Source: an optimization exercise on an open RTL-to-GDS flow (aim: small area). Production flows keep margins and buffers that such runs may drop.
Only simulation tests tie the RTL to the original design; equivalence was not proved.
The series may have gaps, and a smaller design here may also do less where the tests do not look.
Power figures rest on the tool's default switching activity, not on a simulated workload.

==> flow/design.v, too long to show whole: its modules and the start of the top module <==
// module Game_Top: 6005 lines
module Game_Top(clk, rst, pixel_index, game_sw, VOLUME_SW, btnL, btnR, btnC, volume, oled_data);
  // ...
==> flow/flow/run.sh <==
#!/bin/bash
# Own flow: the standard layout (standard.sh), with one change: ABC maps
# the combinational logic with its area-oriented &nf mapper (flow/abc_area.script)
# instead of ORFS's abc_area.script, whose buffer/upsize steps add area.
# Everything else, including the register mapping, is ORFS's synthesis as
# standard.sh runs it.
set -euo pipefail
WORK=$(pwd)
rm -rf "$WORK/scripts_own"
cp -r "$FLOW_HOME/scripts" "$WORK/scripts_own"
cp "$WORK/flow/abc_area.script" "$WORK/scripts_own/abc_area.script"
bash "$WORK/standard.sh" "SCRIPTS_DIR=$WORK/scripts_own" "BUFFER_PORTS_ARGS=-buffer_cell sky130_fd_sc_hd__buf_1" finish > "$WORK/standard_flow.log" 2>&1
==> flow/flow/abc_area.script <==
strash
dch -f
&get -n
&nf -R 1000
&put
topo
==> flow/standard.sh <==
#!/bin/bash
# synth_recipe.tcl (not shown) runs the flow's synth.tcl, then flattens the netlist and writes it again
# the make line also repeats each setting of config.mk as NAME=value (left out here)
make -C /OpenROAD-flow-scripts/flow DESIGN_CONFIG=/design/flow/config.mk WORK_HOME=/design/flow/orfs CLKGATE_MAP_FILE= SYNTH_SCRIPT=/design/flow/synth_recipe.tcl "${@:-finish}"
==> flow/config.mk <==
export PLATFORM = sky130hd
export DESIGN_NAME = Game_Top
export DESIGN_NICKNAME = Game_Top
export VERILOG_FILES = /design/flow/design.v
export SDC_FILE = /design/flow/constraint.sdc
export NUM_CORES = 4
export LEC_CHECK = 0
export ABC_AREA = 1
export CAP_MARGIN = 20
export CELL_PAD_IN_SITES_DETAIL_PLACEMENT = 1
export CORE_MARGIN = 2
export CORE_UTILIZATION = 30
export CTS_BUF_LIST = sky130_fd_sc_hd__clkbuf_8
export GPL_TIMING_DRIVEN = 0
export PLACE_DENSITY = 0.4
export SLEW_MARGIN = 20
==> flow/constraint.sdc <==
create_clock -name core_clock -period 20.0 [get_ports {clk}]
set_input_delay 4.0000 -clock core_clock [delete_from_list [all_inputs] [get_ports {clk}]]
set_output_delay 4.0000 -clock core_clock [all_outputs]
set_load 0.01 [all_outputs]
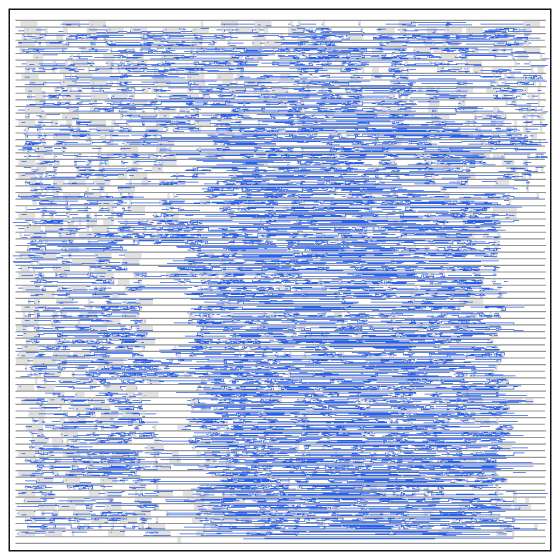
*Metal 1, run 1*
Supply wires on this layer in grey. Cells faint in the background.
- wire length on this layer: 39.4 mm
- longest straight run: 102 µm
- main direction: horizontal
- share of all routed wire: 39%
- nets with wire on the layer: 2099

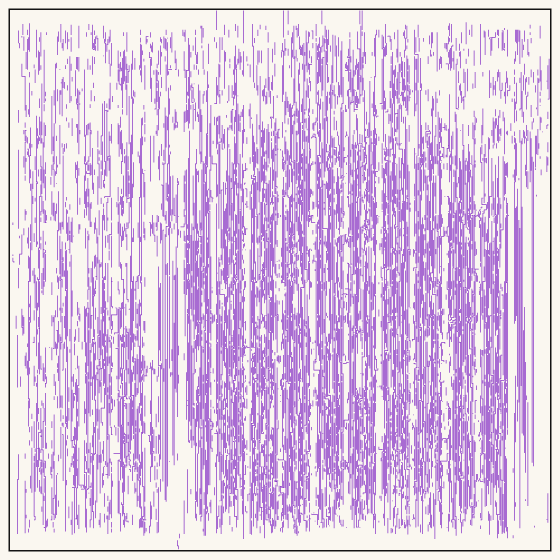
*Metal 2, run 1*
- nets with wire on the layer: 1933
- wire length on this layer: 41.6 mm
- longest straight run: 126 µm

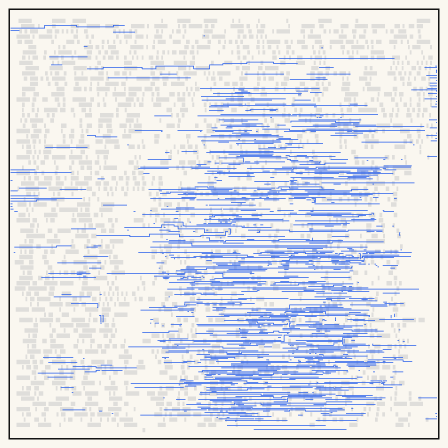
*M3 wires, run 1*
Cells faint in the background.
- share of all routed wire: 12%
- wire length on this layer: 12000 µm

==> metrics.md, run 1 <==
| Metric | Value |
|---|---|
| Number of routed nets with antenna violations | `0` |
| Iter 0 DRT Violations | `2578` |
| Nets@finish | `2254` |
| Ys flop type | `dfxtp_1` |
| Layout overhead on the synthesized area | `14.4%` |
| Post-CTS Hold Buffers | `0` |
| Horiz. Die Dim | `222 µm` |
| Final period utilization | `0.961` |
| M2 GR Usage | `0.586` |
| Worst-path clk slew | `90 ps` |
| Final Setup Violations | `0` |
| Kind of end point of the critical path | `output pin` |
| Crit path kind | `in2out` |
| Fillcell total | `5843` |
| Initial antenna violation count | `8` |
| Core Region | `0.0468 mm²` |
| Final min period | `19230 ps` |
| Least-Margin Pin Slew | `1240 ps` |
| Min-Delay Path Class | `reg2reg` |
| Max Freq | `0.0520 GHz` |
| Fin util | `0.349` |
| Slew HR | `0.165` |
| Post-CTS Setup Inserts | `0` |
| Max Root-Sink Buffers | `2` |
| Ranking of synthesized cells by area | `dfxtp_1, ha_1, nor2_1` |
| Gr usage total | `0.402` |
| Root Buffer Master | `clkbuf_8` |
| Worst EP arrival | `15230 ps` |
| Pin count of the biggest net entering global routing | `64` |
| Max reg flops | `80` |
| Congestion Overflow GR | `0` |
| R2R setup slack | `15330 ps` |
| Die Span Y | `222 µm` |
| Setup TNS Final | `0 ps` |
| Post-synth top area share | `0.222` |
| CTS sink cnt | `158` |
| Setup Skew | `34.2 ps` |
| Most common cell in the netlist | `nor2_1` |
| Row count | `79` |
| Cell taking the most area after synthesis | `dfxtp_1` |
| Clk Latency, worst-skew pair | `560 ps` |
| Synth Warn # | `1` |
| Hold Fails Final Rpt | `0` |
| Status | `complete, no violations` |
| Reg2Reg Depth | `7` |
| Pwr/cell area | `69.9 mW/mm²` |
| Crit path max-delay cell type | `a21oi_4` |
| Post-Synthesis Cells | `2021` |
| Commonest cells in the synthesized netlist | `nor2_1, nand2_1, a21oi_1` |
| Mean Syn Cell Area | `7.05 µm²` |
| Hold path depth | `1` |
| Gpl congestion | `1.08` |
| Met1 usage | `0.497` |
| Final WL | `101000 µm` |
[run 1: metal layers]
metal / share of wire / up-vias
met1: 0.39 / 9479
met5: 0.00053 / -
met4: 0.080 / 8
li1: - / 7939
met3: 0.12 / 429
met2: 0.41 / 1395
[run 1: critical path, delay by kind of cell]
| family | cells | cell delay [ps] |
|---|---|---|
| buffers and inverters | 9 | 1610 |
| AND/OR/NAND/NOR | 15 | 4240 |
| AO/OA/AOI/OAI | 18 | 5040 |
| adder cells (fa/ha/maj) | 1 | 240 |
[run 1: cell usage in the layout, fill, tap and decap left out, types with 21 or more instances in the layout]
master    Yosys  final
nand2b_1     27     26
buf_1         0     41
o22ai_1      24     24
clkinv_1     81     76
nor3_1       66     65
o21ai_0     136    133
a221oi_1     21     21
a22oi_1     120    120
nor2b_1      36     36
nand2_1     253    251
nand3_1      72     72
ha_1        101     96
a31oi_1      44     44
a211oi_1     25     25
nand4_1      31     31
nor2_1      308    301
a21oi_1     167    165
dfxtp_1     158    158
[run 1: power by group]
group | switching [W] | total, W | internal, W
Sequential | 0.00000369 | 0.000322 | 0.000318
Combinational | 0.000436 | 0.000574 | 0.000138
Clock | 0.000151 | 0.000244 | 0.0000926
Total | 0.000591 | 0.00114 | 0.000548
[run 1: cell type report]
type                            instances  area, µm²  share of cell area
Buffer                                  3       22.5             0.00138
Timing Repair Buffer                   75        736              0.0451
Tap cell                              607        759              0.0466
Clock buffer                           17        234              0.0144
Clock inverter                         15        148             0.00906
Sequential cell                       158       3160               0.194
Multi-Input combinational cell       1779      10900               0.669
Antenna cell                            6       15.0            0.000921
Inverter                               81        310              0.0190
[run 1: through the flow]
step / worst slack (ps) / total power (W) / cell area, µm² / hold slack (ps) / instances
final: 773 / 0.00114 / 16300 / 387 / 2741
after floorplan: 2800 / 0.000583 / 14200 / 367 / 2021
after CTS: 21.9 / 0.00111 / 16200 / 393 / 2734
after global routing: 121 / 0.00116 / 16300 / 410 / 2735
after global placement: -5350 / 0.000835 / 15200 / 372 / 2675
after detailed placement: 105 / 0.000855 / 15800 / 380 / 2702
[run 1: logic make-up after synthesis]
kind of cell / after synthesis / synth area share
compound gates: 744 / 0.349
simple gates: 893 / 0.286
buf+inv: 84 / 0.0229
xor+xnor: 23 / 0.0141
mux: 12 / 0.00896
flops: 158 / 0.222
fa+ha+maj: 107 / 0.0972
## Run 2: what changed since run 1
--- a/flow/flow/run.sh
+++ b/flow/flow/run.sh
@@ -10,3 +10,3 @@
 cp -r "$FLOW_HOME/scripts" "$WORK/scripts_own"
 cp "$WORK/flow/abc_area.script" "$WORK/scripts_own/abc_area.script"
-bash "$WORK/standard.sh" "SCRIPTS_DIR=$WORK/scripts_own" "BUFFER_PORTS_ARGS=-buffer_cell sky130_fd_sc_hd__buf_1" finish > "$WORK/standard_flow.log" 2>&1
+bash "$WORK/standard.sh" "SCRIPTS_DIR=$WORK/scripts_own" finish > "$WORK/standard_flow.log" 2>&1
--- a/flow/config.mk
+++ b/flow/config.mk
@@ -11,6 +11,4 @@
 export CORE_MARGIN = 2
 export CORE_UTILIZATION = 30
-export CTS_BUF_LIST = sky130_fd_sc_hd__clkbuf_8
-export GPL_TIMING_DRIVEN = 0
 export PLACE_DENSITY = 0.4
 export SLEW_MARGIN = 20
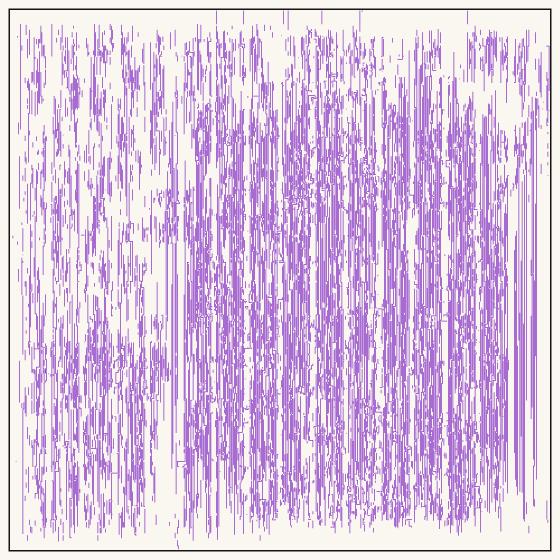
*Metal 2, run 2*
- main direction: vertical
- wire length on this layer: 43.9 mm
- share of all routed wire: 41%
- longest straight run: 148 µm
final WL: 108000 µm
M2 GR Usage: 0.625
Via Count: 19.8k

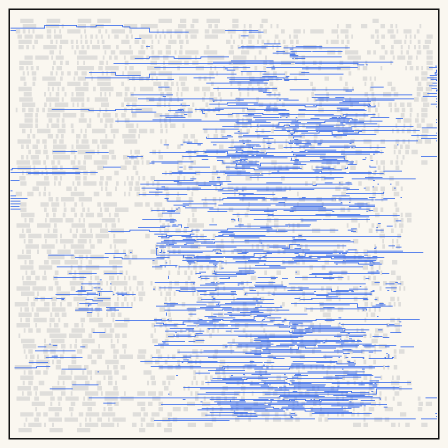
*M3 wires, run 2*
Cells faint in the background.
- share of all routed wire: 13%
- wire length on this layer: 13500 µm

==> metrics.md, run 2 <==
| Metric | Value |
|---|---|
| Max-Cap Viols | `0` |
| Final period utilization | `0.935 (-0.0264)` |
| Die Span Y | `222 µm (unchanged)` |
| Layout overhead on the synthesized area | `17.7%` |
| Reg2Reg Depth | `9 (+2)` |
| Kind of end point of the critical path | `output pin` |
| Setup TNS Final | `0 ps (unchanged)` |
| Initial antenna violation count | `13 (+5)` |
| Worst EP arrival | `14700 ps (-530 ps)` |
| Number of routed nets with antenna violations | `0 (unchanged)` |
| Row count | `79 (unchanged)` |
| Port Buffers | `47` |
| CP Data Required Time | `16000 ps` |
| Pin count of the biggest net entering global routing | `96 (+50%)` |
| Cell taking the most area after synthesis | `dfxtp_1` |
| DP HPWL | `76400 µm` |
| Ys flop type | `dfxtp_1` |
| Pwr/cell area | `74.1 mW/mm² (+6.0%)` |
| Max Root-Sink Buffers | `2 (unchanged)` |
| Max Freq | `0.0535 GHz (+2.8%)` |
| Commonest cells in the synthesized netlist | `nor2_1, nand2_1, a21oi_1` |
| DRC violations left | `0` |
| Congestion Overflow GR | `0 (unchanged)` |
| Slew HR | `0.0471 (-0.118)` |
| Max-slew violations | `0` |
| Post-synth top area share | `0.222 (unchanged)` |
| Crit path max-delay cell type | `a311oi_1` |
| Post-Synthesis Cells | `2021 (unchanged)` |
| Synth Warn # | `1 (unchanged)` |
| Worst Setup Start Kind | `input pin` |
| Post-CTS Setup Inserts | `0 (unchanged)` |
| Worst-path clk slew | `60 ps (-30 ps)` |
| Yosys reg bits | `158` |
| Min-Delay Path Class | `reg2reg` |
| Hold Worst Slack | `383 ps (-4.25 ps)` |
| Hold path depth | `1 (unchanged)` |
| Crit-path max cell delay | `920 ps` |
| Horiz. Die Dim | `222 µm (unchanged)` |
| Final Setup Violations | `0 (unchanged)` |
| Mean Syn Cell Area | `7.05 µm² (unchanged)` |
| Synth async-reset ratio | `0` |
| RSZ-0062 raised after global routing | `no` |
| Iter 0 DRT Violations | `2704 (+4.9%)` |
| VDD IR-drop max | `0.0736 mV` |
| Post-CTS Hold Buffers | `0 (unchanged)` |
| Most common cell in the netlist | `nor2_1` |
| Sequential element share of the synthesized area | `0.222` |
| Post-CTS Resized | `0` |
| Commonest non-fill, non-tap cells in the layout | `nor2_1, nand2_1, a21oi_1, dfxtp_1, o21ai_0` |
| Vias per cell | `7.08` |
| Hold Fails Final Rpt | `0 (unchanged)` |
| Least-Margin Pin Slew | `1410 ps (+172 ps)` |
| Post-synth cell types | `64` |
| Clk Latency, worst-skew pair | `460 ps (-100 ps)` |
| Crit path kind | `in2out` |
| R2R setup slack | `16110 ps (+780 ps)` |
| Most common cell after layout, fill and taps aside | `nor2_1` |
| Gr usage total | `0.430 (+0.0281)` |
| Fillcell total | `5896 (+0.91%)` |
| Setup Skew | `8.39 ps (-25.8 ps)` |
| Core Region | `0.0468 mm² (unchanged)` |
| CTS tree | `done` |
| Global-route wire length before repair | `150000 µm` |
| Sequential Area | `0.00316 mm² (unchanged)` |
| Vias in the first global route | `19.5k` |
| Final min period | `18700 ps (-528 ps)` |
| I/O pin cnt | `48` |
| Nets@finish | `2312 (+2.6%)` |
| Area of the multi-input gates | `0.0108 mm² (-0.93%)` |
| Ranking of synthesized cells by area | `dfxtp_1, ha_1, nor2_1` |
| Fin util | `0.358 (+0.00990)` |
| Post-Syn Area | `0.0142 mm²` |
| TritonRoute pass-1 iters | `6` |
| Share of post-route cells with drive strength above 1 | `0.0608` |
| Max reg flops | `80 (unchanged)` |
| Gpl congestion | `1.10 (+1.6%)` |
| Status | `complete, no violations` |
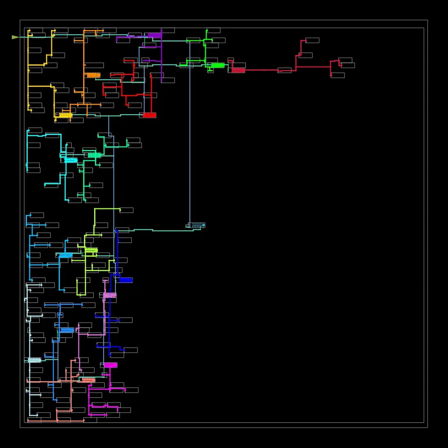
*Clock tree branches, run 2*
Root Buffer Master: clkbuf_16
CTS sink cnt: 158

[run 2: cell counts after synthesis]
No cell type changed its count.
[run 2: logic make-up after synthesis]
kind of cell / synth area share
AO/OA/AOI/OAI: 0.349
buffers and inverters: 0.0229
flip-flops: 0.222
multiplexers: 0.00896
XOR/XNOR: 0.0141
AND/OR/NAND/NOR: 0.286
adder cells (fa/ha/maj): 0.0972
[run 2: stage by stage]
stage / instances / setup WS (ps) / area [µm²] / power (W)
finish: 2800 / 1300 / 16800 / 0.00124
global route: 2795 / 738 / 16700 / 0.00126
CTS: 2793 / 1850 / 16700 / 0.00121
detailed placement: 2761 / 1910 / 16100 / 0.000876
global placement: 2760 / 1940 / 16100 / 0.000879
floorplan: 2021 / 2800 / 14200 / 0.000583
[run 2: layout make-up]
class	count	share of cell area
Clock inverter	12	0.00732
Clock buffer	20	0.0273
Sequential cell	158	0.189
Timing Repair Buffer	136	0.0673
Inverter	81	0.0181
Tap cell	607	0.0453
Multi-Input combinational cell	1779	0.645
Antenna cell	7	0.00105
[run 2: power breakdown]
part / switching, W / leakage, nW / total [W] / internal, W
sequential: 0.00000377 / 1.28 / 0.000322 / 0.000318
clock: 0.000146 / 0.268 / 0.000326 / 0.000180
combinational: 0.000447 / 4.44 / 0.000595 / 0.000148
[run 2: worst max-delay path: cells and delay by family]
family	cells	cell delay, ps
AOI/OAI and AO/OA	17	4900
adders and majority gates	2	550
buffers and inverters	6	1930
and+or+nand+nor	13	3310
[run 2: per-layer routing]
metal  up-vias  track usage  part of all wire
li1       8050            -                 -
met1      9695        0.503              0.37
met2      1516        0.625              0.41
met3       556        0.176              0.13
met4        10        0.326             0.094
met5         -            0           0.00055
## Run 3: what changed since run 2
--- a/flow/flow/run.sh
+++ b/flow/flow/run.sh
@@ -10,3 +10,3 @@
 cp -r "$FLOW_HOME/scripts" "$WORK/scripts_own"
 cp "$WORK/flow/abc_area.script" "$WORK/scripts_own/abc_area.script"
-bash "$WORK/standard.sh" "SCRIPTS_DIR=$WORK/scripts_own" finish > "$WORK/standard_flow.log" 2>&1
+bash "$WORK/standard.sh" "SCRIPTS_DIR=$WORK/scripts_own" "BUFFER_PORTS_ARGS=-buffer_cell sky130_fd_sc_hd__buf_1" "CTS_ARGS=-sink_clustering_enable -repair_clock_nets -dont_use_dummy_load -sink_clustering_size 30 -sink_clustering_max_diameter 150" finish > "$WORK/standard_flow.log" 2>&1
--- a/flow/config.mk
+++ b/flow/config.mk
@@ -11,4 +11,5 @@
 export CORE_MARGIN = 2
 export CORE_UTILIZATION = 30
+export GPL_TIMING_DRIVEN = 0
 export PLACE_DENSITY = 0.4
 export SLEW_MARGIN = 20
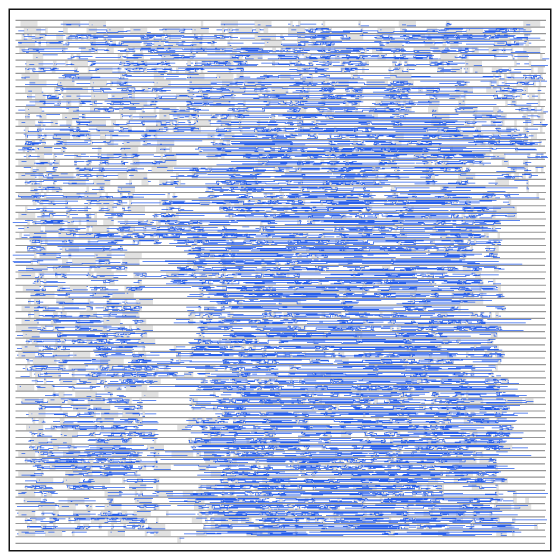
*Metal 1, run 3*
Supply wires on this layer in grey. Cells faint in the background.
- share of all routed wire: 39%
- main direction: horizontal
- wire length on this layer: 39.6 mm
- longest straight run: 98.9 µm
Via Count: 19.2k
final WL: 101000 µm
met1 usage: 0.504

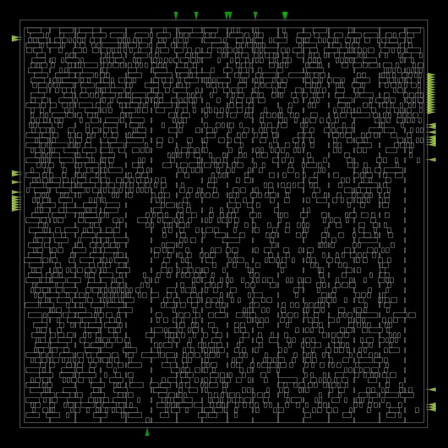
*Placed standard cells, run 3*
Core Region: 0.0468 mm²
row count: 79
Finished Layout Cells: 2723

==> metrics.md, run 3 <==
| Metric | Value |
|---|---|
| Share of post-route cells with drive strength above 1 | `0.0426 (-0.0182)` |
| VDD IR-drop max | `0.0605 mV (-18%)` |
| Horiz. Die Dim | `222 µm (unchanged)` |
| Final min period | `19650 ps (+948 ps)` |
| CP Data Required Time | `16000 ps (about the same)` |
| Post-synth EDFFs | `0` |
| DRC violations left | `0 (unchanged)` |
| Layout overhead on the synthesized area | `14.7%` |
| Vias in the first global route | `18.3k (-6.2%)` |
| Ranking of synthesized cells by area | `dfxtp_1, ha_1, nor2_1` |
| Yosys reg bits | `158 (unchanged)` |
| Starting Density | `0.305` |
| Port Buffers | `47 (unchanged)` |
| Crit path max fanout | `29` |
| CTS tree | `done` |
| Nets@finish | `2254 (-2.5%)` |
| Max-slew violations | `0 (unchanged)` |
| Cell taking the most area after synthesis | `dfxtp_1` |
| Die ar. | `0.0492 mm²` |
| Initial antenna violation count | `6 (-7)` |
| Post-synth cell types | `64 (unchanged)` |
| Gr usage total | `0.401 (-0.0285)` |
| Post-Synthesis Cells | `2021 (unchanged)` |
| Leak | `5.68 nW` |
| Commonest non-fill, non-tap cells in the layout | `nor2_1, nand2_1, a21oi_1, dfxtp_1, o21ai_0` |
| Hold Fails Final Rpt | `0 (unchanged)` |
| Kind of end point of the critical path | `output pin` |
| CTS sink cnt | `158 (unchanged)` |
| Syn nets | `2160` |
| Post-CTS Setup Inserts | `0 (unchanged)` |
| Congestion Overflow GR | `0 (unchanged)` |
| Max reg flops | `80 (unchanged)` |
| Least-Margin Pin Slew | `1220 ps (-188 ps)` |
| Crit-path max cell delay | `620 ps (-300 ps)` |
| Number of routed nets with antenna violations | `0 (unchanged)` |
| Vias per cell | `7.05 (-0.43%)` |
| Min-Delay Path Class | `reg2reg` |
| Final period utilization | `0.982 (+0.0474)` |
| Slew HR | `0.181 (+0.134)` |
| Gpl congestion | `1.08 (-1.5%)` |
| Post-Syn Area | `0.0142 mm² (unchanged)` |
| Status | `complete, no violations` |
| Final Setup Violations | `0 (unchanged)` |
| Fin util | `0.349 (-0.00910)` |
| TritonRoute pass-1 iters | `8 (+2)` |
| R2R setup slack | `15370 ps (-740 ps)` |
| Crit path max-delay cell type | `nand2_1` |
| Clk Latency, worst-skew pair | `490 ps (+30 ps)` |
| Placed Cells | `2702 (-2.1%)` |
| Setup Skew | `36.9 ps (+28.5 ps)` |
| I/O pin cnt | `48 (unchanged)` |
| Die Span Y | `222 µm (unchanged)` |
| Post-CTS Hold Buffers | `0 (unchanged)` |
| Most common cell in the netlist | `nor2_1` |
| Crit path kind | `in2out` |
| Reg2Reg Depth | `7 (-2)` |
| Pin count of the biggest net entering global routing | `64 (-33%)` |
| Synth Warn # | `1 (unchanged)` |
| Sequential element share of the synthesized area | `0.222 (unchanged)` |
| Hold path depth | `1 (unchanged)` |
| Most common cell after layout, fill and taps aside | `nor2_1` |
| Crit path max-delay family | `compound AO/OA/AOI/OAI gates` |
| DR WL/cell | `37.0 µm` |
| Max Root-Sink Buffers | `2 (unchanged)` |
| Post-CTS Resized | `0 (unchanged)` |
| Placed cell area | `0.0158 mm² (-1.8%)` |
| CTS H-tree depth | `4` |
| Worst Setup Start Kind | `input pin` |
| Post-synth top area share | `0.222 (unchanged)` |
| Worst EP arrival | `15650 ps (+950 ps)` |
| Critical path depth | `43 (+13%)` |
| Buf+Inv Stages, Crit Path | `9 (+3)` |
| Max Freq | `0.0509 GHz (-4.8%)` |
| Mean Syn Cell Area | `7.05 µm² (unchanged)` |
| Synth async-reset ratio | `0 (unchanged)` |
| Commonest cells in the synthesized netlist | `nor2_1, nand2_1, a21oi_1` |
| Iter 0 DRT Violations | `2819 (+4.3%)` |
| Root Buffer Master | `clkbuf_16` |
| Post-Layout Inst Area | `0.0163 mm² (-2.5%)` |
| TritonCTS Buffers | `17` |
| Max-Cap Viols | `0 (unchanged)` |
| Setup TNS Final | `0 ps (unchanged)` |
| RSZ-0062 raised after global routing | `no` |
| Ys flop type | `dfxtp_1` |
| DP HPWL | `72700 µm (-4.8%)` |
| Worst-path clk slew | `50 ps (about the same)` |
| Global-route wire length before repair | `141000 µm (-6.0%)` |
| Pwr/cell area | `71.4 mW/mm² (-3.7%)` |
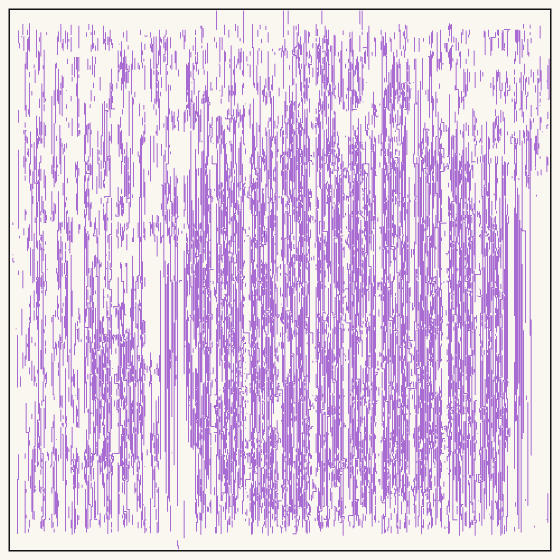
*Metal 2, run 3*
- nets with wire on the layer: 1932
- share of all routed wire: 41%
- wire length on this layer: 41.3 mm
- main direction: vertical
M2 GR Usage: 0.579

run 3: cell counts after synthesis:
Identical to the previous run, type by type.
run 3: stage by stage:
| step | power [W] | setup WS [ps] | hold WS, ps |
|---|---|---|---|
| after CTS | 0.00113 | 21.4 | 387 |
| after global routing | 0.00119 | 28.5 | 403 |
| after floorplan | 0.000583 | 2800 | 367 |
| after global placement | 0.000835 | -5350 | 372 |
| after detailed placement | 0.000855 | 105 | 380 |
| final | 0.00117 | 353 | 382 |
run 3: final cells by class:
class / instances / area (µm²)
tap: 607 / 759
antenna: 3 / 7.51
fill: 5823 / 30400
clock buffer: 17 / 425
sequential: 158 / 3160
inverter: 81 / 310
multi-input combinational: 1779 / 10900
timing repair buffer: 75 / 736
buffer: 3 / 22.5
run 3: logic make-up (layout without fill, tap and decap cells):
logic type                 count (synthesis)  count (layout)  share of synthesized area
DFF                                      158             158                      0.222
muxes                                     12              12                    0.00896
and+or+nand+nor                          893             893                      0.286
other                                      0               3                          0
adders and majority gates                107             107                     0.0972
xor gates and xnor gates                  23              23                     0.0141
AOI/OAI and AO/OA                        744             744                      0.349
buffers and inverters                     84             176                     0.0229
run 3: report_power, final:
part | total (W) | switching (W) | internal (W)
Clock | 0.000272 | 0.000125 | 0.000147
Combinational | 0.000572 | 0.000435 | 0.000138
Sequential | 0.000322 | 0.00000369 | 0.000318
run 3: routing by layer:
layer / track usage / vias up / part of all wire
met5: 0 / - / 0.00051
met4: 0.273 / 8 / 0.080
met3: 0.133 / 401 / 0.12
met2: 0.579 / 1412 / 0.41
met1: 0.504 / 9445 / 0.39
li1: - / 7932 / -
## Run 4: what changed since run 3
--- a/flow/flow/run.sh
+++ b/flow/flow/run.sh
@@ -10,3 +10,3 @@
 cp -r "$FLOW_HOME/scripts" "$WORK/scripts_own"
 cp "$WORK/flow/abc_area.script" "$WORK/scripts_own/abc_area.script"
-bash "$WORK/standard.sh" "SCRIPTS_DIR=$WORK/scripts_own" "BUFFER_PORTS_ARGS=-buffer_cell sky130_fd_sc_hd__buf_1" "CTS_ARGS=-sink_clustering_enable -repair_clock_nets -dont_use_dummy_load -sink_clustering_size 30 -sink_clustering_max_diameter 150" finish > "$WORK/standard_flow.log" 2>&1
+bash "$WORK/standard.sh" "SCRIPTS_DIR=$WORK/scripts_own" "BUFFER_PORTS_ARGS=-buffer_cell sky130_fd_sc_hd__buf_1" "CTS_ARGS=-sink_clustering_enable -repair_clock_nets -dont_use_dummy_load -buf_list sky130_fd_sc_hd__clkbuf_8 -root_buf sky130_fd_sc_hd__clkbuf_16 -sink_clustering_size 12 -sink_clustering_max_diameter 80" finish > "$WORK/standard_flow.log" 2>&1
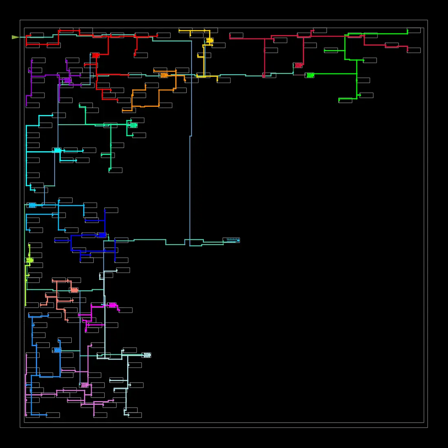
*Clock tree branches, run 4*
seq_cells: 158
TritonCTS Buffers: 17
CTS H-tree depth: 4

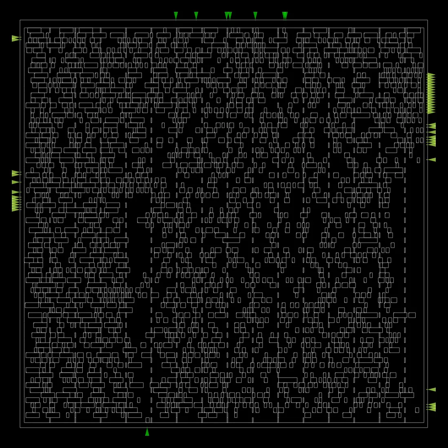
*Placed standard cells, run 4*
fin util: 0.345
fillcell total: 5857
Finished Layout Cells: 2722
Tap Count: 607

==> metrics.md, run 4 <==
| Metric | Value |
|---|---|
| Status | `complete, no violations` |
| Max-slew violations | `0 (unchanged)` |
| Setup Skew | `58.8 ps (+21.9 ps)` |
| Share of post-route cells with drive strength above 1 | `0.0426 (unchanged)` |
| Crit path max-delay cell type | `nand2_1` |
| RSZ-0062 raised after global routing | `no` |
| Crit-path max cell delay | `650 ps (+30 ps)` |
| Placed Cells | `2702 (unchanged)` |
| CTS sink cnt | `158 (unchanged)` |
| Vias per cell | `7.03 (-0.30%)` |
| M1 WL | `39800 µm (+0.49%)` |
| Vias in the first global route | `18.3k (-0.23%)` |
| Cell Int Power | `0.000536 W (-11%)` |
| Number of routed nets with antenna violations | `0 (unchanged)` |
| Most common cell after layout, fill and taps aside | `nor2_1` |
| Synth Warn # | `1 (unchanged)` |
| Pwr/cell area | `67.4 mW/mm² (-5.5%)` |
| Kind of end point of the critical path | `output pin` |
| Global-route wire length before repair | `141000 µm (about the same)` |
| Hold Fails Final Rpt | `0 (unchanged)` |
| TritonRoute pass-1 iters | `8 (unchanged)` |
| DR WL/cell | `37.0 µm (+0.11%)` |
| Gr usage total | `0.401 (about the same)` |
| Largest family of logic cells by synthesized area | `compound AO/OA/AOI/OAI gates` |
| Nets@finish | `2254 (unchanged)` |
| Highest metal used | `met5` |
| Congestion Overflow GR | `0 (unchanged)` |
| Post-synth cell types | `64 (unchanged)` |
| Clock Power Share | `0.179 (-0.054)` |
| Sequential element share of the synthesized area | `0.222 (unchanged)` |
| Synth Area in Simple Gates | `0.286 (unchanged)` |
| Row count | `79 (unchanged)` |
| Root Buffer Master | `clkbuf_16` |
| Slew HR | `0.132 (-0.0490)` |
| R2R setup slack | `15340 ps (-30 ps)` |
| Crit path max fanout | `29 (unchanged)` |
| VDD IR-drop max | `0.0491 mV (-19%)` |
| Xor/xnor cell area share of the yosys netlist | `0.0141 (unchanged)` |
| Commonest cells in the synthesized netlist | `nor2_1, nand2_1, a21oi_1` |
| Least-Margin Pin Slew | `1280 ps (+57.8 ps)` |
| Ranking of synthesized cells by area | `dfxtp_1, ha_1, nor2_1` |
| Yosys reg bits | `158 (unchanged)` |
| Met3 WL | `11700 µm (about the same)` |
| Die ar. | `0.0492 mm² (unchanged)` |
| Min-Delay Path Class | `reg2reg` |
| Post-CTS Setup Inserts | `0 (unchanged)` |
| Core Region | `0.0468 mm² (unchanged)` |
| Post-synth EDFFs | `0 (unchanged)` |
| Crit path kind | `in2out` |
| Setup TNS Final | `0 ps (unchanged)` |
| Clk Latency, worst-skew pair | `450 ps (-40 ps)` |
| Via Count | `19.1k (-0.33%)` |
| Die Span Y | `222 µm (unchanged)` |
| CP Data Required Time | `16000 ps (about the same)` |
| DRC violations left | `0 (unchanged)` |
| Commonest non-fill, non-tap cells in the layout | `nor2_1, nand2_1, a21oi_1, dfxtp_1, o21ai_0` |
| Synth Area in Compound Gates | `0.349 (unchanged)` |
| Reg2Reg Depth | `7 (unchanged)` |
| Max Freq | `0.0511 GHz (+0.40%)` |
| Adder-cell area share of the yosys netlist | `0.0972 (unchanged)` |
| Sw Pwr | `0.000554 W (-1.8%)` |
| Power Total | `0.00109 W (-6.6%)` |
| Initial antenna violation count | `6 (unchanged)` |
| Port Buffers | `47 (unchanged)` |
| Worst EP arrival | `15570 ps (-80 ps)` |
| Starting Density | `0.305 (unchanged)` |
| Leak | `5.60 nW (-1.4%)` |
| Cell taking the most area after synthesis | `dfxtp_1` |
| Most common cell in the netlist | `nor2_1` |
| Post-synth top area share | `0.222 (unchanged)` |
| CTS tree | `done` |
| Gpl congestion | `1.08 (unchanged)` |
| Horiz. Die Dim | `222 µm (unchanged)` |
| Comb pwr share | `0.526 (+0.035)` |
| Iter 0 DRT Violations | `2776 (-1.5%)` |
| Seq pwr share | `0.295 (+0.019)` |
| Hold path depth | `1 (unchanged)` |
| Max reg flops | `80 (unchanged)` |
| Max-Cap Viols | `0 (unchanged)` |
| Max Root-Sink Buffers | `2 (unchanged)` |
| Synth async-reset ratio | `0 (unchanged)` |
| Final Setup Violations | `0 (unchanged)` |
| Worst-path clk slew | `60 ps (about the same)` |
| Final period utilization | `0.978 (-0.00390)` |
| Pin count of the biggest net entering global routing | `64 (unchanged)` |
| Final min period | `19570 ps (-78.1 ps)` |
| Mean Syn Cell Area | `7.05 µm² (unchanged)` |
| WL met2 | `41000 µm (-0.62%)` |
| Syn nets | `2160 (unchanged)` |
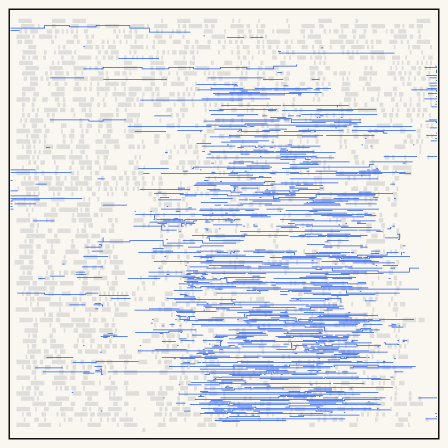
*M3 wires, run 4*
Cells faint in the background.
- share of all routed wire: 12%
- main direction: horizontal
GR Util met3: 0.131
final WL: 101000 µm

## run 4: cell counts after synthesis
Identical to the previous run, type by type.
## run 4: cell type report
cell class,count,area (µm²),share of cell area
multi-input cells,1779,10900,0.675
well taps,607,759,0.0470
flip-flops and latches,158,3160,0.196
diodes,2,5.00,0.000310
repair buffers,75,736,0.0456
clock buffers,17,245,0.0152
inverters,81,310,0.0192
plain buffers,3,22.5,0.00139
## run 4: power groups by stage
stage	registers [W]	logic (W)	clock network, W
global placement	0.000329	0.000506	0
global route	0.000322	0.000574	0.000215
detailed placement	0.000329	0.000526	0
finish	0.000322	0.000572	0.000195
CTS	0.000322	0.000528	0.000208
floorplan	0.000328	0.000255	0
## run 4: kinds of logic (layout without fill, tap and decap cells)
logic type,after synthesis,after routing
buf+inv,84,176
simple gates,893,893
mux,12,12
compound gates,744,744
other cells,0,2
xor+xnor,23,23
flops,158,158
fa+ha+maj,107,107
## run 4: stage by stage
stage / cell area [µm²] / worst slack (ps) / hold slack (ps)
after floorplan: 14200 / 2800 / 367
after global placement: 15200 / -5350 / 372
after detailed placement: 15800 / 105 / 380
after CTS: 16100 / 21.9 / 389
after global routing: 16100 / 27.5 / 405
final: 16200 / 431 / 383
## run 4: metal layers
layer | vias to the layer above | GRT usage
met5 | - | 0
met4 | 8 | 0.275
met3 | 431 | 0.131
met2 | 1327 | 0.578
met1 | 9453 | 0.505
li1 | 7915 | -
## run 4: critical path: cells and delay by family
kind,cells,cell delay (ps)
buffers and inverters,9,1630
AO/OA/AOI/OAI,18,5230
AND/OR/NAND/NOR,15,4340
adder cells (fa/ha/maj),1,240
## run 4: what timing repair did
item	in CTS	in global routing
setup endpoints to repair	0	16
resized for setup	0	10
hold buffers	0	0
## Run 5: what changed since run 4
==> flow/flow/run.sh (replaced) <==
#!/bin/bash
# Own flow: the standard layout (standard.sh) with these changes:
# - ABC maps the combinational logic with its area-oriented &nf mapper
#   (flow/abc_area.script) instead of ORFS's abc_area.script, whose
#   buffer/upsize steps add area. The rest of synthesis, including the
#   register mapping, is ORFS's synthesis as standard.sh runs it.
# - every port still gets a buffer, but a buf_1 (BUFFER_PORTS_ARGS);
# - clock tree synthesis without dummy loads, clkbuf_8 buffers under a
#   clkbuf_16 root, clusters of at most 12 sinks (CTS_ARGS).
# The tools' full output goes to standard_flow.log here and to ORFS's logs.
set -euo pipefail
WORK=$(pwd)
rm -rf "$WORK/scripts_own"
cp -r "$FLOW_HOME/scripts" "$WORK/scripts_own"
cp "$WORK/flow/abc_area.script" "$WORK/scripts_own/abc_area.script"
bash "$WORK/standard.sh" "SCRIPTS_DIR=$WORK/scripts_own" \
  "BUFFER_PORTS_ARGS=-buffer_cell sky130_fd_sc_hd__buf_1" \
  "CTS_ARGS=-sink_clustering_enable -repair_clock_nets -dont_use_dummy_load -buf_list sky130_fd_sc_hd__clkbuf_8 -root_buf sky130_fd_sc_hd__clkbuf_16 -sink_clustering_size 12 -sink_clustering_max_diameter 80" \
  finish > "$WORK/standard_flow.log" 2>&1
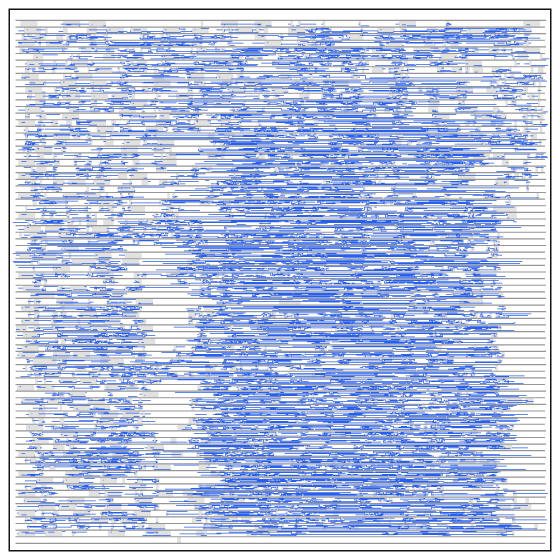
*Metal 1, run 5*
Supply wires on this layer in grey. Cells faint in the background.
- longest straight run: 108 µm
- nets with wire on the layer: 2100

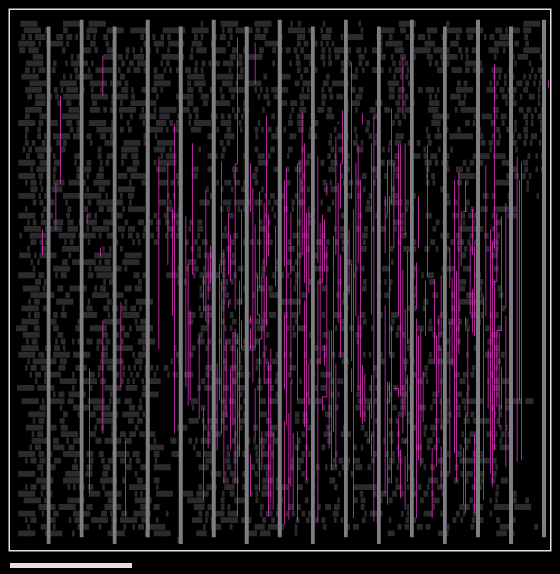
*Signal wires on met4, run 5*
The bar under the picture is 50 µm long. Supply wires on this layer in grey. Cells faint in the background.
- share of all routed wire: 8.2%
- longest straight run: 166 µm
- wire length on this layer: 8230 µm
Via Count: 19.1k

==> metrics.md, run 5 <==
| Metric | Value |
|---|---|
| Status | `complete, no violations` |
| Core Region | `0.0468 mm² (unchanged)` |
| Pin count of the biggest net entering global routing | `64 (unchanged)` |
| Iter 0 DRT Violations | `2776 (unchanged)` |
| Die ar. | `0.0492 mm² (unchanged)` |
| Final WL | `101000 µm (unchanged)` |
| Hold Fails Final Rpt | `0 (unchanged)` |
| Synth Warn # | `1 (unchanged)` |
| Reg2Reg Depth | `7 (unchanged)` |
| CP Data Required Time | `16000 ps (about the same)` |
| Kind of end point of the critical path | `output pin` |
| Post-Syn Area | `0.0142 mm²` |
| Post-CTS Hold Buffers | `0 (unchanged)` |
| Pwr/cell area | `67.4 mW/mm² (unchanged)` |
| RSZ-0062 raised after global routing | `no` |
| Congestion Overflow GR | `0 (unchanged)` |
| CTS H-tree depth | `4 (unchanged)` |
| Synth Area in Simple Gates | `0.286 (unchanged)` |
| Worst-path clk slew | `60 ps (about the same)` |
| Mean Syn Cell Area | `7.05 µm² (unchanged)` |
| TritonCTS Buffers | `17 (unchanged)` |
| Crit-path max cell delay | `650 ps (about the same)` |
| Leak | `5.60 nW (unchanged)` |
| Gpl congestion | `1.08 (unchanged)` |
| Max Freq | `0.0511 GHz (unchanged)` |
| Hold path depth | `1 (unchanged)` |
| Global-route wire length before repair | `141000 µm (unchanged)` |
| DR WL/cell | `37.0 µm (unchanged)` |
| Setup TNS Final | `0 ps (unchanged)` |
| Syn nets | `2160 (unchanged)` |
| Vias per cell | `7.03 (unchanged)` |
| Die Span Y | `222 µm (unchanged)` |
| Crit path max-delay cell type | `nand2_1` |
| Final Setup Violations | `0 (unchanged)` |
| Synth async-reset ratio | `0 (unchanged)` |
| VDD IR-drop max | `0.0491 mV (unchanged)` |
| Clk Latency, worst-skew pair | `450 ps (about the same)` |
| CTS tree | `done` |
| Most common cell in the netlist | `nor2_1` |
| Place WS | `105 ps (unchanged)` |
| Post-CTS Setup Inserts | `0 (unchanged)` |
| Initial antenna violation count | `6 (unchanged)` |
| Setup ws final | `431 ps (unchanged)` |
| Post-synth top area share | `0.222 (unchanged)` |
| Post-synth cell types | `64 (unchanged)` |
| Crit path max fanout | `29 (unchanged)` |
| Most common cell after layout, fill and taps aside | `nor2_1` |
| Yosys reg bits | `158 (unchanged)` |
| Post-Layout Inst Area | `0.0162 mm² (unchanged)` |
| Starting Density | `0.305 (unchanged)` |
| Xor/xnor cell area share of the yosys netlist | `0.0141 (unchanged)` |
| Adder-cell area share of the yosys netlist | `0.0972 (unchanged)` |
| Max-slew violations | `0 (unchanged)` |
| Gr usage total | `0.401 (unchanged)` |
| Vias in the first global route | `18.3k (unchanged)` |
| Power Total | `0.00109 W (unchanged)` |
| Min-Delay Path Class | `reg2reg` |
| Area of the multi-input gates | `0.0109 mm² (unchanged)` |
| Fillcell total | `5857 (unchanged)` |
| Setup Skew | `58.8 ps (unchanged)` |
| Max-Cap Viols | `0 (unchanged)` |
| CTS sink cnt | `158 (unchanged)` |
| Number of routed nets with antenna violations | `0 (unchanged)` |
| Max Root-Sink Buffers | `2 (unchanged)` |
| Synth Area in Compound Gates | `0.349 (unchanged)` |
| Commonest non-fill, non-tap cells in the layout | `nor2_1, nand2_1, a21oi_1, dfxtp_1, o21ai_0` |
| Final period utilization | `0.978 (unchanged)` |
| Post-synth EDFFs | `0 (unchanged)` |
| Horiz. Die Dim | `222 µm (unchanged)` |
| Row count | `79 (unchanged)` |
| Ys flop type | `dfxtp_1` |
| Least-Margin Pin Slew | `1280 ps (unchanged)` |
| Commonest cells in the synthesized netlist | `nor2_1, nand2_1, a21oi_1` |
| Port Buffers | `47 (unchanged)` |
| Root Buffer Master | `clkbuf_16` |
| R2R setup slack | `15340 ps (about the same)` |
| Final min period | `19570 ps (unchanged)` |
| Crit path kind | `in2out` |
| Worst EP arrival | `15570 ps (about the same)` |
| Cell taking the most area after synthesis | `dfxtp_1` |
| TritonRoute pass-1 iters | `8 (unchanged)` |
| Post-CTS Resized | `0 (unchanged)` |
| Ranking of synthesized cells by area | `dfxtp_1, ha_1, nor2_1` |
| Slew HR | `0.132 (unchanged)` |
| Share of post-route cells with drive strength above 1 | `0.0426 (unchanged)` |
| Fin util | `0.345 (unchanged)` |
| DRC violations left | `0 (unchanged)` |
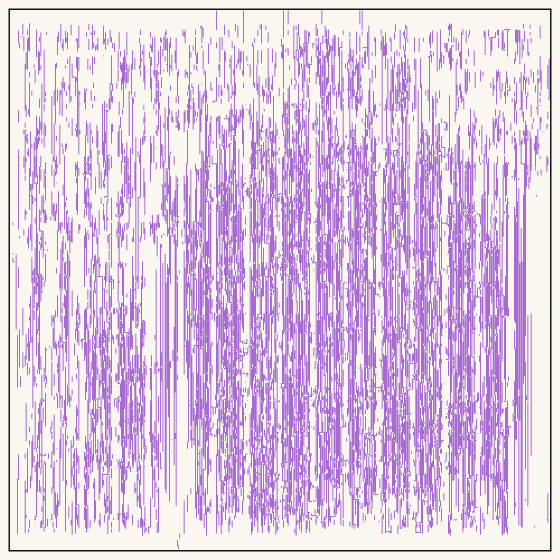
*Metal 2, run 5*
- wire length on this layer: 41.0 mm
- nets with wire on the layer: 1938

## run 5: cell counts after synthesis
No cell type changed its count.
## run 5: critical path: cells and delay by family
| family | cells | cell delay [ps] |
|---|---|---|
| AOI/OAI and AO/OA | 18 | 5230 |
| and+or+nand+nor | 15 | 4340 |
| buffers and inverters | 9 | 1630 |
| adders and majority gates | 1 | 240 |
## run 5: cells by family after synthesis
logic type      after synthesis
compound gates              744
buf+inv                      84
mux                          12
flops                       158
xor+xnor                     23
fa+ha+maj                   107
simple gates                893
## run 5: cell type report
cell class | instances | share of cell area
Multi-Input combinational cell | 1779 | 0.675
Sequential cell | 158 | 0.196
Tap cell | 607 | 0.0470
Timing Repair Buffer | 75 | 0.0456
Inverter | 81 | 0.0192
Clock buffer | 17 | 0.0152
Buffer | 3 | 0.00139
Antenna cell | 2 | 0.000310
## run 5: power breakdown
group	switching [W]	internal, W
Clock	0.000115	0.0000799
Sequential	0.00000368	0.000318
Combinational	0.000435	0.000138
Total	0.000554	0.000536
## run 5: metrics by stage
stage | hold slack [ps] | instances
final | 383 | 2722
after global routing | 405 | 2720
after CTS | 389 | 2719
after detailed placement | 380 | 2702
after global placement | 372 | 2675
after floorplan | 367 | 2021
## run 5: metal layers
| metal | GRT usage | share of wire | up-vias |
|---|---|---|---|
| met5 | 0 | 0.00048 | - |
| met4 | 0.275 | 0.082 | 8 |
| met3 | 0.131 | 0.12 | 431 |
| met2 | 0.578 | 0.41 | 1327 |
| met1 | 0.505 | 0.39 | 9453 |
| li1 | - | - | 7915 |
--- run 6: outline of the changes from run 5 ---
flow/design.v: 6005 -> 5867 lines; modules unchanged: 0
  Game_Top: edited, 6005 -> 5867 lines
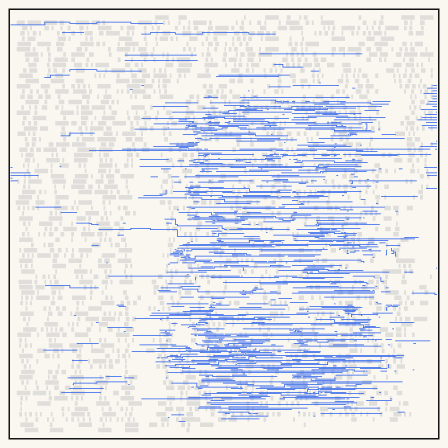
*M3 wires, run 6*
Cells faint in the background.
- nets with wire on the layer: 334
- wire length on this layer: 11100 µm

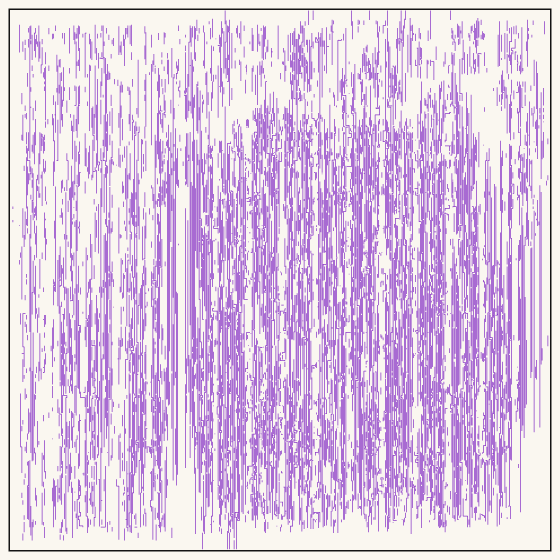
*Metal 2, run 6*
- main direction: vertical
- wire length on this layer: 40.9 mm
- nets with wire on the layer: 1901
- share of all routed wire: 42%
- longest straight run: 114 µm
final WL: 98000 µm
Via Count: 18.6k

==> metrics.md, run 6 <==
| Metric | Value |
|---|---|
| Synth async-reset ratio | `0 (unchanged)` |
| Finished Layout Cells | `2729 (+0.26%)` |
| Final min period | `19360 ps (-204 ps)` |
| Post-Layout Inst Area | `0.0158 mm² (-2.0%)` |
| Setup Skew | `44.9 ps (-13.9 ps)` |
| Gr usage total | `0.404 (+0.00269)` |
| CTS sink cnt | `158 (unchanged)` |
| Most common cell after layout, fill and taps aside | `nor2_1` |
| Placed Cells | `2708 (+0.22%)` |
| Min-Delay Path Class | `reg2reg` |
| Cell taking the most area after synthesis | `dfxtp_1` |
| Cell Int Power | `0.000528 W (-1.5%)` |
| Commonest cells in the synthesized netlist | `nor2_1, nand2_1, a21oi_1` |
| Crit path max-delay family | `simple AND/OR/NAND/NOR gates` |
| Congestion Overflow GR | `0 (unchanged)` |
| Kind of end point of the critical path | `output pin` |
| Initial antenna violation count | `10 (+4)` |
| Met1 usage | `0.500 (-0.00430)` |
| Worst EP arrival | `15360 ps (-210 ps)` |
| Core Region | `0.0464 mm² (-0.85%)` |
| Mean Syn Cell Area | `6.90 µm² (-2.1%)` |
| Post-CTS Setup Inserts | `0 (unchanged)` |
| Yosys reg bits | `158 (unchanged)` |
| Max Root-Sink Buffers | `2 (unchanged)` |
| Pin count of the biggest net entering global routing | `57 (-11%)` |
| Global-route wire length before repair | `137000 µm (-2.9%)` |
| Port Buffers | `47 (unchanged)` |
| Comb pwr share | `0.519 (-0.007)` |
| Slew HR | `0.172 (+0.0393)` |
| Share of post-route cells with drive strength above 1 | `0.0406 (-0.00199)` |
| Worst-path clk slew | `80 ps (+20 ps)` |
| Die ar. | `0.0484 mm² (-1.6%)` |
| Buf+Inv Stages, Crit Path | `4 (-5)` |
| Gpl congestion | `1.06 (-2.1%)` |
| Pwr/cell area | `67.4 mW/mm² (-0.11%)` |
| CTS tree | `done` |
| Final Setup Violations | `0 (unchanged)` |
| Crit path max-delay cell type | `a2111oi_0` |
| Max Freq | `0.0516 GHz (+1.1%)` |
| Row count | `79 (unchanged)` |
| Post-Syn Area | `0.0140 mm² (-1.6%)` |
| GR Util met3 | `0.125 (-0.00574)` |
| Max-Cap Viols | `0 (unchanged)` |
| Fillcell total | `5854 (-0.051%)` |
| Max-slew violations | `0 (unchanged)` |
| Synth Warn # | `1 (unchanged)` |
| CP Data Required Time | `16000 ps (about the same)` |
| Iter 0 DRT Violations | `2343 (-16%)` |
| TritonCTS Buffers | `17 (unchanged)` |
| Status | `complete, no violations` |
| Post-synth top area share | `0.226 (+0.00371)` |
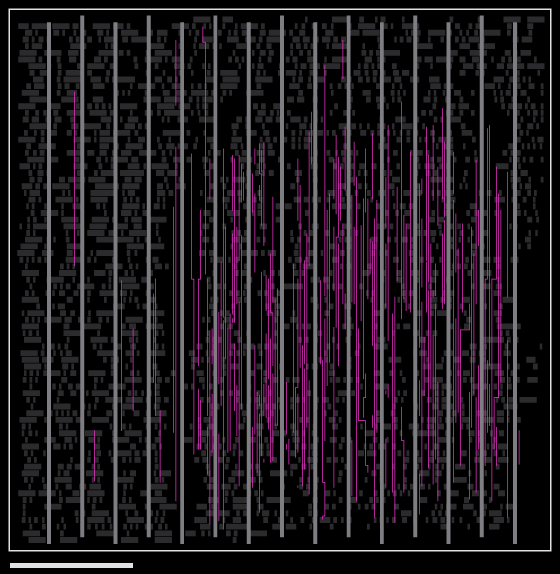
*Signal wires on met4, run 6*
The bar under the picture is 50 µm long. Supply wires on this layer in grey. Cells faint in the background.
- wire length on this layer: 7860 µm
- share of all routed wire: 8.0%
- nets with wire on the layer: 131

==> run 6: cell types whose count changed after synthesis, moves of 11 or more <==
cell     previous run  this run
nand4_1            31        20
a22oi_1           120        38
a21oi_1           167       181
nand2_1           253       234
nor2_1            308       364
a31oi_1            44        31
nor3_1             66       139
==> run 6: worst register-to-register path, stage by stage (launching register included) <==
cell and delay (ps):
dfxtp_1 600, nor2b_1 480, nand2_1 570, nand2_1 320, and3_4 510, and3_1 320, and3_1 230, and2_0 250
and3_1 240, o21bai_1 70, a21oi_1 100
==> run 6: cells by family after synthesis <==
group                    count (synthesis)  synth area share
AO/OA/AOI/OAI                          663             0.309
XOR/XNOR                                25            0.0156
adder cells (fa/ha/maj)                112             0.104
buffers and inverters                   89            0.0247
flip-flops                             158             0.226
multiplexers                            13           0.00956
AND/OR/NAND/NOR                        970             0.311
==> run 6: metrics by stage <==
step | hold slack [ps] | utilization | TNS [ps] | total power [W] | setup slack (ps)
floorplan | 367 | - | 0 | 0.000574 | 4680
global placement | 374 | 0.322 | -21040 | 0.000821 | -1570
detailed placement | 389 | 0.335 | 0 | 0.000836 | 1240
CTS | 392 | 0.341 | 0 | 0.00104 | 1200
global route | 412 | 0.341 | 0 | 0.00109 | 243
finish | 385 | 0.341 | 0 | 0.00107 | 635
==> run 6: area by class of cell <==
| cell class | count | area (µm²) | share of cell area |
|---|---|---|---|
| clock buffer | 17 | 245 | 0.0155 |
| sequential | 158 | 3160 | 0.200 |
| antenna | 4 | 10.0 | 0.000633 |
| inverter | 86 | 329 | 0.0208 |
| buffer | 3 | 22.5 | 0.00142 |
| multi-input combinational | 1783 | 10600 | 0.673 |
| tap | 607 | 759 | 0.0480 |
| timing repair buffer | 71 | 648 | 0.0410 |
==> run 6: power groups by stage <==
stage | Sequential [W] | Clock [W] | Combinational (W)
4_1_cts | 0.000320 | 0.000206 | 0.000511
6_report | 0.000320 | 0.000193 | 0.000553
5_1_grt | 0.000320 | 0.000214 | 0.000556
3_5_place_dp | 0.000327 | 0 | 0.000509
2_1_floorplan | 0.000326 | 0 | 0.000248
3_3_place_gp | 0.000327 | 0 | 0.000494
==> run 6: metal layers <==
layer  routed length [µm]  part of all wire
met1                38100              0.39
met2                40900              0.42
met3                11100              0.11
met4                 7860             0.080
met5                   31           0.00032
==> run 7: too many edits to list; what changed since run 6 <==
flow/design.v: 5867 -> 5857 lines; modules unchanged: 0
  Game_Top: edited, 5867 -> 5857 lines
--- a/flow/config.mk
+++ b/flow/config.mk
@@ -13,3 +13,4 @@
 export GPL_TIMING_DRIVEN = 0
 export PLACE_DENSITY = 0.4
+export SETUP_SLACK_MARGIN = 0.4
 export SLEW_MARGIN = 20
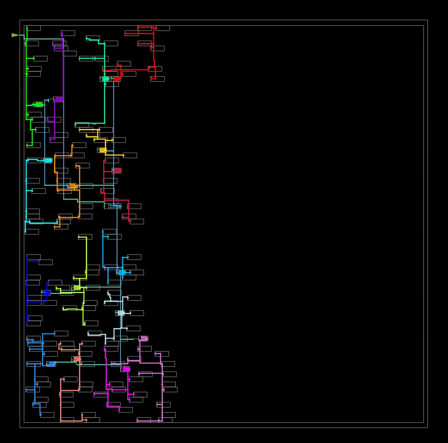
*Clock tree branches, run 7*
seq_cells: 151
CTS sink cnt: 151

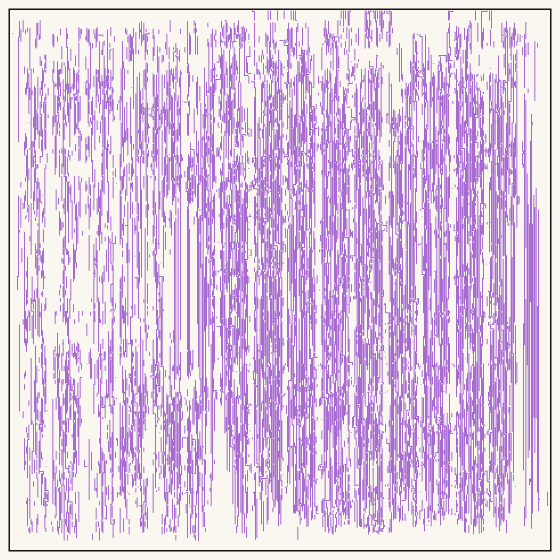
*Metal 2, run 7*
- share of all routed wire: 43%
- nets with wire on the layer: 1911
final WL: 98300 µm
Via Count: 18.3k
M2 GR Usage: 0.631

==> metrics.md, run 7 <==
| Metric | Value |
|---|---|
| Commonest cells in the synthesized netlist | `nor2_1, nand2_1, a21oi_1` |
| I/O pin cnt | `48` |
| Leak | `5.41 nW` |
| RSZ-0062 raised after global routing | `no` |
| Crit path max-delay cell type | `nand2_1` |
| Number of routed nets with antenna violations | `0` |
| Yosys reg bits | `151 (-4.4%)` |
| Worst Setup Start Kind | `input pin` |
| Share of post-route cells with drive strength above 1 | `0.0436 (+0.00298)` |
| DRC violations left | `0` |
| Clk Latency, worst-skew pair | `390 ps` |
| Vias in the first global route | `18.3k` |
| Synth Warn # | `1 (unchanged)` |
| Congestion Overflow GR | `0 (unchanged)` |
| CTS tree | `done` |
| Buf+Inv Stages, Crit Path | `3 (-1)` |
| Nets@finish | `2199` |
| Gpl congestion | `1.01 (-4.7%)` |
| Die ar. | `0.0475 mm² (-2.0%)` |
| Least-Margin Pin Slew | `1240 ps` |
| Core Region | `0.0453 mm² (-2.3%)` |
| Ys flop type | `dfxtp_1` |
| Layout overhead on the synthesized area | `13.8%` |
| Horiz. Die Dim | `218 µm` |
| Finished Layout Cells | `2668 (-2.2%)` |
| Post-synth cell types | `69` |
| Mean Syn Cell Area | `6.98 µm² (+1.2%)` |
| Hold Fails Final Rpt | `0` |
| Worst EP arrival | `15160 ps (-200 ps)` |
| Fin util | `0.345 (+0.00351)` |
| Worst-path clk slew | `50 ps (-30 ps)` |
| Placed cell area | `0.0153 mm²` |
| Syn nets | `2097` |
| Root Buffer Master | `clkbuf_16` |
| Most common cell after layout, fill and taps aside | `nor2_1` |
| Row count | `78 (-1.3%)` |
| Sequential element share of the synthesized area | `0.220` |
| Max-Cap Viols | `0 (unchanged)` |
| VDD IR-drop max | `0.0547 mV` |
| Cell taking the most area after synthesis | `dfxtp_1` |
| Ranking of synthesized cells by area | `dfxtp_1, nor2_1, ha_1` |
| Post-Synthesis Cells | `1965` |
| Gr usage total | `0.409 (+0.00550)` |
| Crit path kind | `in2out` |
| Synth async-reset ratio | `0 (unchanged)` |
| Post-Syn Area | `0.0137 mm² (-2.0%)` |
| Max Root-Sink Buffers | `2 (unchanged)` |
| CP dominant cell by count | `a21oi_1` |
| Iter 0 DRT Violations | `2299 (-1.9%)` |
| Crit path max-delay family | `simple AND/OR/NAND/NOR gates` |
| Vias per cell | `6.86` |
| Setup ws final | `842 ps (+207 ps)` |
| Min-Delay Path Class | `reg2reg` |
| Kind of end point of the critical path | `output pin` |
| Final period utilization | `0.958` |
| TritonRoute pass-1 iters | `5` |
| Max-slew violations | `0 (unchanged)` |
| Die Span Y | `218 µm` |
| R2R setup slack | `16420 ps` |
| Reg2Reg Depth | `9` |
| Global-route wire length before repair | `138000 µm (+0.63%)` |
| Post-synth top area share | `0.220 (-0.00554)` |
| Port Buffers | `47 (unchanged)` |
| Hold path depth | `1` |
| DP HPWL | `73200 µm` |
| Hold Worst Slack | `390 ps (+4.79 ps)` |
| Critical path depth | `44` |
| Pin count of the biggest net entering global routing | `44 (-23%)` |
| Max reg flops | `80` |
| Placed Cells | `2646 (-2.3%)` |
| Setup Skew | `25.7 ps (-19.3 ps)` |
| Post-Layout Inst Area | `0.0156 mm² (-1.3%)` |
| CTS H-tree depth | `4` |
| Slew HR | `0.172 (+0.000611)` |
| CP Data Required Time | `16000 ps (about the same)` |
| DR WL/cell | `36.9 µm` |
| Pwr/cell area | `70.2 mW/mm² (+4.2%)` |
| Crit-path max cell delay | `870 ps` |
| Final Setup Violations | `0 (unchanged)` |
| TritonCTS Buffers | `17 (unchanged)` |
| Initial antenna violation count | `5 (-5)` |
| Starting Density | `0.303` |
| Final min period | `19160 ps (-207 ps)` |
| Max Freq | `0.0522 GHz (+1.1%)` |
| Most common cell in the netlist | `nor2_1` |
| Place WS | `811 ps (-425 ps)` |
| Status | `complete, no violations` |
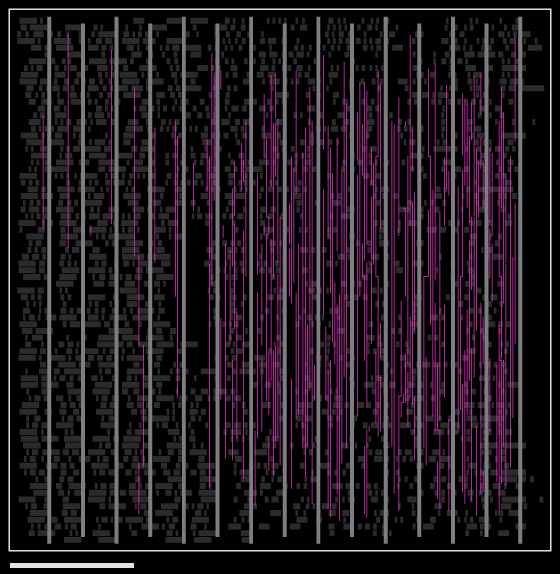
*Signal wires on met4, run 7*
The bar under the picture is 50 µm long. Supply wires on this layer in grey. Cells faint in the background.
- share of all routed wire: 9.1%
- wire length on this layer: 8950 µm
- nets with wire on the layer: 126

==> run 7: cell count changes after synthesis, sizes merged, moves of 6 or more <==
cell | previous run | this run
nor2 | 364 | 319
ha | 104 | 94
or3 | 15 | 8
dfxtp | 158 | 151
nand2b | 18 | 31
nor3 | 139 | 89
a211oi | 31 | 18
o31ai | 13 | 7
a21oi | 181 | 172
a22oi | 38 | 125
clkinv | 86 | 78
and3 | 21 | 14
==> run 7: routing by layer <==
layer	track usage	up-vias	wire length, µm
met3	0.0954	390	9140
met5	0	-	37
met4	0.313	6	8950
met1	0.491	9085	37700
li1	-	7681	-
met2	0.631	1130	42500
==> run 7: layout make-up <==
class	count	area (µm²)
Antenna cell	3	7.51
Buffer	3	22.5
Clock buffer	17	245
Fill cell	5745	29700
Inverter	78	297
Multi-Input combinational cell	1733	10500
Sequential cell	151	3020
Tap cell	600	751
Timing Repair Buffer	83	783
==> run 7: report_power, final <==
group | internal [W] | switching (W) | leakage [nW]
Clock | 0.0000801 | 0.0000974 | 0.127
Combinational | 0.000144 | 0.000446 | 4.06
Sequential | 0.000314 | 0.0000144 | 1.22
==> run 7: per-stage QoR <==
step | setup TNS (ps) | total power [W]
global route | 0 | 0.00112
global placement | -68930 | 0.000863
detailed placement | 0 | 0.000886
finish | 0 | 0.00110
CTS | 0 | 0.00107
floorplan | 0 | 0.000598
==> run 7: cell families (layout without fill, tap and decap cells) <==
kind of cell / Yosys count / count (layout) / share of synthesized area
multiplexers: 11 / 11 / 0.00830
AO/OA/AOI/OAI: 711 / 711 / 0.343
other: 0 / 3 / 0
flip-flops: 151 / 151 / 0.220
buffers and inverters: 81 / 181 / 0.0230
adder cells (fa/ha/maj): 100 / 100 / 0.0944
AND/OR/NAND/NOR: 880 / 880 / 0.291
XOR/XNOR: 31 / 31 / 0.0198
==> run 7: what timing repair did <==
| item | in CTS | in global routing |
|---|---|---|
| setup endpoints to repair | 0 | 12 |
| resized for setup | 0 | 2 |
| buffers inserted | 0 | 0 |
==> run 7: worst reg2reg max path: cells and delay by family (launching register included) <==
| family | cells | cell delay [ps] |
|---|---|---|
| AND/OR/NAND/NOR | 4 | 1520 |
| AO/OA/AOI/OAI | 5 | 1370 |
| flip-flops | 1 | 570 |
## Run 8: what changed since run 7
--- a/flow/config.mk
+++ b/flow/config.mk
@@ -11,5 +11,4 @@
 export CORE_MARGIN = 2
 export CORE_UTILIZATION = 30
-export GPL_TIMING_DRIVEN = 0
 export PLACE_DENSITY = 0.4
 export SETUP_SLACK_MARGIN = 0.4
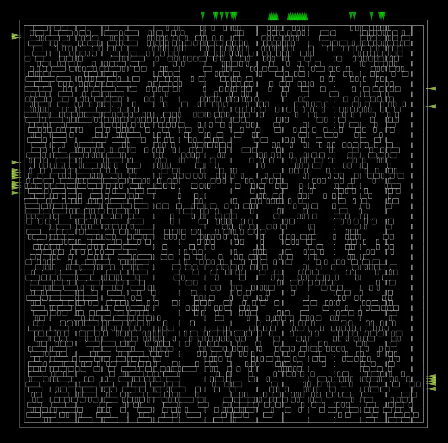
*Placed standard cells, run 8*
Core Region: 0.0453 mm²
fin util: 0.343
Finished Layout Cells: 2707
fillcell total: 5815

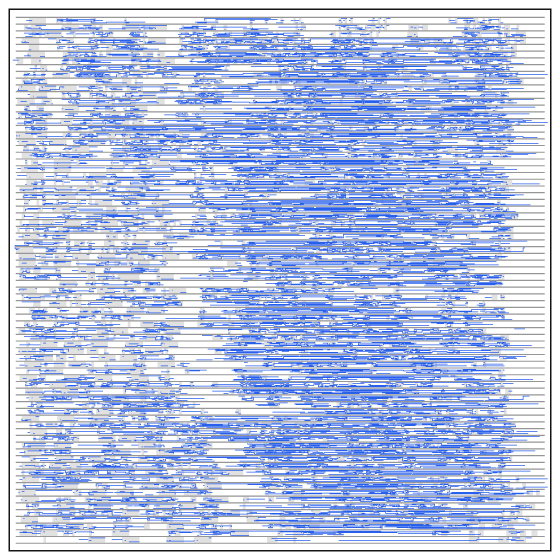
*Metal 1, run 8*
Supply wires on this layer in grey. Cells faint in the background.
- share of all routed wire: 37%
- longest straight run: 78.2 µm
- main direction: horizontal
- wire length on this layer: 38.8 mm
final WL: 104000 µm
Via Count: 19.0k

==> metrics.md, run 8 <==
| Metric | Value |
|---|---|
| Die Span Y | `218 µm (unchanged)` |
| Global-route wire length before repair | `145000 µm (+4.9%)` |
| Ranking of synthesized cells by area | `dfxtp_1, nor2_1, ha_1` |
| Max Freq | `0.0546 GHz (+4.6%)` |
| Mean Syn Cell Area | `6.98 µm² (unchanged)` |
| DRC violations left | `0 (unchanged)` |
| Post-CTS Setup Inserts | `0 (unchanged)` |
| Post-CTS Resized | `0 (unchanged)` |
| Sequential Area | `0.00302 mm² (unchanged)` |
| M2 GR Usage | `0.647 (+0.0153)` |
| Status | `complete, no violations` |
| Crit path max-delay cell type | `nor3_1` |
| Post-Syn Area | `0.0137 mm² (unchanged)` |
| Final Setup Violations | `0 (unchanged)` |
| Synth Area in Simple Gates | `0.291 (unchanged)` |
| Min-Delay Path Class | `reg2reg` |
| Final period utilization | `0.915 (-0.0425)` |
| Final min period | `18310 ps (-850 ps)` |
| Most common cell in the netlist | `nor2_1` |
| Worst Setup Start Kind | `input pin` |
| Syn nets | `2097 (unchanged)` |
| Pwr/cell area | `71.2 mW/mm² (+1.5%)` |
| Global route hottest layer | `met2` |
| Yosys reg bits | `151 (unchanged)` |
| Iter 0 DRT Violations | `2483 (+8.0%)` |
| Clk Latency, worst-skew pair | `390 ps (about the same)` |
| Post-synth top area share | `0.220 (unchanged)` |
| Crit-path max cell delay | `760 ps (-110 ps)` |
| Root Buffer Master | `clkbuf_16` |
| DR WL/cell | `38.4 µm (+4.3%)` |
| Hold path depth | `1 (unchanged)` |
| Layout overhead on the synthesized area | `13.0%` |
| Vias per cell | `7.01 (+2.3%)` |
| Post-synth cell types | `69 (unchanged)` |
| Setup Skew | `33.7 ps (+8.08 ps)` |
| Reg2Reg Depth | `11 (+2)` |
| Initial antenna violation count | `14 (+9)` |
| Synth Area in Compound Gates | `0.343 (unchanged)` |
| GR Util met3 | `0.153 (+0.0572)` |
| Die ar. | `0.0475 mm² (unchanged)` |
| VDD IR-drop max | `0.0611 mV (+12%)` |
| Hold Worst Slack | `384 ps (-5.35 ps)` |
| DP HPWL | `74300 µm (+1.5%)` |
| Nets@finish | `2237 (+1.7%)` |
| Kind of end point of the critical path | `output pin` |
| Sequential element share of the synthesized area | `0.220 (unchanged)` |
| Commonest cells in the synthesized netlist | `nor2_1, nand2_1, a21oi_1` |
| Most common cell after layout, fill and taps aside | `nor2_1` |
| Slew HR | `0.154 (-0.0182)` |
| Cell taking the most area after synthesis | `dfxtp_1` |
| Met1 usage | `0.501 (+0.00954)` |
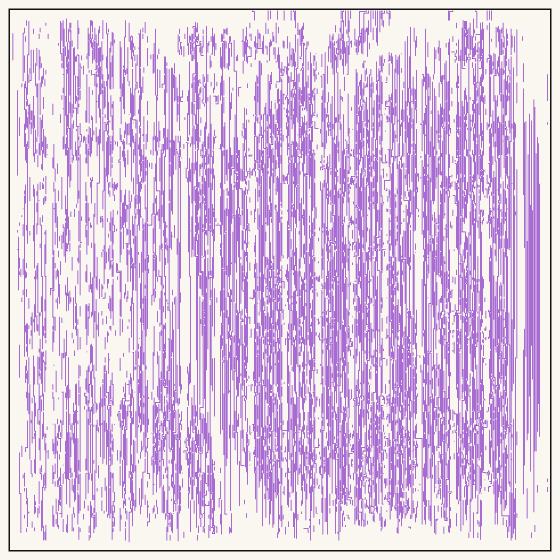
*Metal 2, run 8*
- longest straight run: 166 µm
- share of all routed wire: 42%
- wire length on this layer: 43.6 mm
- nets with wire on the layer: 1933
- main direction: vertical

run 8: metal layers:
layer | wire length, µm | vias to the layer above
li1 | - | 7753
met1 | 38800 | 9340
met2 | 43600 | 1354
met3 | 11700 | 516
met4 | 9880 | 16
met5 | 125 | -
run 8: where the power goes:
group / leakage [nW] / switching [W] / internal [W]
registers: 1.22 / 0.0000167 / 0.000314
logic: 4.13 / 0.000458 / 0.000138
clock network: 0.127 / 0.0000980 / 0.0000802
total: 5.48 / 0.000573 / 0.000532
run 8: cell type report:
cell class,count,share of cell area
multi-input cells,1733,0.672
flip-flops and latches,151,0.195
repair buffers,124,0.0493
well taps,600,0.0484
inverters,78,0.0189
clock buffers,17,0.0158
diodes,4,0.000645
run 8: cells by family after synthesis:
logic type | Yosys count
and+or+nand+nor | 880
AOI/OAI and AO/OA | 711
DFF | 151
adders and majority gates | 100
buffers and inverters | 81
xor gates and xnor gates | 31
muxes | 11
run 8: metrics by stage:
step                power [W]  setup WS [ps]
CTS                   0.00106           2250
global route          0.00113           1300
global placement     0.000887           2650
floorplan            0.000598           3300
detailed placement   0.000882           2270
finish                0.00111           1690
run 8: worst max-delay path: cells and delay by family:
kind / cells / cell delay, ps
AOI/OAI and AO/OA: 20 / 4430
buffers and inverters: 5 / 1450
and+or+nand+nor: 21 / 4400
## Run 9: what changed since run 8
--- a/flow/flow/run.sh
+++ b/flow/flow/run.sh
@@ -15,5 +15,5 @@
 cp "$WORK/flow/abc_area.script" "$WORK/scripts_own/abc_area.script"
 bash "$WORK/standard.sh" "SCRIPTS_DIR=$WORK/scripts_own" \
-  "BUFFER_PORTS_ARGS=-buffer_cell sky130_fd_sc_hd__buf_1" \
+  "BUFFER_PORTS_ARGS=-buffer_cell sky130_fd_sc_hd__buf_4" \
   "CTS_ARGS=-sink_clustering_enable -repair_clock_nets -dont_use_dummy_load -buf_list sky130_fd_sc_hd__clkbuf_8 -root_buf sky130_fd_sc_hd__clkbuf_16 -sink_clustering_size 12 -sink_clustering_max_diameter 80" \
   finish > "$WORK/standard_flow.log" 2>&1
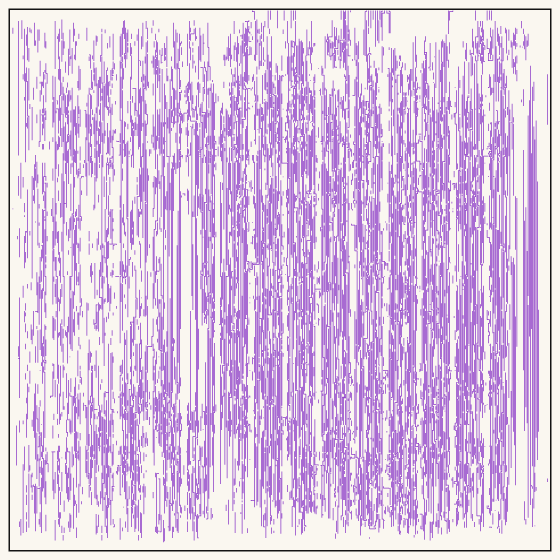
*Metal 2, run 9*
- share of all routed wire: 43%
- longest straight run: 177 µm
- wire length on this layer: 43.8 mm
- nets with wire on the layer: 1952
final WL: 103000 µm
M2 GR Usage: 0.647

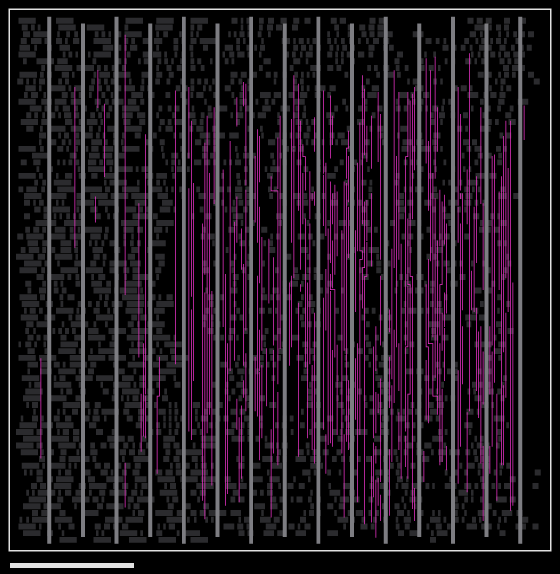
*Signal wires on met4, run 9*
The bar under the picture is 50 µm long. Supply wires on this layer in grey. Cells faint in the background.
- longest straight run: 157 µm
- main direction: vertical

==> metrics.md, run 9 <==
| Metric | Value |
|---|---|
| Sw Pwr | `0.000571 W (-0.22%)` |
| Post-synth cell types | `69 (unchanged)` |
| Initial antenna violation count | `8 (-6)` |
| DP HPWL | `74300 µm (about the same)` |
| Min-Delay Path Class | `reg2reg` |
| Commonest cells in the synthesized netlist | `nor2_1, nand2_1, a21oi_1` |
| GR Util met3 | `0.146 (-0.00628)` |
| Post-CTS Setup Inserts | `0 (unchanged)` |
| Final min period | `17740 ps (-572 ps)` |
| Die ar. | `0.0475 mm² (unchanged)` |
| Slew HR | `0.113 (-0.0413)` |
| Clk Latency, worst-skew pair | `400 ps (about the same)` |
| DRC violations left | `0 (unchanged)` |
| Core Region | `0.0453 mm² (unchanged)` |
| Final Setup Violations | `0 (unchanged)` |
| Buf+Inv Stages, Crit Path | `4 (-1)` |
| Reg2Reg Depth | `9 (-2)` |
| Mean Syn Cell Area | `6.98 µm² (unchanged)` |
| Setup Skew | `32.6 ps (-1.17 ps)` |
| Cell Int Power | `0.000543 W (+1.9%)` |
| Die Span Y | `218 µm (unchanged)` |
| Hold Worst Slack | `408 ps (+23.7 ps)` |
| Final period utilization | `0.887 (-0.0286)` |
| Finished Layout Cells | `2703 (-0.15%)` |
| Ranking of synthesized cells by area | `dfxtp_1, nor2_1, ha_1` |
| Kind of end point of the critical path | `output pin` |
| DR WL/cell | `37.9 µm (-1.3%)` |
| Worst-path clk slew | `80 ps` |
| Via Count | `18.8k (-1.0%)` |
| Vias per cell | `6.95 (-0.86%)` |
| Yosys reg bits | `151 (unchanged)` |
| Syn nets | `2097 (unchanged)` |
| Critical path depth | `36 (-22%)` |
| Clock Power Share | `0.161 (about the same)` |
| Sequential element share of the synthesized area | `0.220 (unchanged)` |
| Net Sw Frac | `0.513 (-0.00531)` |
| Met1 usage | `0.493 (-0.00802)` |
| Global route hottest layer | `met2` |
| Post-CTS Resized | `0 (unchanged)` |
| Worst Setup Start Kind | `input pin` |
| Global-route wire length before repair | `143000 µm (-0.88%)` |
| Status | `complete, no violations` |
| Cell taking the most area after synthesis | `dfxtp_1` |
| Sequential Area | `0.00302 mm² (unchanged)` |
| Iter 0 DRT Violations | `2409 (-3.0%)` |
| Max Freq | `0.0564 GHz (+3.2%)` |
| Most common cell in the netlist | `nor2_1` |
| Comb pwr share | `0.545 (+0.006)` |
| Hold path depth | `1 (unchanged)` |
| Post-Syn Area | `0.0137 mm² (unchanged)` |
| Post-synth top area share | `0.220 (unchanged)` |
| VDD IR-drop max | `0.0619 mV (+1.3%)` |
| Layout overhead on the synthesized area | `14.1%` |
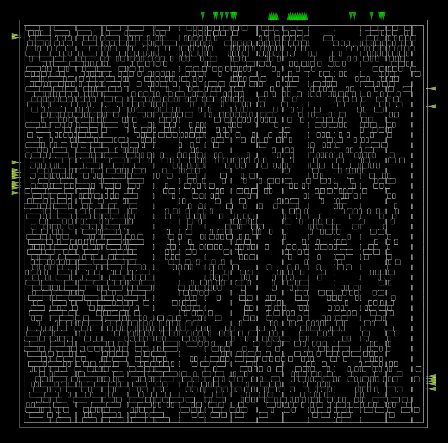
*Placed standard cells, run 9*
register share of the cell area: 0.193
fillcell total: 5739

## run 9: cell counts after synthesis
No cell type changed its count.
## run 9: power by group through the flow
stage / Clock, W / Combinational, W / Sequential, W
finish: 0.000179 / 0.000607 / 0.000328
global route: 0.000196 / 0.000613 / 0.000330
CTS: 0.000186 / 0.000558 / 0.000328
detailed placement: 0 / 0.000556 / 0.000335
global placement: 0 / 0.000565 / 0.000335
floorplan: 0 / 0.000269 / 0.000329
## run 9: worst reg2reg max path: stages (launching register included)
cell	delay, ps
dfxtp_1	540
nand2b_1	230
nor2_1	620
nor2_1	310
a21boi_1	680
nand2_1	340
a21oi_1	300
o21ai_0	160
a21oi_1	150
o21ai_0	100
## run 9: layer usage
| layer | part of all wire | vias up | wire [µm] |
|---|---|---|---|
| li1 | - | 7748 | - |
| met1 | 0.37 | 9259 | 38400 |
| met2 | 0.43 | 1301 | 43800 |
| met3 | 0.11 | 476 | 10900 |
| met4 | 0.091 | 4 | 9360 |
| met5 | 0.00026 | - | 27 |
## run 9: layout make-up
class                      count  share of cell area
tap                          600              0.0480
sequential                   151               0.193
multi-input combinational   1733               0.666
antenna                        4            0.000639
timing repair buffer         120              0.0575
clock buffer                  17              0.0157
inverter                      78              0.0187
## run 9: cell families (layout without fill, tap and decap cells)
family / Yosys count / in the layout / synth area share
fa+ha+maj: 100 / 100 / 0.0944
compound gates: 711 / 711 / 0.343
buf+inv: 81 / 215 / 0.0230
flops: 151 / 151 / 0.220
simple gates: 880 / 880 / 0.291
other cells: 0 / 4 / 0
xor+xnor: 31 / 31 / 0.0198
mux: 11 / 11 / 0.00830
## run 9: through the flow
step	setup WS [ps]	power (W)	instance area, µm²	utilization
detailed placement	2760	0.000891	15400	0.340
global route	1880	0.00114	15600	0.346
global placement	2450	0.000900	15400	0.340
finish	2260	0.00111	15700	0.346
floorplan	3300	0.000598	13700	-
CTS	2740	0.00107	15600	0.345
## Run 10: what changed since run 9
--- a/flow/flow/run.sh
+++ b/flow/flow/run.sh
@@ -15,5 +15,5 @@
 cp "$WORK/flow/abc_area.script" "$WORK/scripts_own/abc_area.script"
 bash "$WORK/standard.sh" "SCRIPTS_DIR=$WORK/scripts_own" \
-  "BUFFER_PORTS_ARGS=-buffer_cell sky130_fd_sc_hd__buf_4" \
+  "BUFFER_PORTS_ARGS=-buffer_cell sky130_fd_sc_hd__buf_1" \
   "CTS_ARGS=-sink_clustering_enable -repair_clock_nets -dont_use_dummy_load -buf_list sky130_fd_sc_hd__clkbuf_8 -root_buf sky130_fd_sc_hd__clkbuf_16 -sink_clustering_size 12 -sink_clustering_max_diameter 80" \
   finish > "$WORK/standard_flow.log" 2>&1
--- a/flow/config.mk
+++ b/flow/config.mk
@@ -10,6 +10,6 @@
 export CELL_PAD_IN_SITES_DETAIL_PLACEMENT = 1
 export CORE_MARGIN = 2
-export CORE_UTILIZATION = 30
-export PLACE_DENSITY = 0.4
+export CORE_UTILIZATION = 35
+export PLACE_DENSITY = 0.45
 export SETUP_SLACK_MARGIN = 0.4
 export SLEW_MARGIN = 20
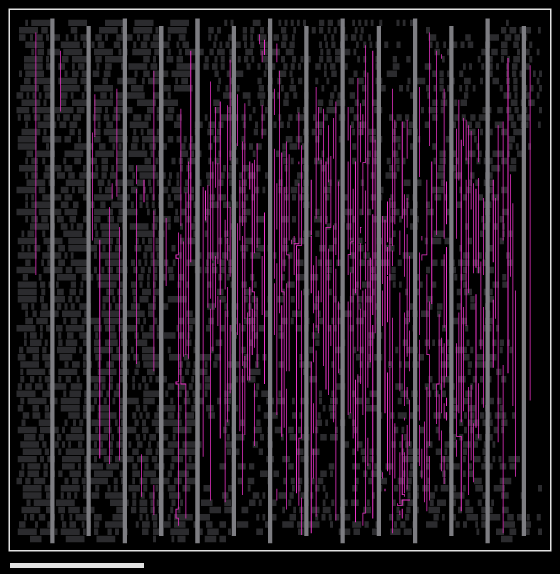
*Signal wires on met4, run 10*
The bar under the picture is 50 µm long. Supply wires on this layer in grey. Cells faint in the background.
- nets with wire on the layer: 170
- wire length on this layer: 9290 µm
- main direction: vertical

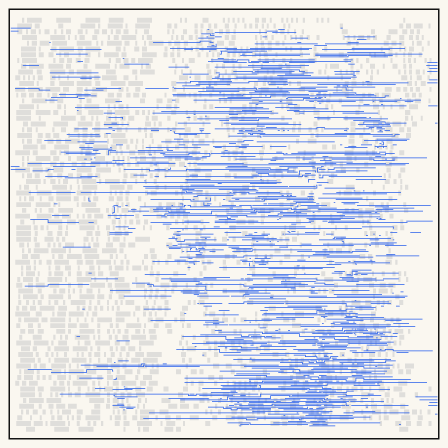
*M3 wires, run 10*
Cells faint in the background.
- nets with wire on the layer: 398
- wire length on this layer: 13300 µm
- longest straight run: 98.0 µm
- main direction: horizontal
- share of all routed wire: 13%
Via Count: 19.2k
GR Util met3: 0.230
final WL: 101000 µm

==> metrics.md, run 10 <==
| Metric | Value |
|---|---|
| Finished Layout Cells | `2623 (-3.0%)` |
| Xor/xnor cell area share of the yosys netlist | `0.0198 (unchanged)` |
| Max reg flops | `80` |
| Nets@finish | `2229` |
| Synth Warn # | `1` |
| Final min period | `18240 ps (+507 ps)` |
| Final Setup Violations | `0 (unchanged)` |
| Crit path max-delay family | `compound AO/OA/AOI/OAI gates` |
| Post-synth cell types | `69 (unchanged)` |
| Gr usage total | `0.493` |
| Crit path max-delay cell type | `nor3_1` |
| Setup Skew | `24.2 ps (-8.36 ps)` |
| CTS H-tree depth | `4` |
| Crit path max fanout | `39` |
| Buf+Inv Stages, Crit Path | `6 (+2)` |
| Synth Area in Compound Gates | `0.343 (unchanged)` |
| Worst Setup Start Kind | `input pin` |
| Yosys reg bits | `151 (unchanged)` |
| Pwr/cell area | `71.3 mW/mm²` |
| Hold path depth | `1 (unchanged)` |
| Global-route wire length before repair | `143000 µm (about the same)` |
| DP HPWL | `71600 µm (-3.7%)` |
| Commonest cells in the synthesized netlist | `nor2_1, nand2_1, a21oi_1` |
| Crit-path max cell delay | `830 ps` |
| DRC violations left | `0 (unchanged)` |
| Multiplexer share of the synthesized area | `0.00830 (unchanged)` |
| Final period utilization | `0.912 (+0.0253)` |
| Sequential element share of the synthesized area | `0.220 (unchanged)` |
| Max Freq | `0.0548 GHz (-2.8%)` |
| Least-Margin Pin Slew | `1230 ps` |
| CTS sink cnt | `151` |
| RSZ-0062 raised after global routing | `no` |
| Port Buffers | `47` |
| Syn nets | `2097 (unchanged)` |
| Slew HR | `0.178 (+0.0649)` |
| Ranking of synthesized cells by area | `dfxtp_1, nor2_1, ha_1` |
| Post-CTS Hold Buffers | `0` |
| Critical path depth | `40 (+11%)` |
| CP Data Required Time | `16000 ps` |
| Max-Cap Viols | `0` |
| R2R setup slack | `16480 ps` |
| Leak | `5.44 nW` |
| Pin count of the biggest net entering global routing | `93` |
| Number of routed nets with antenna violations | `0` |
| Commonest non-fill, non-tap cells in the layout | `nor2_1, nand2_1, a21oi_1, dfxtp_1, o21ai_0` |
| Congestion Overflow GR | `0` |
| Post-synth EDFFs | `0` |
| DR WL/cell | `38.4 µm (+1.1%)` |
| Horiz. Die Dim | `202 µm` |
| Row count | `72` |
| Layout overhead on the synthesized area | `12.0%` |
| Adder-cell area share of the yosys netlist | `0.0944 (unchanged)` |
| Post-CTS Resized | `0 (unchanged)` |
| Hold Fails Final Rpt | `0` |
| Core Region | `0.0386 mm² (-15%)` |
| Most common cell after layout, fill and taps aside | `nor2_1` |
| Min-Delay Path Class | `reg2reg` |
| Synth async-reset ratio | `0` |
| Largest family of logic cells by synthesized area | `compound AO/OA/AOI/OAI gates` |
| Reg2Reg Depth | `9 (unchanged)` |
| Crit path kind | `in2out` |
| Synth Area in Simple Gates | `0.291 (unchanged)` |
| Placed Cells | `2593` |
| Mean Syn Cell Area | `6.98 µm² (unchanged)` |
| Max-slew violations | `0` |
| Post-synth top area share | `0.220 (unchanged)` |
| Initial antenna violation count | `13 (+5)` |
| Kind of end point of the critical path | `output pin` |
| Setup TNS Final | `0 ps` |
| Clk Latency, worst-skew pair | `390 ps (about the same)` |
| Vias per cell | `7.32 (+5.3%)` |
| Post-Syn Area | `0.0137 mm² (unchanged)` |
| CTS tree | `done` |
| Post-Synthesis Cells | `1965` |
| Ys flop type | `dfxtp_1` |
| Die Span Y | `202 µm (-7.3%)` |
| VDD IR-drop max | `0.0799 mV (+29%)` |
| Vias in the first global route | `19.0k` |
| CP dominant cell by count | `a21oi_1` |
| Gpl congestion | `1.10` |
| Worst-path clk slew | `60 ps (-20 ps)` |
| Max Root-Sink Buffers | `2` |
| Most common cell in the netlist | `nor2_1` |
| I/O pin cnt | `48` |
| Post-CTS Setup Inserts | `0 (unchanged)` |
| TritonCTS Buffers | `17` |
| TritonRoute pass-1 iters | `6` |
| Status | `complete, no violations` |
| Worst EP arrival | `14240 ps` |
| Share of post-route cells with drive strength above 1 | `0.0482` |
| Starting Density | `0.355` |
| Root Buffer Master | `clkbuf_16` |
| Die ar. | `0.0408 mm² (-14%)` |
| Iter 0 DRT Violations | `2681 (+11%)` |
| Cell taking the most area after synthesis | `dfxtp_1` |
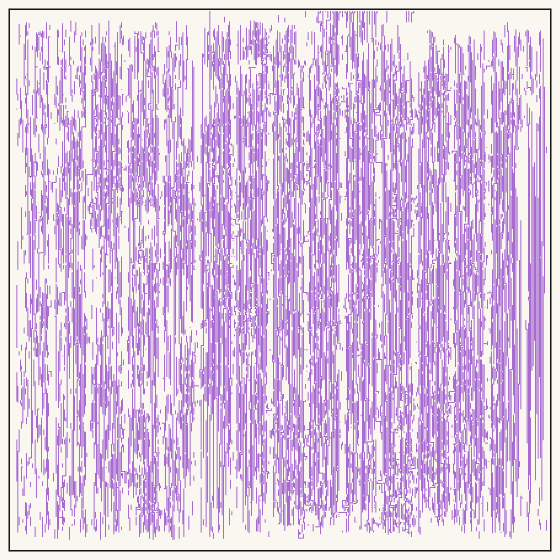
*Metal 2, run 10*
- main direction: vertical
- share of all routed wire: 42%
- longest straight run: 126 µm
- wire length on this layer: 42.4 mm

-- run 10: cell families after synthesis --
group           count (synthesis)
buf+inv                        81
mux                            11
compound gates                711
xor+xnor                       31
simple gates                  880
flops                         151
fa+ha+maj                     100
-- run 10: per-stage QoR --
stage	instance area, µm²	setup WS, ps	hold WS, ps	util	total power, W
6_report	15400	1760	377	0.398	0.00110
5_1_grt	15400	1250	379	0.397	0.00111
4_1_cts	15300	2310	379	0.396	0.00104
3_5_place_dp	15100	2330	378	0.390	0.000861
3_3_place_gp	15000	2630	370	0.389	0.000862
2_1_floorplan	13700	3300	367	-	0.000598
-- run 10: where the power goes --
| part | total, W | internal, W | leakage (nW) | switching [W] |
|---|---|---|---|---|
| Combinational | 0.000589 | 0.000136 | 4.09 | 0.000453 |
| Clock | 0.000179 | 0.0000801 | 0.127 | 0.0000985 |
| Sequential | 0.000328 | 0.000314 | 1.22 | 0.0000142 |
| Total | 0.00110 | 0.000531 | 5.44 | 0.000566 |
-- run 10: final cells by class --
type | count | area (µm²)
Inverter | 78 | 293
Sequential cell | 151 | 3020
Tap cell | 518 | 648
Fill cell | 4996 | 23300
Multi-Input combinational cell | 1733 | 10400
Clock buffer | 17 | 245
Timing Repair Buffer | 116 | 703
Antenna cell | 10 | 25.0
-- run 10: worst register-to-register path, cell delays in order, from the launching register on --
cell	delay [ps]
dfxtp_1	550
nand2b_1	180
nor3_1	640
buf_4	260
o211ai_1	120
buf_4	420
nor2_4	190
buf_4	680
a22oi_1	270
nor2_1	160
-- run 10: per-layer routing --
metal  up-vias  routed length [µm]  GRT usage
met5         -                 124     0.0250
met4        10                9290      0.376
met3       547               13300      0.230
met2      1516               42400      0.734
met1      9368               35500      0.543
li1       7754                   -          -
## Run 11: what changed since run 10
--- a/flow/config.mk
+++ b/flow/config.mk
@@ -10,6 +10,6 @@
 export CELL_PAD_IN_SITES_DETAIL_PLACEMENT = 1
 export CORE_MARGIN = 2
-export CORE_UTILIZATION = 35
-export PLACE_DENSITY = 0.45
-export SETUP_SLACK_MARGIN = 0.4
+export CORE_UTILIZATION = 30
+export PLACE_DENSITY = 0.4
+export SETUP_SLACK_MARGIN = 0.2
 export SLEW_MARGIN = 20
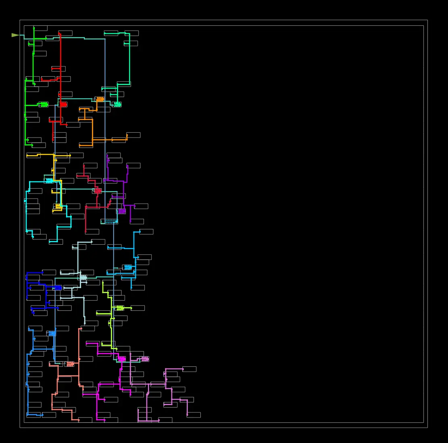
*Clock tree branches, run 11*

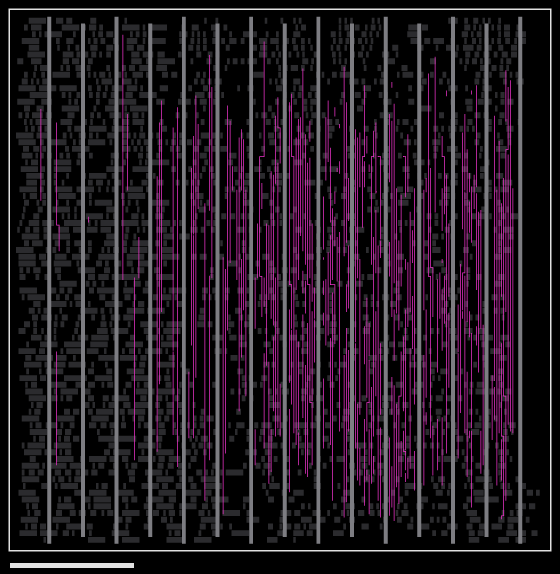
*Signal wires on met4, run 11*
The bar under the picture is 50 µm long. Supply wires on this layer in grey. Cells faint in the background.
- share of all routed wire: 9.5%
- wire length on this layer: 9880 µm
- main direction: vertical
- longest straight run: 145 µm
- nets with wire on the layer: 148

==> metrics.md, run 11 <==
| Metric | Value |
|---|---|
| Global-route wire length before repair | `145000 µm (+0.93%)` |
| Gr usage total | `0.432 (-0.0608)` |
| CTS H-tree depth | `4 (unchanged)` |
| Final Setup Violations | `0 (unchanged)` |
| Hold path depth | `1 (unchanged)` |
| Setup ws final | `1690 ps (-65.0 ps)` |
| Clk Latency, worst-skew pair | `390 ps (about the same)` |
| Post-synth EDFFs | `0 (unchanged)` |
| Final period utilization | `0.915 (+0.00325)` |
| Fillcell total | `5815 (+16%)` |
| Worst Setup Start Kind | `input pin` |
| Slew HR | `0.154 (-0.0236)` |
| Gpl congestion | `1.08 (-2.0%)` |
| Post-Syn Area | `0.0137 mm² (unchanged)` |
| Post-CTS Setup Inserts | `0 (unchanged)` |
| DP HPWL | `74300 µm (+3.8%)` |
| Post-synth cell types | `69 (unchanged)` |
| Number of routed nets with antenna violations | `0 (unchanged)` |
| Starting Density | `0.303 (-0.0520)` |
| Share of post-route cells with drive strength above 1 | `0.0514 (+0.00315)` |
| Port Buffers | `47 (unchanged)` |
| Min-Delay Path Class | `reg2reg` |
| Worst EP arrival | `14310 ps (+70 ps)` |
| Most common cell in the netlist | `nor2_1` |
| Final min period | `18310 ps (+65.0 ps)` |
| Max-Cap Viols | `0 (unchanged)` |
| Horiz. Die Dim | `218 µm (+7.9%)` |
| Status | `complete, no violations` |
| Syn nets | `2097 (unchanged)` |
| Least-Margin Pin Slew | `1250 ps (+17.7 ps)` |
| Post-Layout Inst Area | `0.0155 mm² (+0.94%)` |
| Synth Warn # | `1 (unchanged)` |
| Max-slew violations | `0 (unchanged)` |
| CTS tree | `done` |
| Worst-path clk slew | `60 ps (about the same)` |
| Pin count of the biggest net entering global routing | `93 (unchanged)` |
| Ys flop type | `dfxtp_1` |
| Post-CTS Resized | `0 (unchanged)` |
| Most common cell after layout, fill and taps aside | `nor2_1` |
| I/O pin cnt | `48 (unchanged)` |
| TritonCTS Buffers | `17 (unchanged)` |
| Congestion Overflow GR | `0 (unchanged)` |
| Setup Skew | `33.7 ps (+9.53 ps)` |
| Iter 0 DRT Violations | `2483 (-7.4%)` |
| Max Freq | `0.0546 GHz (-0.36%)` |
| Hold Worst Slack | `384 ps (+6.81 ps)` |
| RSZ-0062 raised after global routing | `no` |
| DR WL/cell | `38.4 µm (+0.19%)` |
| Post-Synthesis Cells | `1965 (unchanged)` |
| Leak | `5.48 nW (+0.73%)` |
| Die Span Y | `218 µm (+7.9%)` |
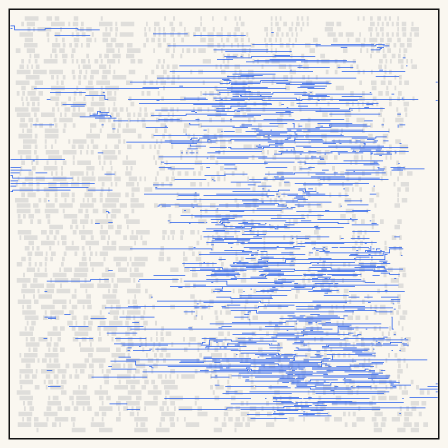
*M3 wires, run 11*
Cells faint in the background.
- longest straight run: 103 µm
- wire length on this layer: 11700 µm
- share of all routed wire: 11%
- nets with wire on the layer: 342
- main direction: horizontal

==> run 11: per-layer routing <==
metal / track usage / part of all wire / routed length (µm) / vias up
met2: 0.647 / 0.42 / 43600 / 1354
li1: - / - / - / 7753
met3: 0.153 / 0.11 / 11700 / 516
met1: 0.501 / 0.37 / 38800 / 9340
met5: 0 / 0.0012 / 125 / -
met4: 0.337 / 0.095 / 9880 / 16
==> run 11: area by class of cell <==
class	count	area share
Antenna cell	4	0.000645
Timing Repair Buffer	124	0.0493
Tap cell	600	0.0484
Multi-Input combinational cell	1733	0.672
Clock buffer	17	0.0158
Sequential cell	151	0.195
Inverter	78	0.0189
==> run 11: logic make-up (layout without fill, tap and decap cells) <==
family / Yosys count / in the layout / synth area share
simple gates: 880 / 880 / 0.291
compound gates: 711 / 711 / 0.343
flops: 151 / 151 / 0.220
fa+ha+maj: 100 / 100 / 0.0944
buf+inv: 81 / 219 / 0.0230
xor+xnor: 31 / 31 / 0.0198
mux: 11 / 11 / 0.00830
other cells: 0 / 4 / 0
==> run 11: per-stage QoR <==
step | util | instances | total power [W]
floorplan | - | 1965 | 0.000598
global placement | 0.337 | 2685 | 0.000887
detailed placement | 0.337 | 2685 | 0.000882
CTS | 0.342 | 2702 | 0.00106
global route | 0.342 | 2704 | 0.00113
finish | 0.343 | 2707 | 0.00111
==> run 11: power by group <==
group          total, W  switching [W]  internal, W
clock          0.000178      0.0000980    0.0000802
sequential     0.000331      0.0000167     0.000314
combinational  0.000596       0.000458     0.000138
total           0.00111       0.000573     0.000532
--- run 12: outline of the changes from run 11 ---
flow/design.v: 5857 -> 6370 lines; modules unchanged: 0
  Game_Top: edited, 5857 -> 6370 lines
--- a/flow/config.mk
+++ b/flow/config.mk
@@ -10,6 +10,6 @@
 export CELL_PAD_IN_SITES_DETAIL_PLACEMENT = 1
 export CORE_MARGIN = 2
-export CORE_UTILIZATION = 30
-export PLACE_DENSITY = 0.4
-export SETUP_SLACK_MARGIN = 0.2
+export CORE_UTILIZATION = 35
+export PLACE_DENSITY = 0.45
+export SETUP_SLACK_MARGIN = 0.4
 export SLEW_MARGIN = 20
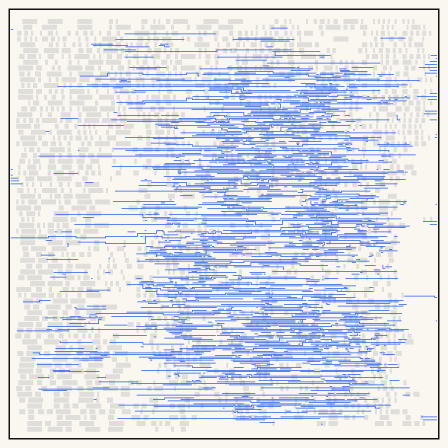
*M3 wires, run 12*
Cells faint in the background.
- longest straight run: 134 µm
- nets with wire on the layer: 434
GR Util met3: 0.301
Via Count: 19.3k
final WL: 102000 µm

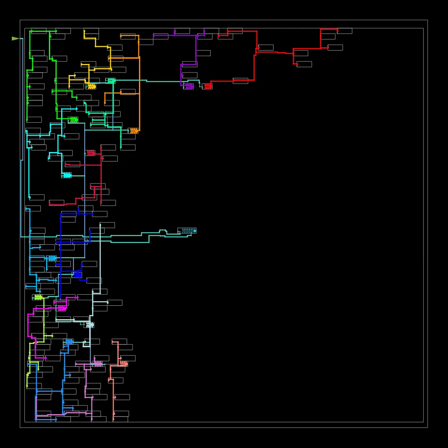
*Clock tree branches, run 12*

==> metrics.md, run 12 <==
| Metric | Value |
|---|---|
| Sw Pwr | `0.000570 W (-0.42%)` |
| Least-Margin Pin Slew | `1320 ps (+67.4 ps)` |
| Power Total | `0.00108 W (-1.9%)` |
| Port Buffers | `47 (unchanged)` |
| DRC violations left | `0` |
| Max-Cap Viols | `0 (unchanged)` |
| Leak | `5.44 nW (-0.67%)` |
| Cell taking the most area after synthesis | `dfxtp_1` |
| Root Buffer Master | `clkbuf_16` |
| Fin util | `0.401 (+0.0580)` |
| Core Region | `0.0378 mm²` |
| Crit-path max cell delay | `920 ps` |
| Max reg flops | `80` |
| Global-route wire length before repair | `142000 µm (-1.8%)` |
| R2R setup slack | `16050 ps` |
| Mean Syn Cell Area | `7.17 µm²` |
| Post-CTS Hold Buffers | `0` |
| RSZ-0062 raised after global routing | `no` |
| Hold path depth | `1 (unchanged)` |
| TritonCTS Buffers | `17 (unchanged)` |
| CTS H-tree depth | `4 (unchanged)` |
| CTS tree | `done` |
| Initial antenna violation count | `20` |
| Horiz. Die Dim | `200 µm (-8.3%)` |
| Clk Latency, worst-skew pair | `400 ps (about the same)` |
| Post-synth cell types | `64 (-7.2%)` |
| Crit path max-delay cell type | `ha_2` |
| Crit path kind | `in2out` |
| Die ar. | `0.0399 mm²` |
| Post-Syn Area | `0.0134 mm² (-2.2%)` |
| Number of routed nets with antenna violations | `0 (unchanged)` |
| Clock Power Share | `0.171 (+0.010)` |
| Worst Setup Start Kind | `input pin` |
| Iter 0 DRT Violations | `3431 (+38%)` |
| Gpl congestion | `1.15 (+6.7%)` |
| Worst EP arrival | `14760 ps (+450 ps)` |
| Die Span Y | `200 µm (-8.3%)` |
| Worst-path clk slew | `80 ps (+20 ps)` |
| Final min period | `18760 ps (+449 ps)` |
| Comb pwr share | `0.547 (+0.008)` |
| Share of post-route cells with drive strength above 1 | `0.0538 (+0.00240)` |
| Final period utilization | `0.938 (+0.0225)` |
| Post-synth top area share | `0.225` |
| Vias per cell | `7.63` |
| Most common cell after layout, fill and taps aside | `nand2_1` |
| Placed Cells | `2502 (-6.8%)` |
| Starting Density | `0.356 (+0.0525)` |
| Net Sw Frac | `0.526 (+0.00759)` |
| Max-slew violations | `0 (unchanged)` |
| DP HPWL | `71800 µm (-3.4%)` |
| Pwr/cell area | `71.7 mW/mm²` |
| Reg2Reg Depth | `8` |
| Syn nets | `1992 (-5.0%)` |
| CP Data Required Time | `16000 ps` |
| Synth Warn # | `1 (unchanged)` |
| Final Setup Violations | `0 (unchanged)` |
| Status | `complete, no violations` |
| Pin count of the biggest net entering global routing | `88 (-5.4%)` |
| Yosys reg bits | `151` |
| Ys flop type | `dfxtp_1` |
| Gr usage total | `0.512 (+0.0799)` |
| Seq pwr share | `0.282 (-0.017)` |
| Setup Skew | `31.9 ps (-1.89 ps)` |
| Post-Synthesis Cells | `1872 (-4.7%)` |
| Cell Int Power | `0.000514 W (-3.4%)` |
| Post-CTS Setup Inserts | `0 (unchanged)` |
| Congestion Overflow GR | `0 (unchanged)` |
| Finished Layout Cells | `2532 (-6.5%)` |
| Min-Delay Path Class | `reg2reg` |
| Slew HR | `0.112 (-0.0424)` |
| Post-synth EDFFs | `0 (unchanged)` |
| Ranking of synthesized cells by area | `dfxtp_1, ha_1, nand2_1` |
| Layout overhead on the synthesized area | `12.7%` |
| Max Freq | `0.0533 GHz (-2.4%)` |
| CTS sink cnt | `151` |
| I/O pin cnt | `48 (unchanged)` |
| DR WL/cell | `40.1 µm (+4.4%)` |
| Post-CTS Resized | `0 (unchanged)` |
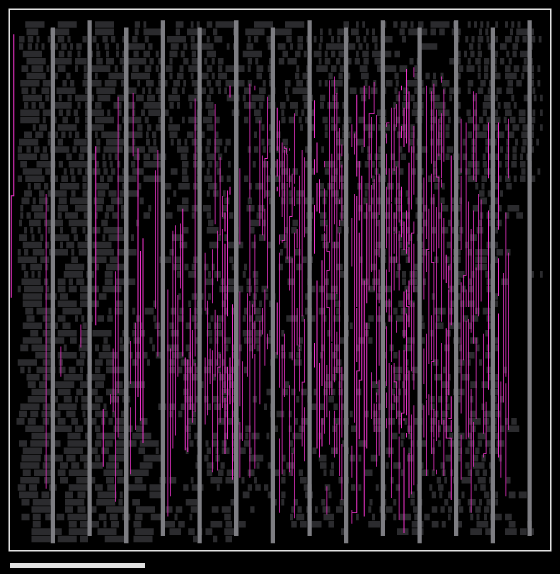
*Signal wires on met4, run 12*
The bar under the picture is 50 µm long. Supply wires on this layer in grey. Cells faint in the background.
- share of all routed wire: 9.0%
- nets with wire on the layer: 188
- longest straight run: 110 µm

-- run 12: cell count changes after synthesis, sizes merged, moves of 9 or more --
cell,before,now
nor3,89,64
a22o,10,86
nand3,61,52
ha,94,83
o21ai,144,161
a22oi,125,31
a31oi,32,45
a2111oi,9,18
nor2,319,230
o22ai,26,37
-- run 12: layout make-up --
class                   count  area [µm²]
diodes                     12        30.0
clock buffers              17         245
well taps                 511         639
inverters                  75         282
multi-input cells        1643       10200
repair buffers            123         754
flip-flops and latches    151        3020
fillers                  4812       22600
-- run 12: power groups by stage --
stage	sequential [W]	combinational, W	clock, W
finish	0.000305	0.000593	0.000186
detailed placement	0.000312	0.000522	0
global route	0.000306	0.000584	0.000199
CTS	0.000305	0.000524	0.000189
floorplan	0.000311	0.000257	0
global placement	0.000312	0.000529	0
-- run 12: routing by layer --
layer  track usage  part of all wire  vias to the layer above
li1              -                 -                     7535
met1         0.581              0.36                     9348
met2         0.711              0.39                     1756
met3         0.301              0.15                      656
met4         0.361             0.090                       14
met5       0.00741           0.00076                        -
-- run 12: logic make-up (layout without fill, tap and decap cells) --
group	after synthesis	in the layout	share of synthesized area
flops	151	151	0.225
simple gates	763	763	0.263
xor+xnor	31	31	0.0202
buf+inv	78	215	0.0226
mux	8	8	0.00615
compound gates	753	753	0.378
fa+ha+maj	88	88	0.0848
other cells	0	12	0
-- run 12: stage by stage --
step | worst slack (ps) | instance area [µm²] | hold slack, ps
floorplan | 2750 | 13400 | 367
global placement | 2330 | 14800 | 375
detailed placement | 1840 | 14800 | 383
CTS | 1800 | 15100 | 398
global route | 833 | 15100 | 411
finish | 1240 | 15100 | 400

[afterwards: timing with drivers on the ports]
In the flow no input, the clock included, has a driving cell. The finished layouts below were timed again as built, in two steps. Step 1 assumes that a clkbuf_16 drives the clock port and a buf_2 every other input. Step 2 adds t to the input delays and takes it off the output delays; t is the mean of the earliest and latest rising clock arrival at the registers after step 1. Input paths then give back, and output paths get back, about the clock's delay inside the block. a / b / c = no drivers / after step 1 / after step 2; a / b = the first two.
run | shift t [ns] | setup slack, ns | worst hold slack (ns) | clock arrival spread, ns
run 1 | 0.605 | 0.773 / 0.746 / 0.746 | 0.387 / 0.387 / 0.387 | 0.034 / 0.034
run 2 | 0.512 | 1.301 / 1.273 / 1.273 | 0.383 / 0.383 / 0.383 | 0.008 / 0.009
run 3 | 0.530 | 0.353 / 0.326 / 0.326 | 0.382 / 0.382 / 0.382 | 0.037 / 0.037
run 4 | 0.489 | 0.431 / 0.404 / 0.404 | 0.383 / 0.383 / 0.383 | 0.059 / 0.059
run 5 | 0.489 | 0.431 / 0.404 / 0.404 | 0.383 / 0.383 / 0.383 | 0.059 / 0.059
run 6 | 0.485 | 0.635 / 0.610 / 0.610 | 0.385 / 0.385 / 0.385 | 0.045 / 0.045
run 7 | 0.421 | 0.842 / 0.811 / 0.811 | 0.390 / 0.390 / 0.390 | 0.031 / 0.030
run 8 | 0.425 | 1.692 / 1.670 / 1.670 | 0.384 / 0.384 / 0.384 | 0.033 / 0.034
run 9 | 0.431 | 2.264 / 2.238 / 2.238 | 0.408 / 0.408 / 0.408 | 0.040 / 0.040
run 10 | 0.418 | 1.757 / 1.733 / 1.733 | 0.377 / 0.377 / 0.377 | 0.027 / 0.027
run 11 | 0.425 | 1.692 / 1.670 / 1.670 | 0.384 / 0.384 / 0.384 | 0.033 / 0.034
run 12 | 0.441 | 1.243 / 1.220 / 1.220 | 0.400 / 0.400 / 0.400 | 0.032 / 0.033
After both steps every run listed still meets setup and hold. The setup slack of run 7, which loses most, moves by -0.031 ns with the drivers and by -0.031 ns with both steps.
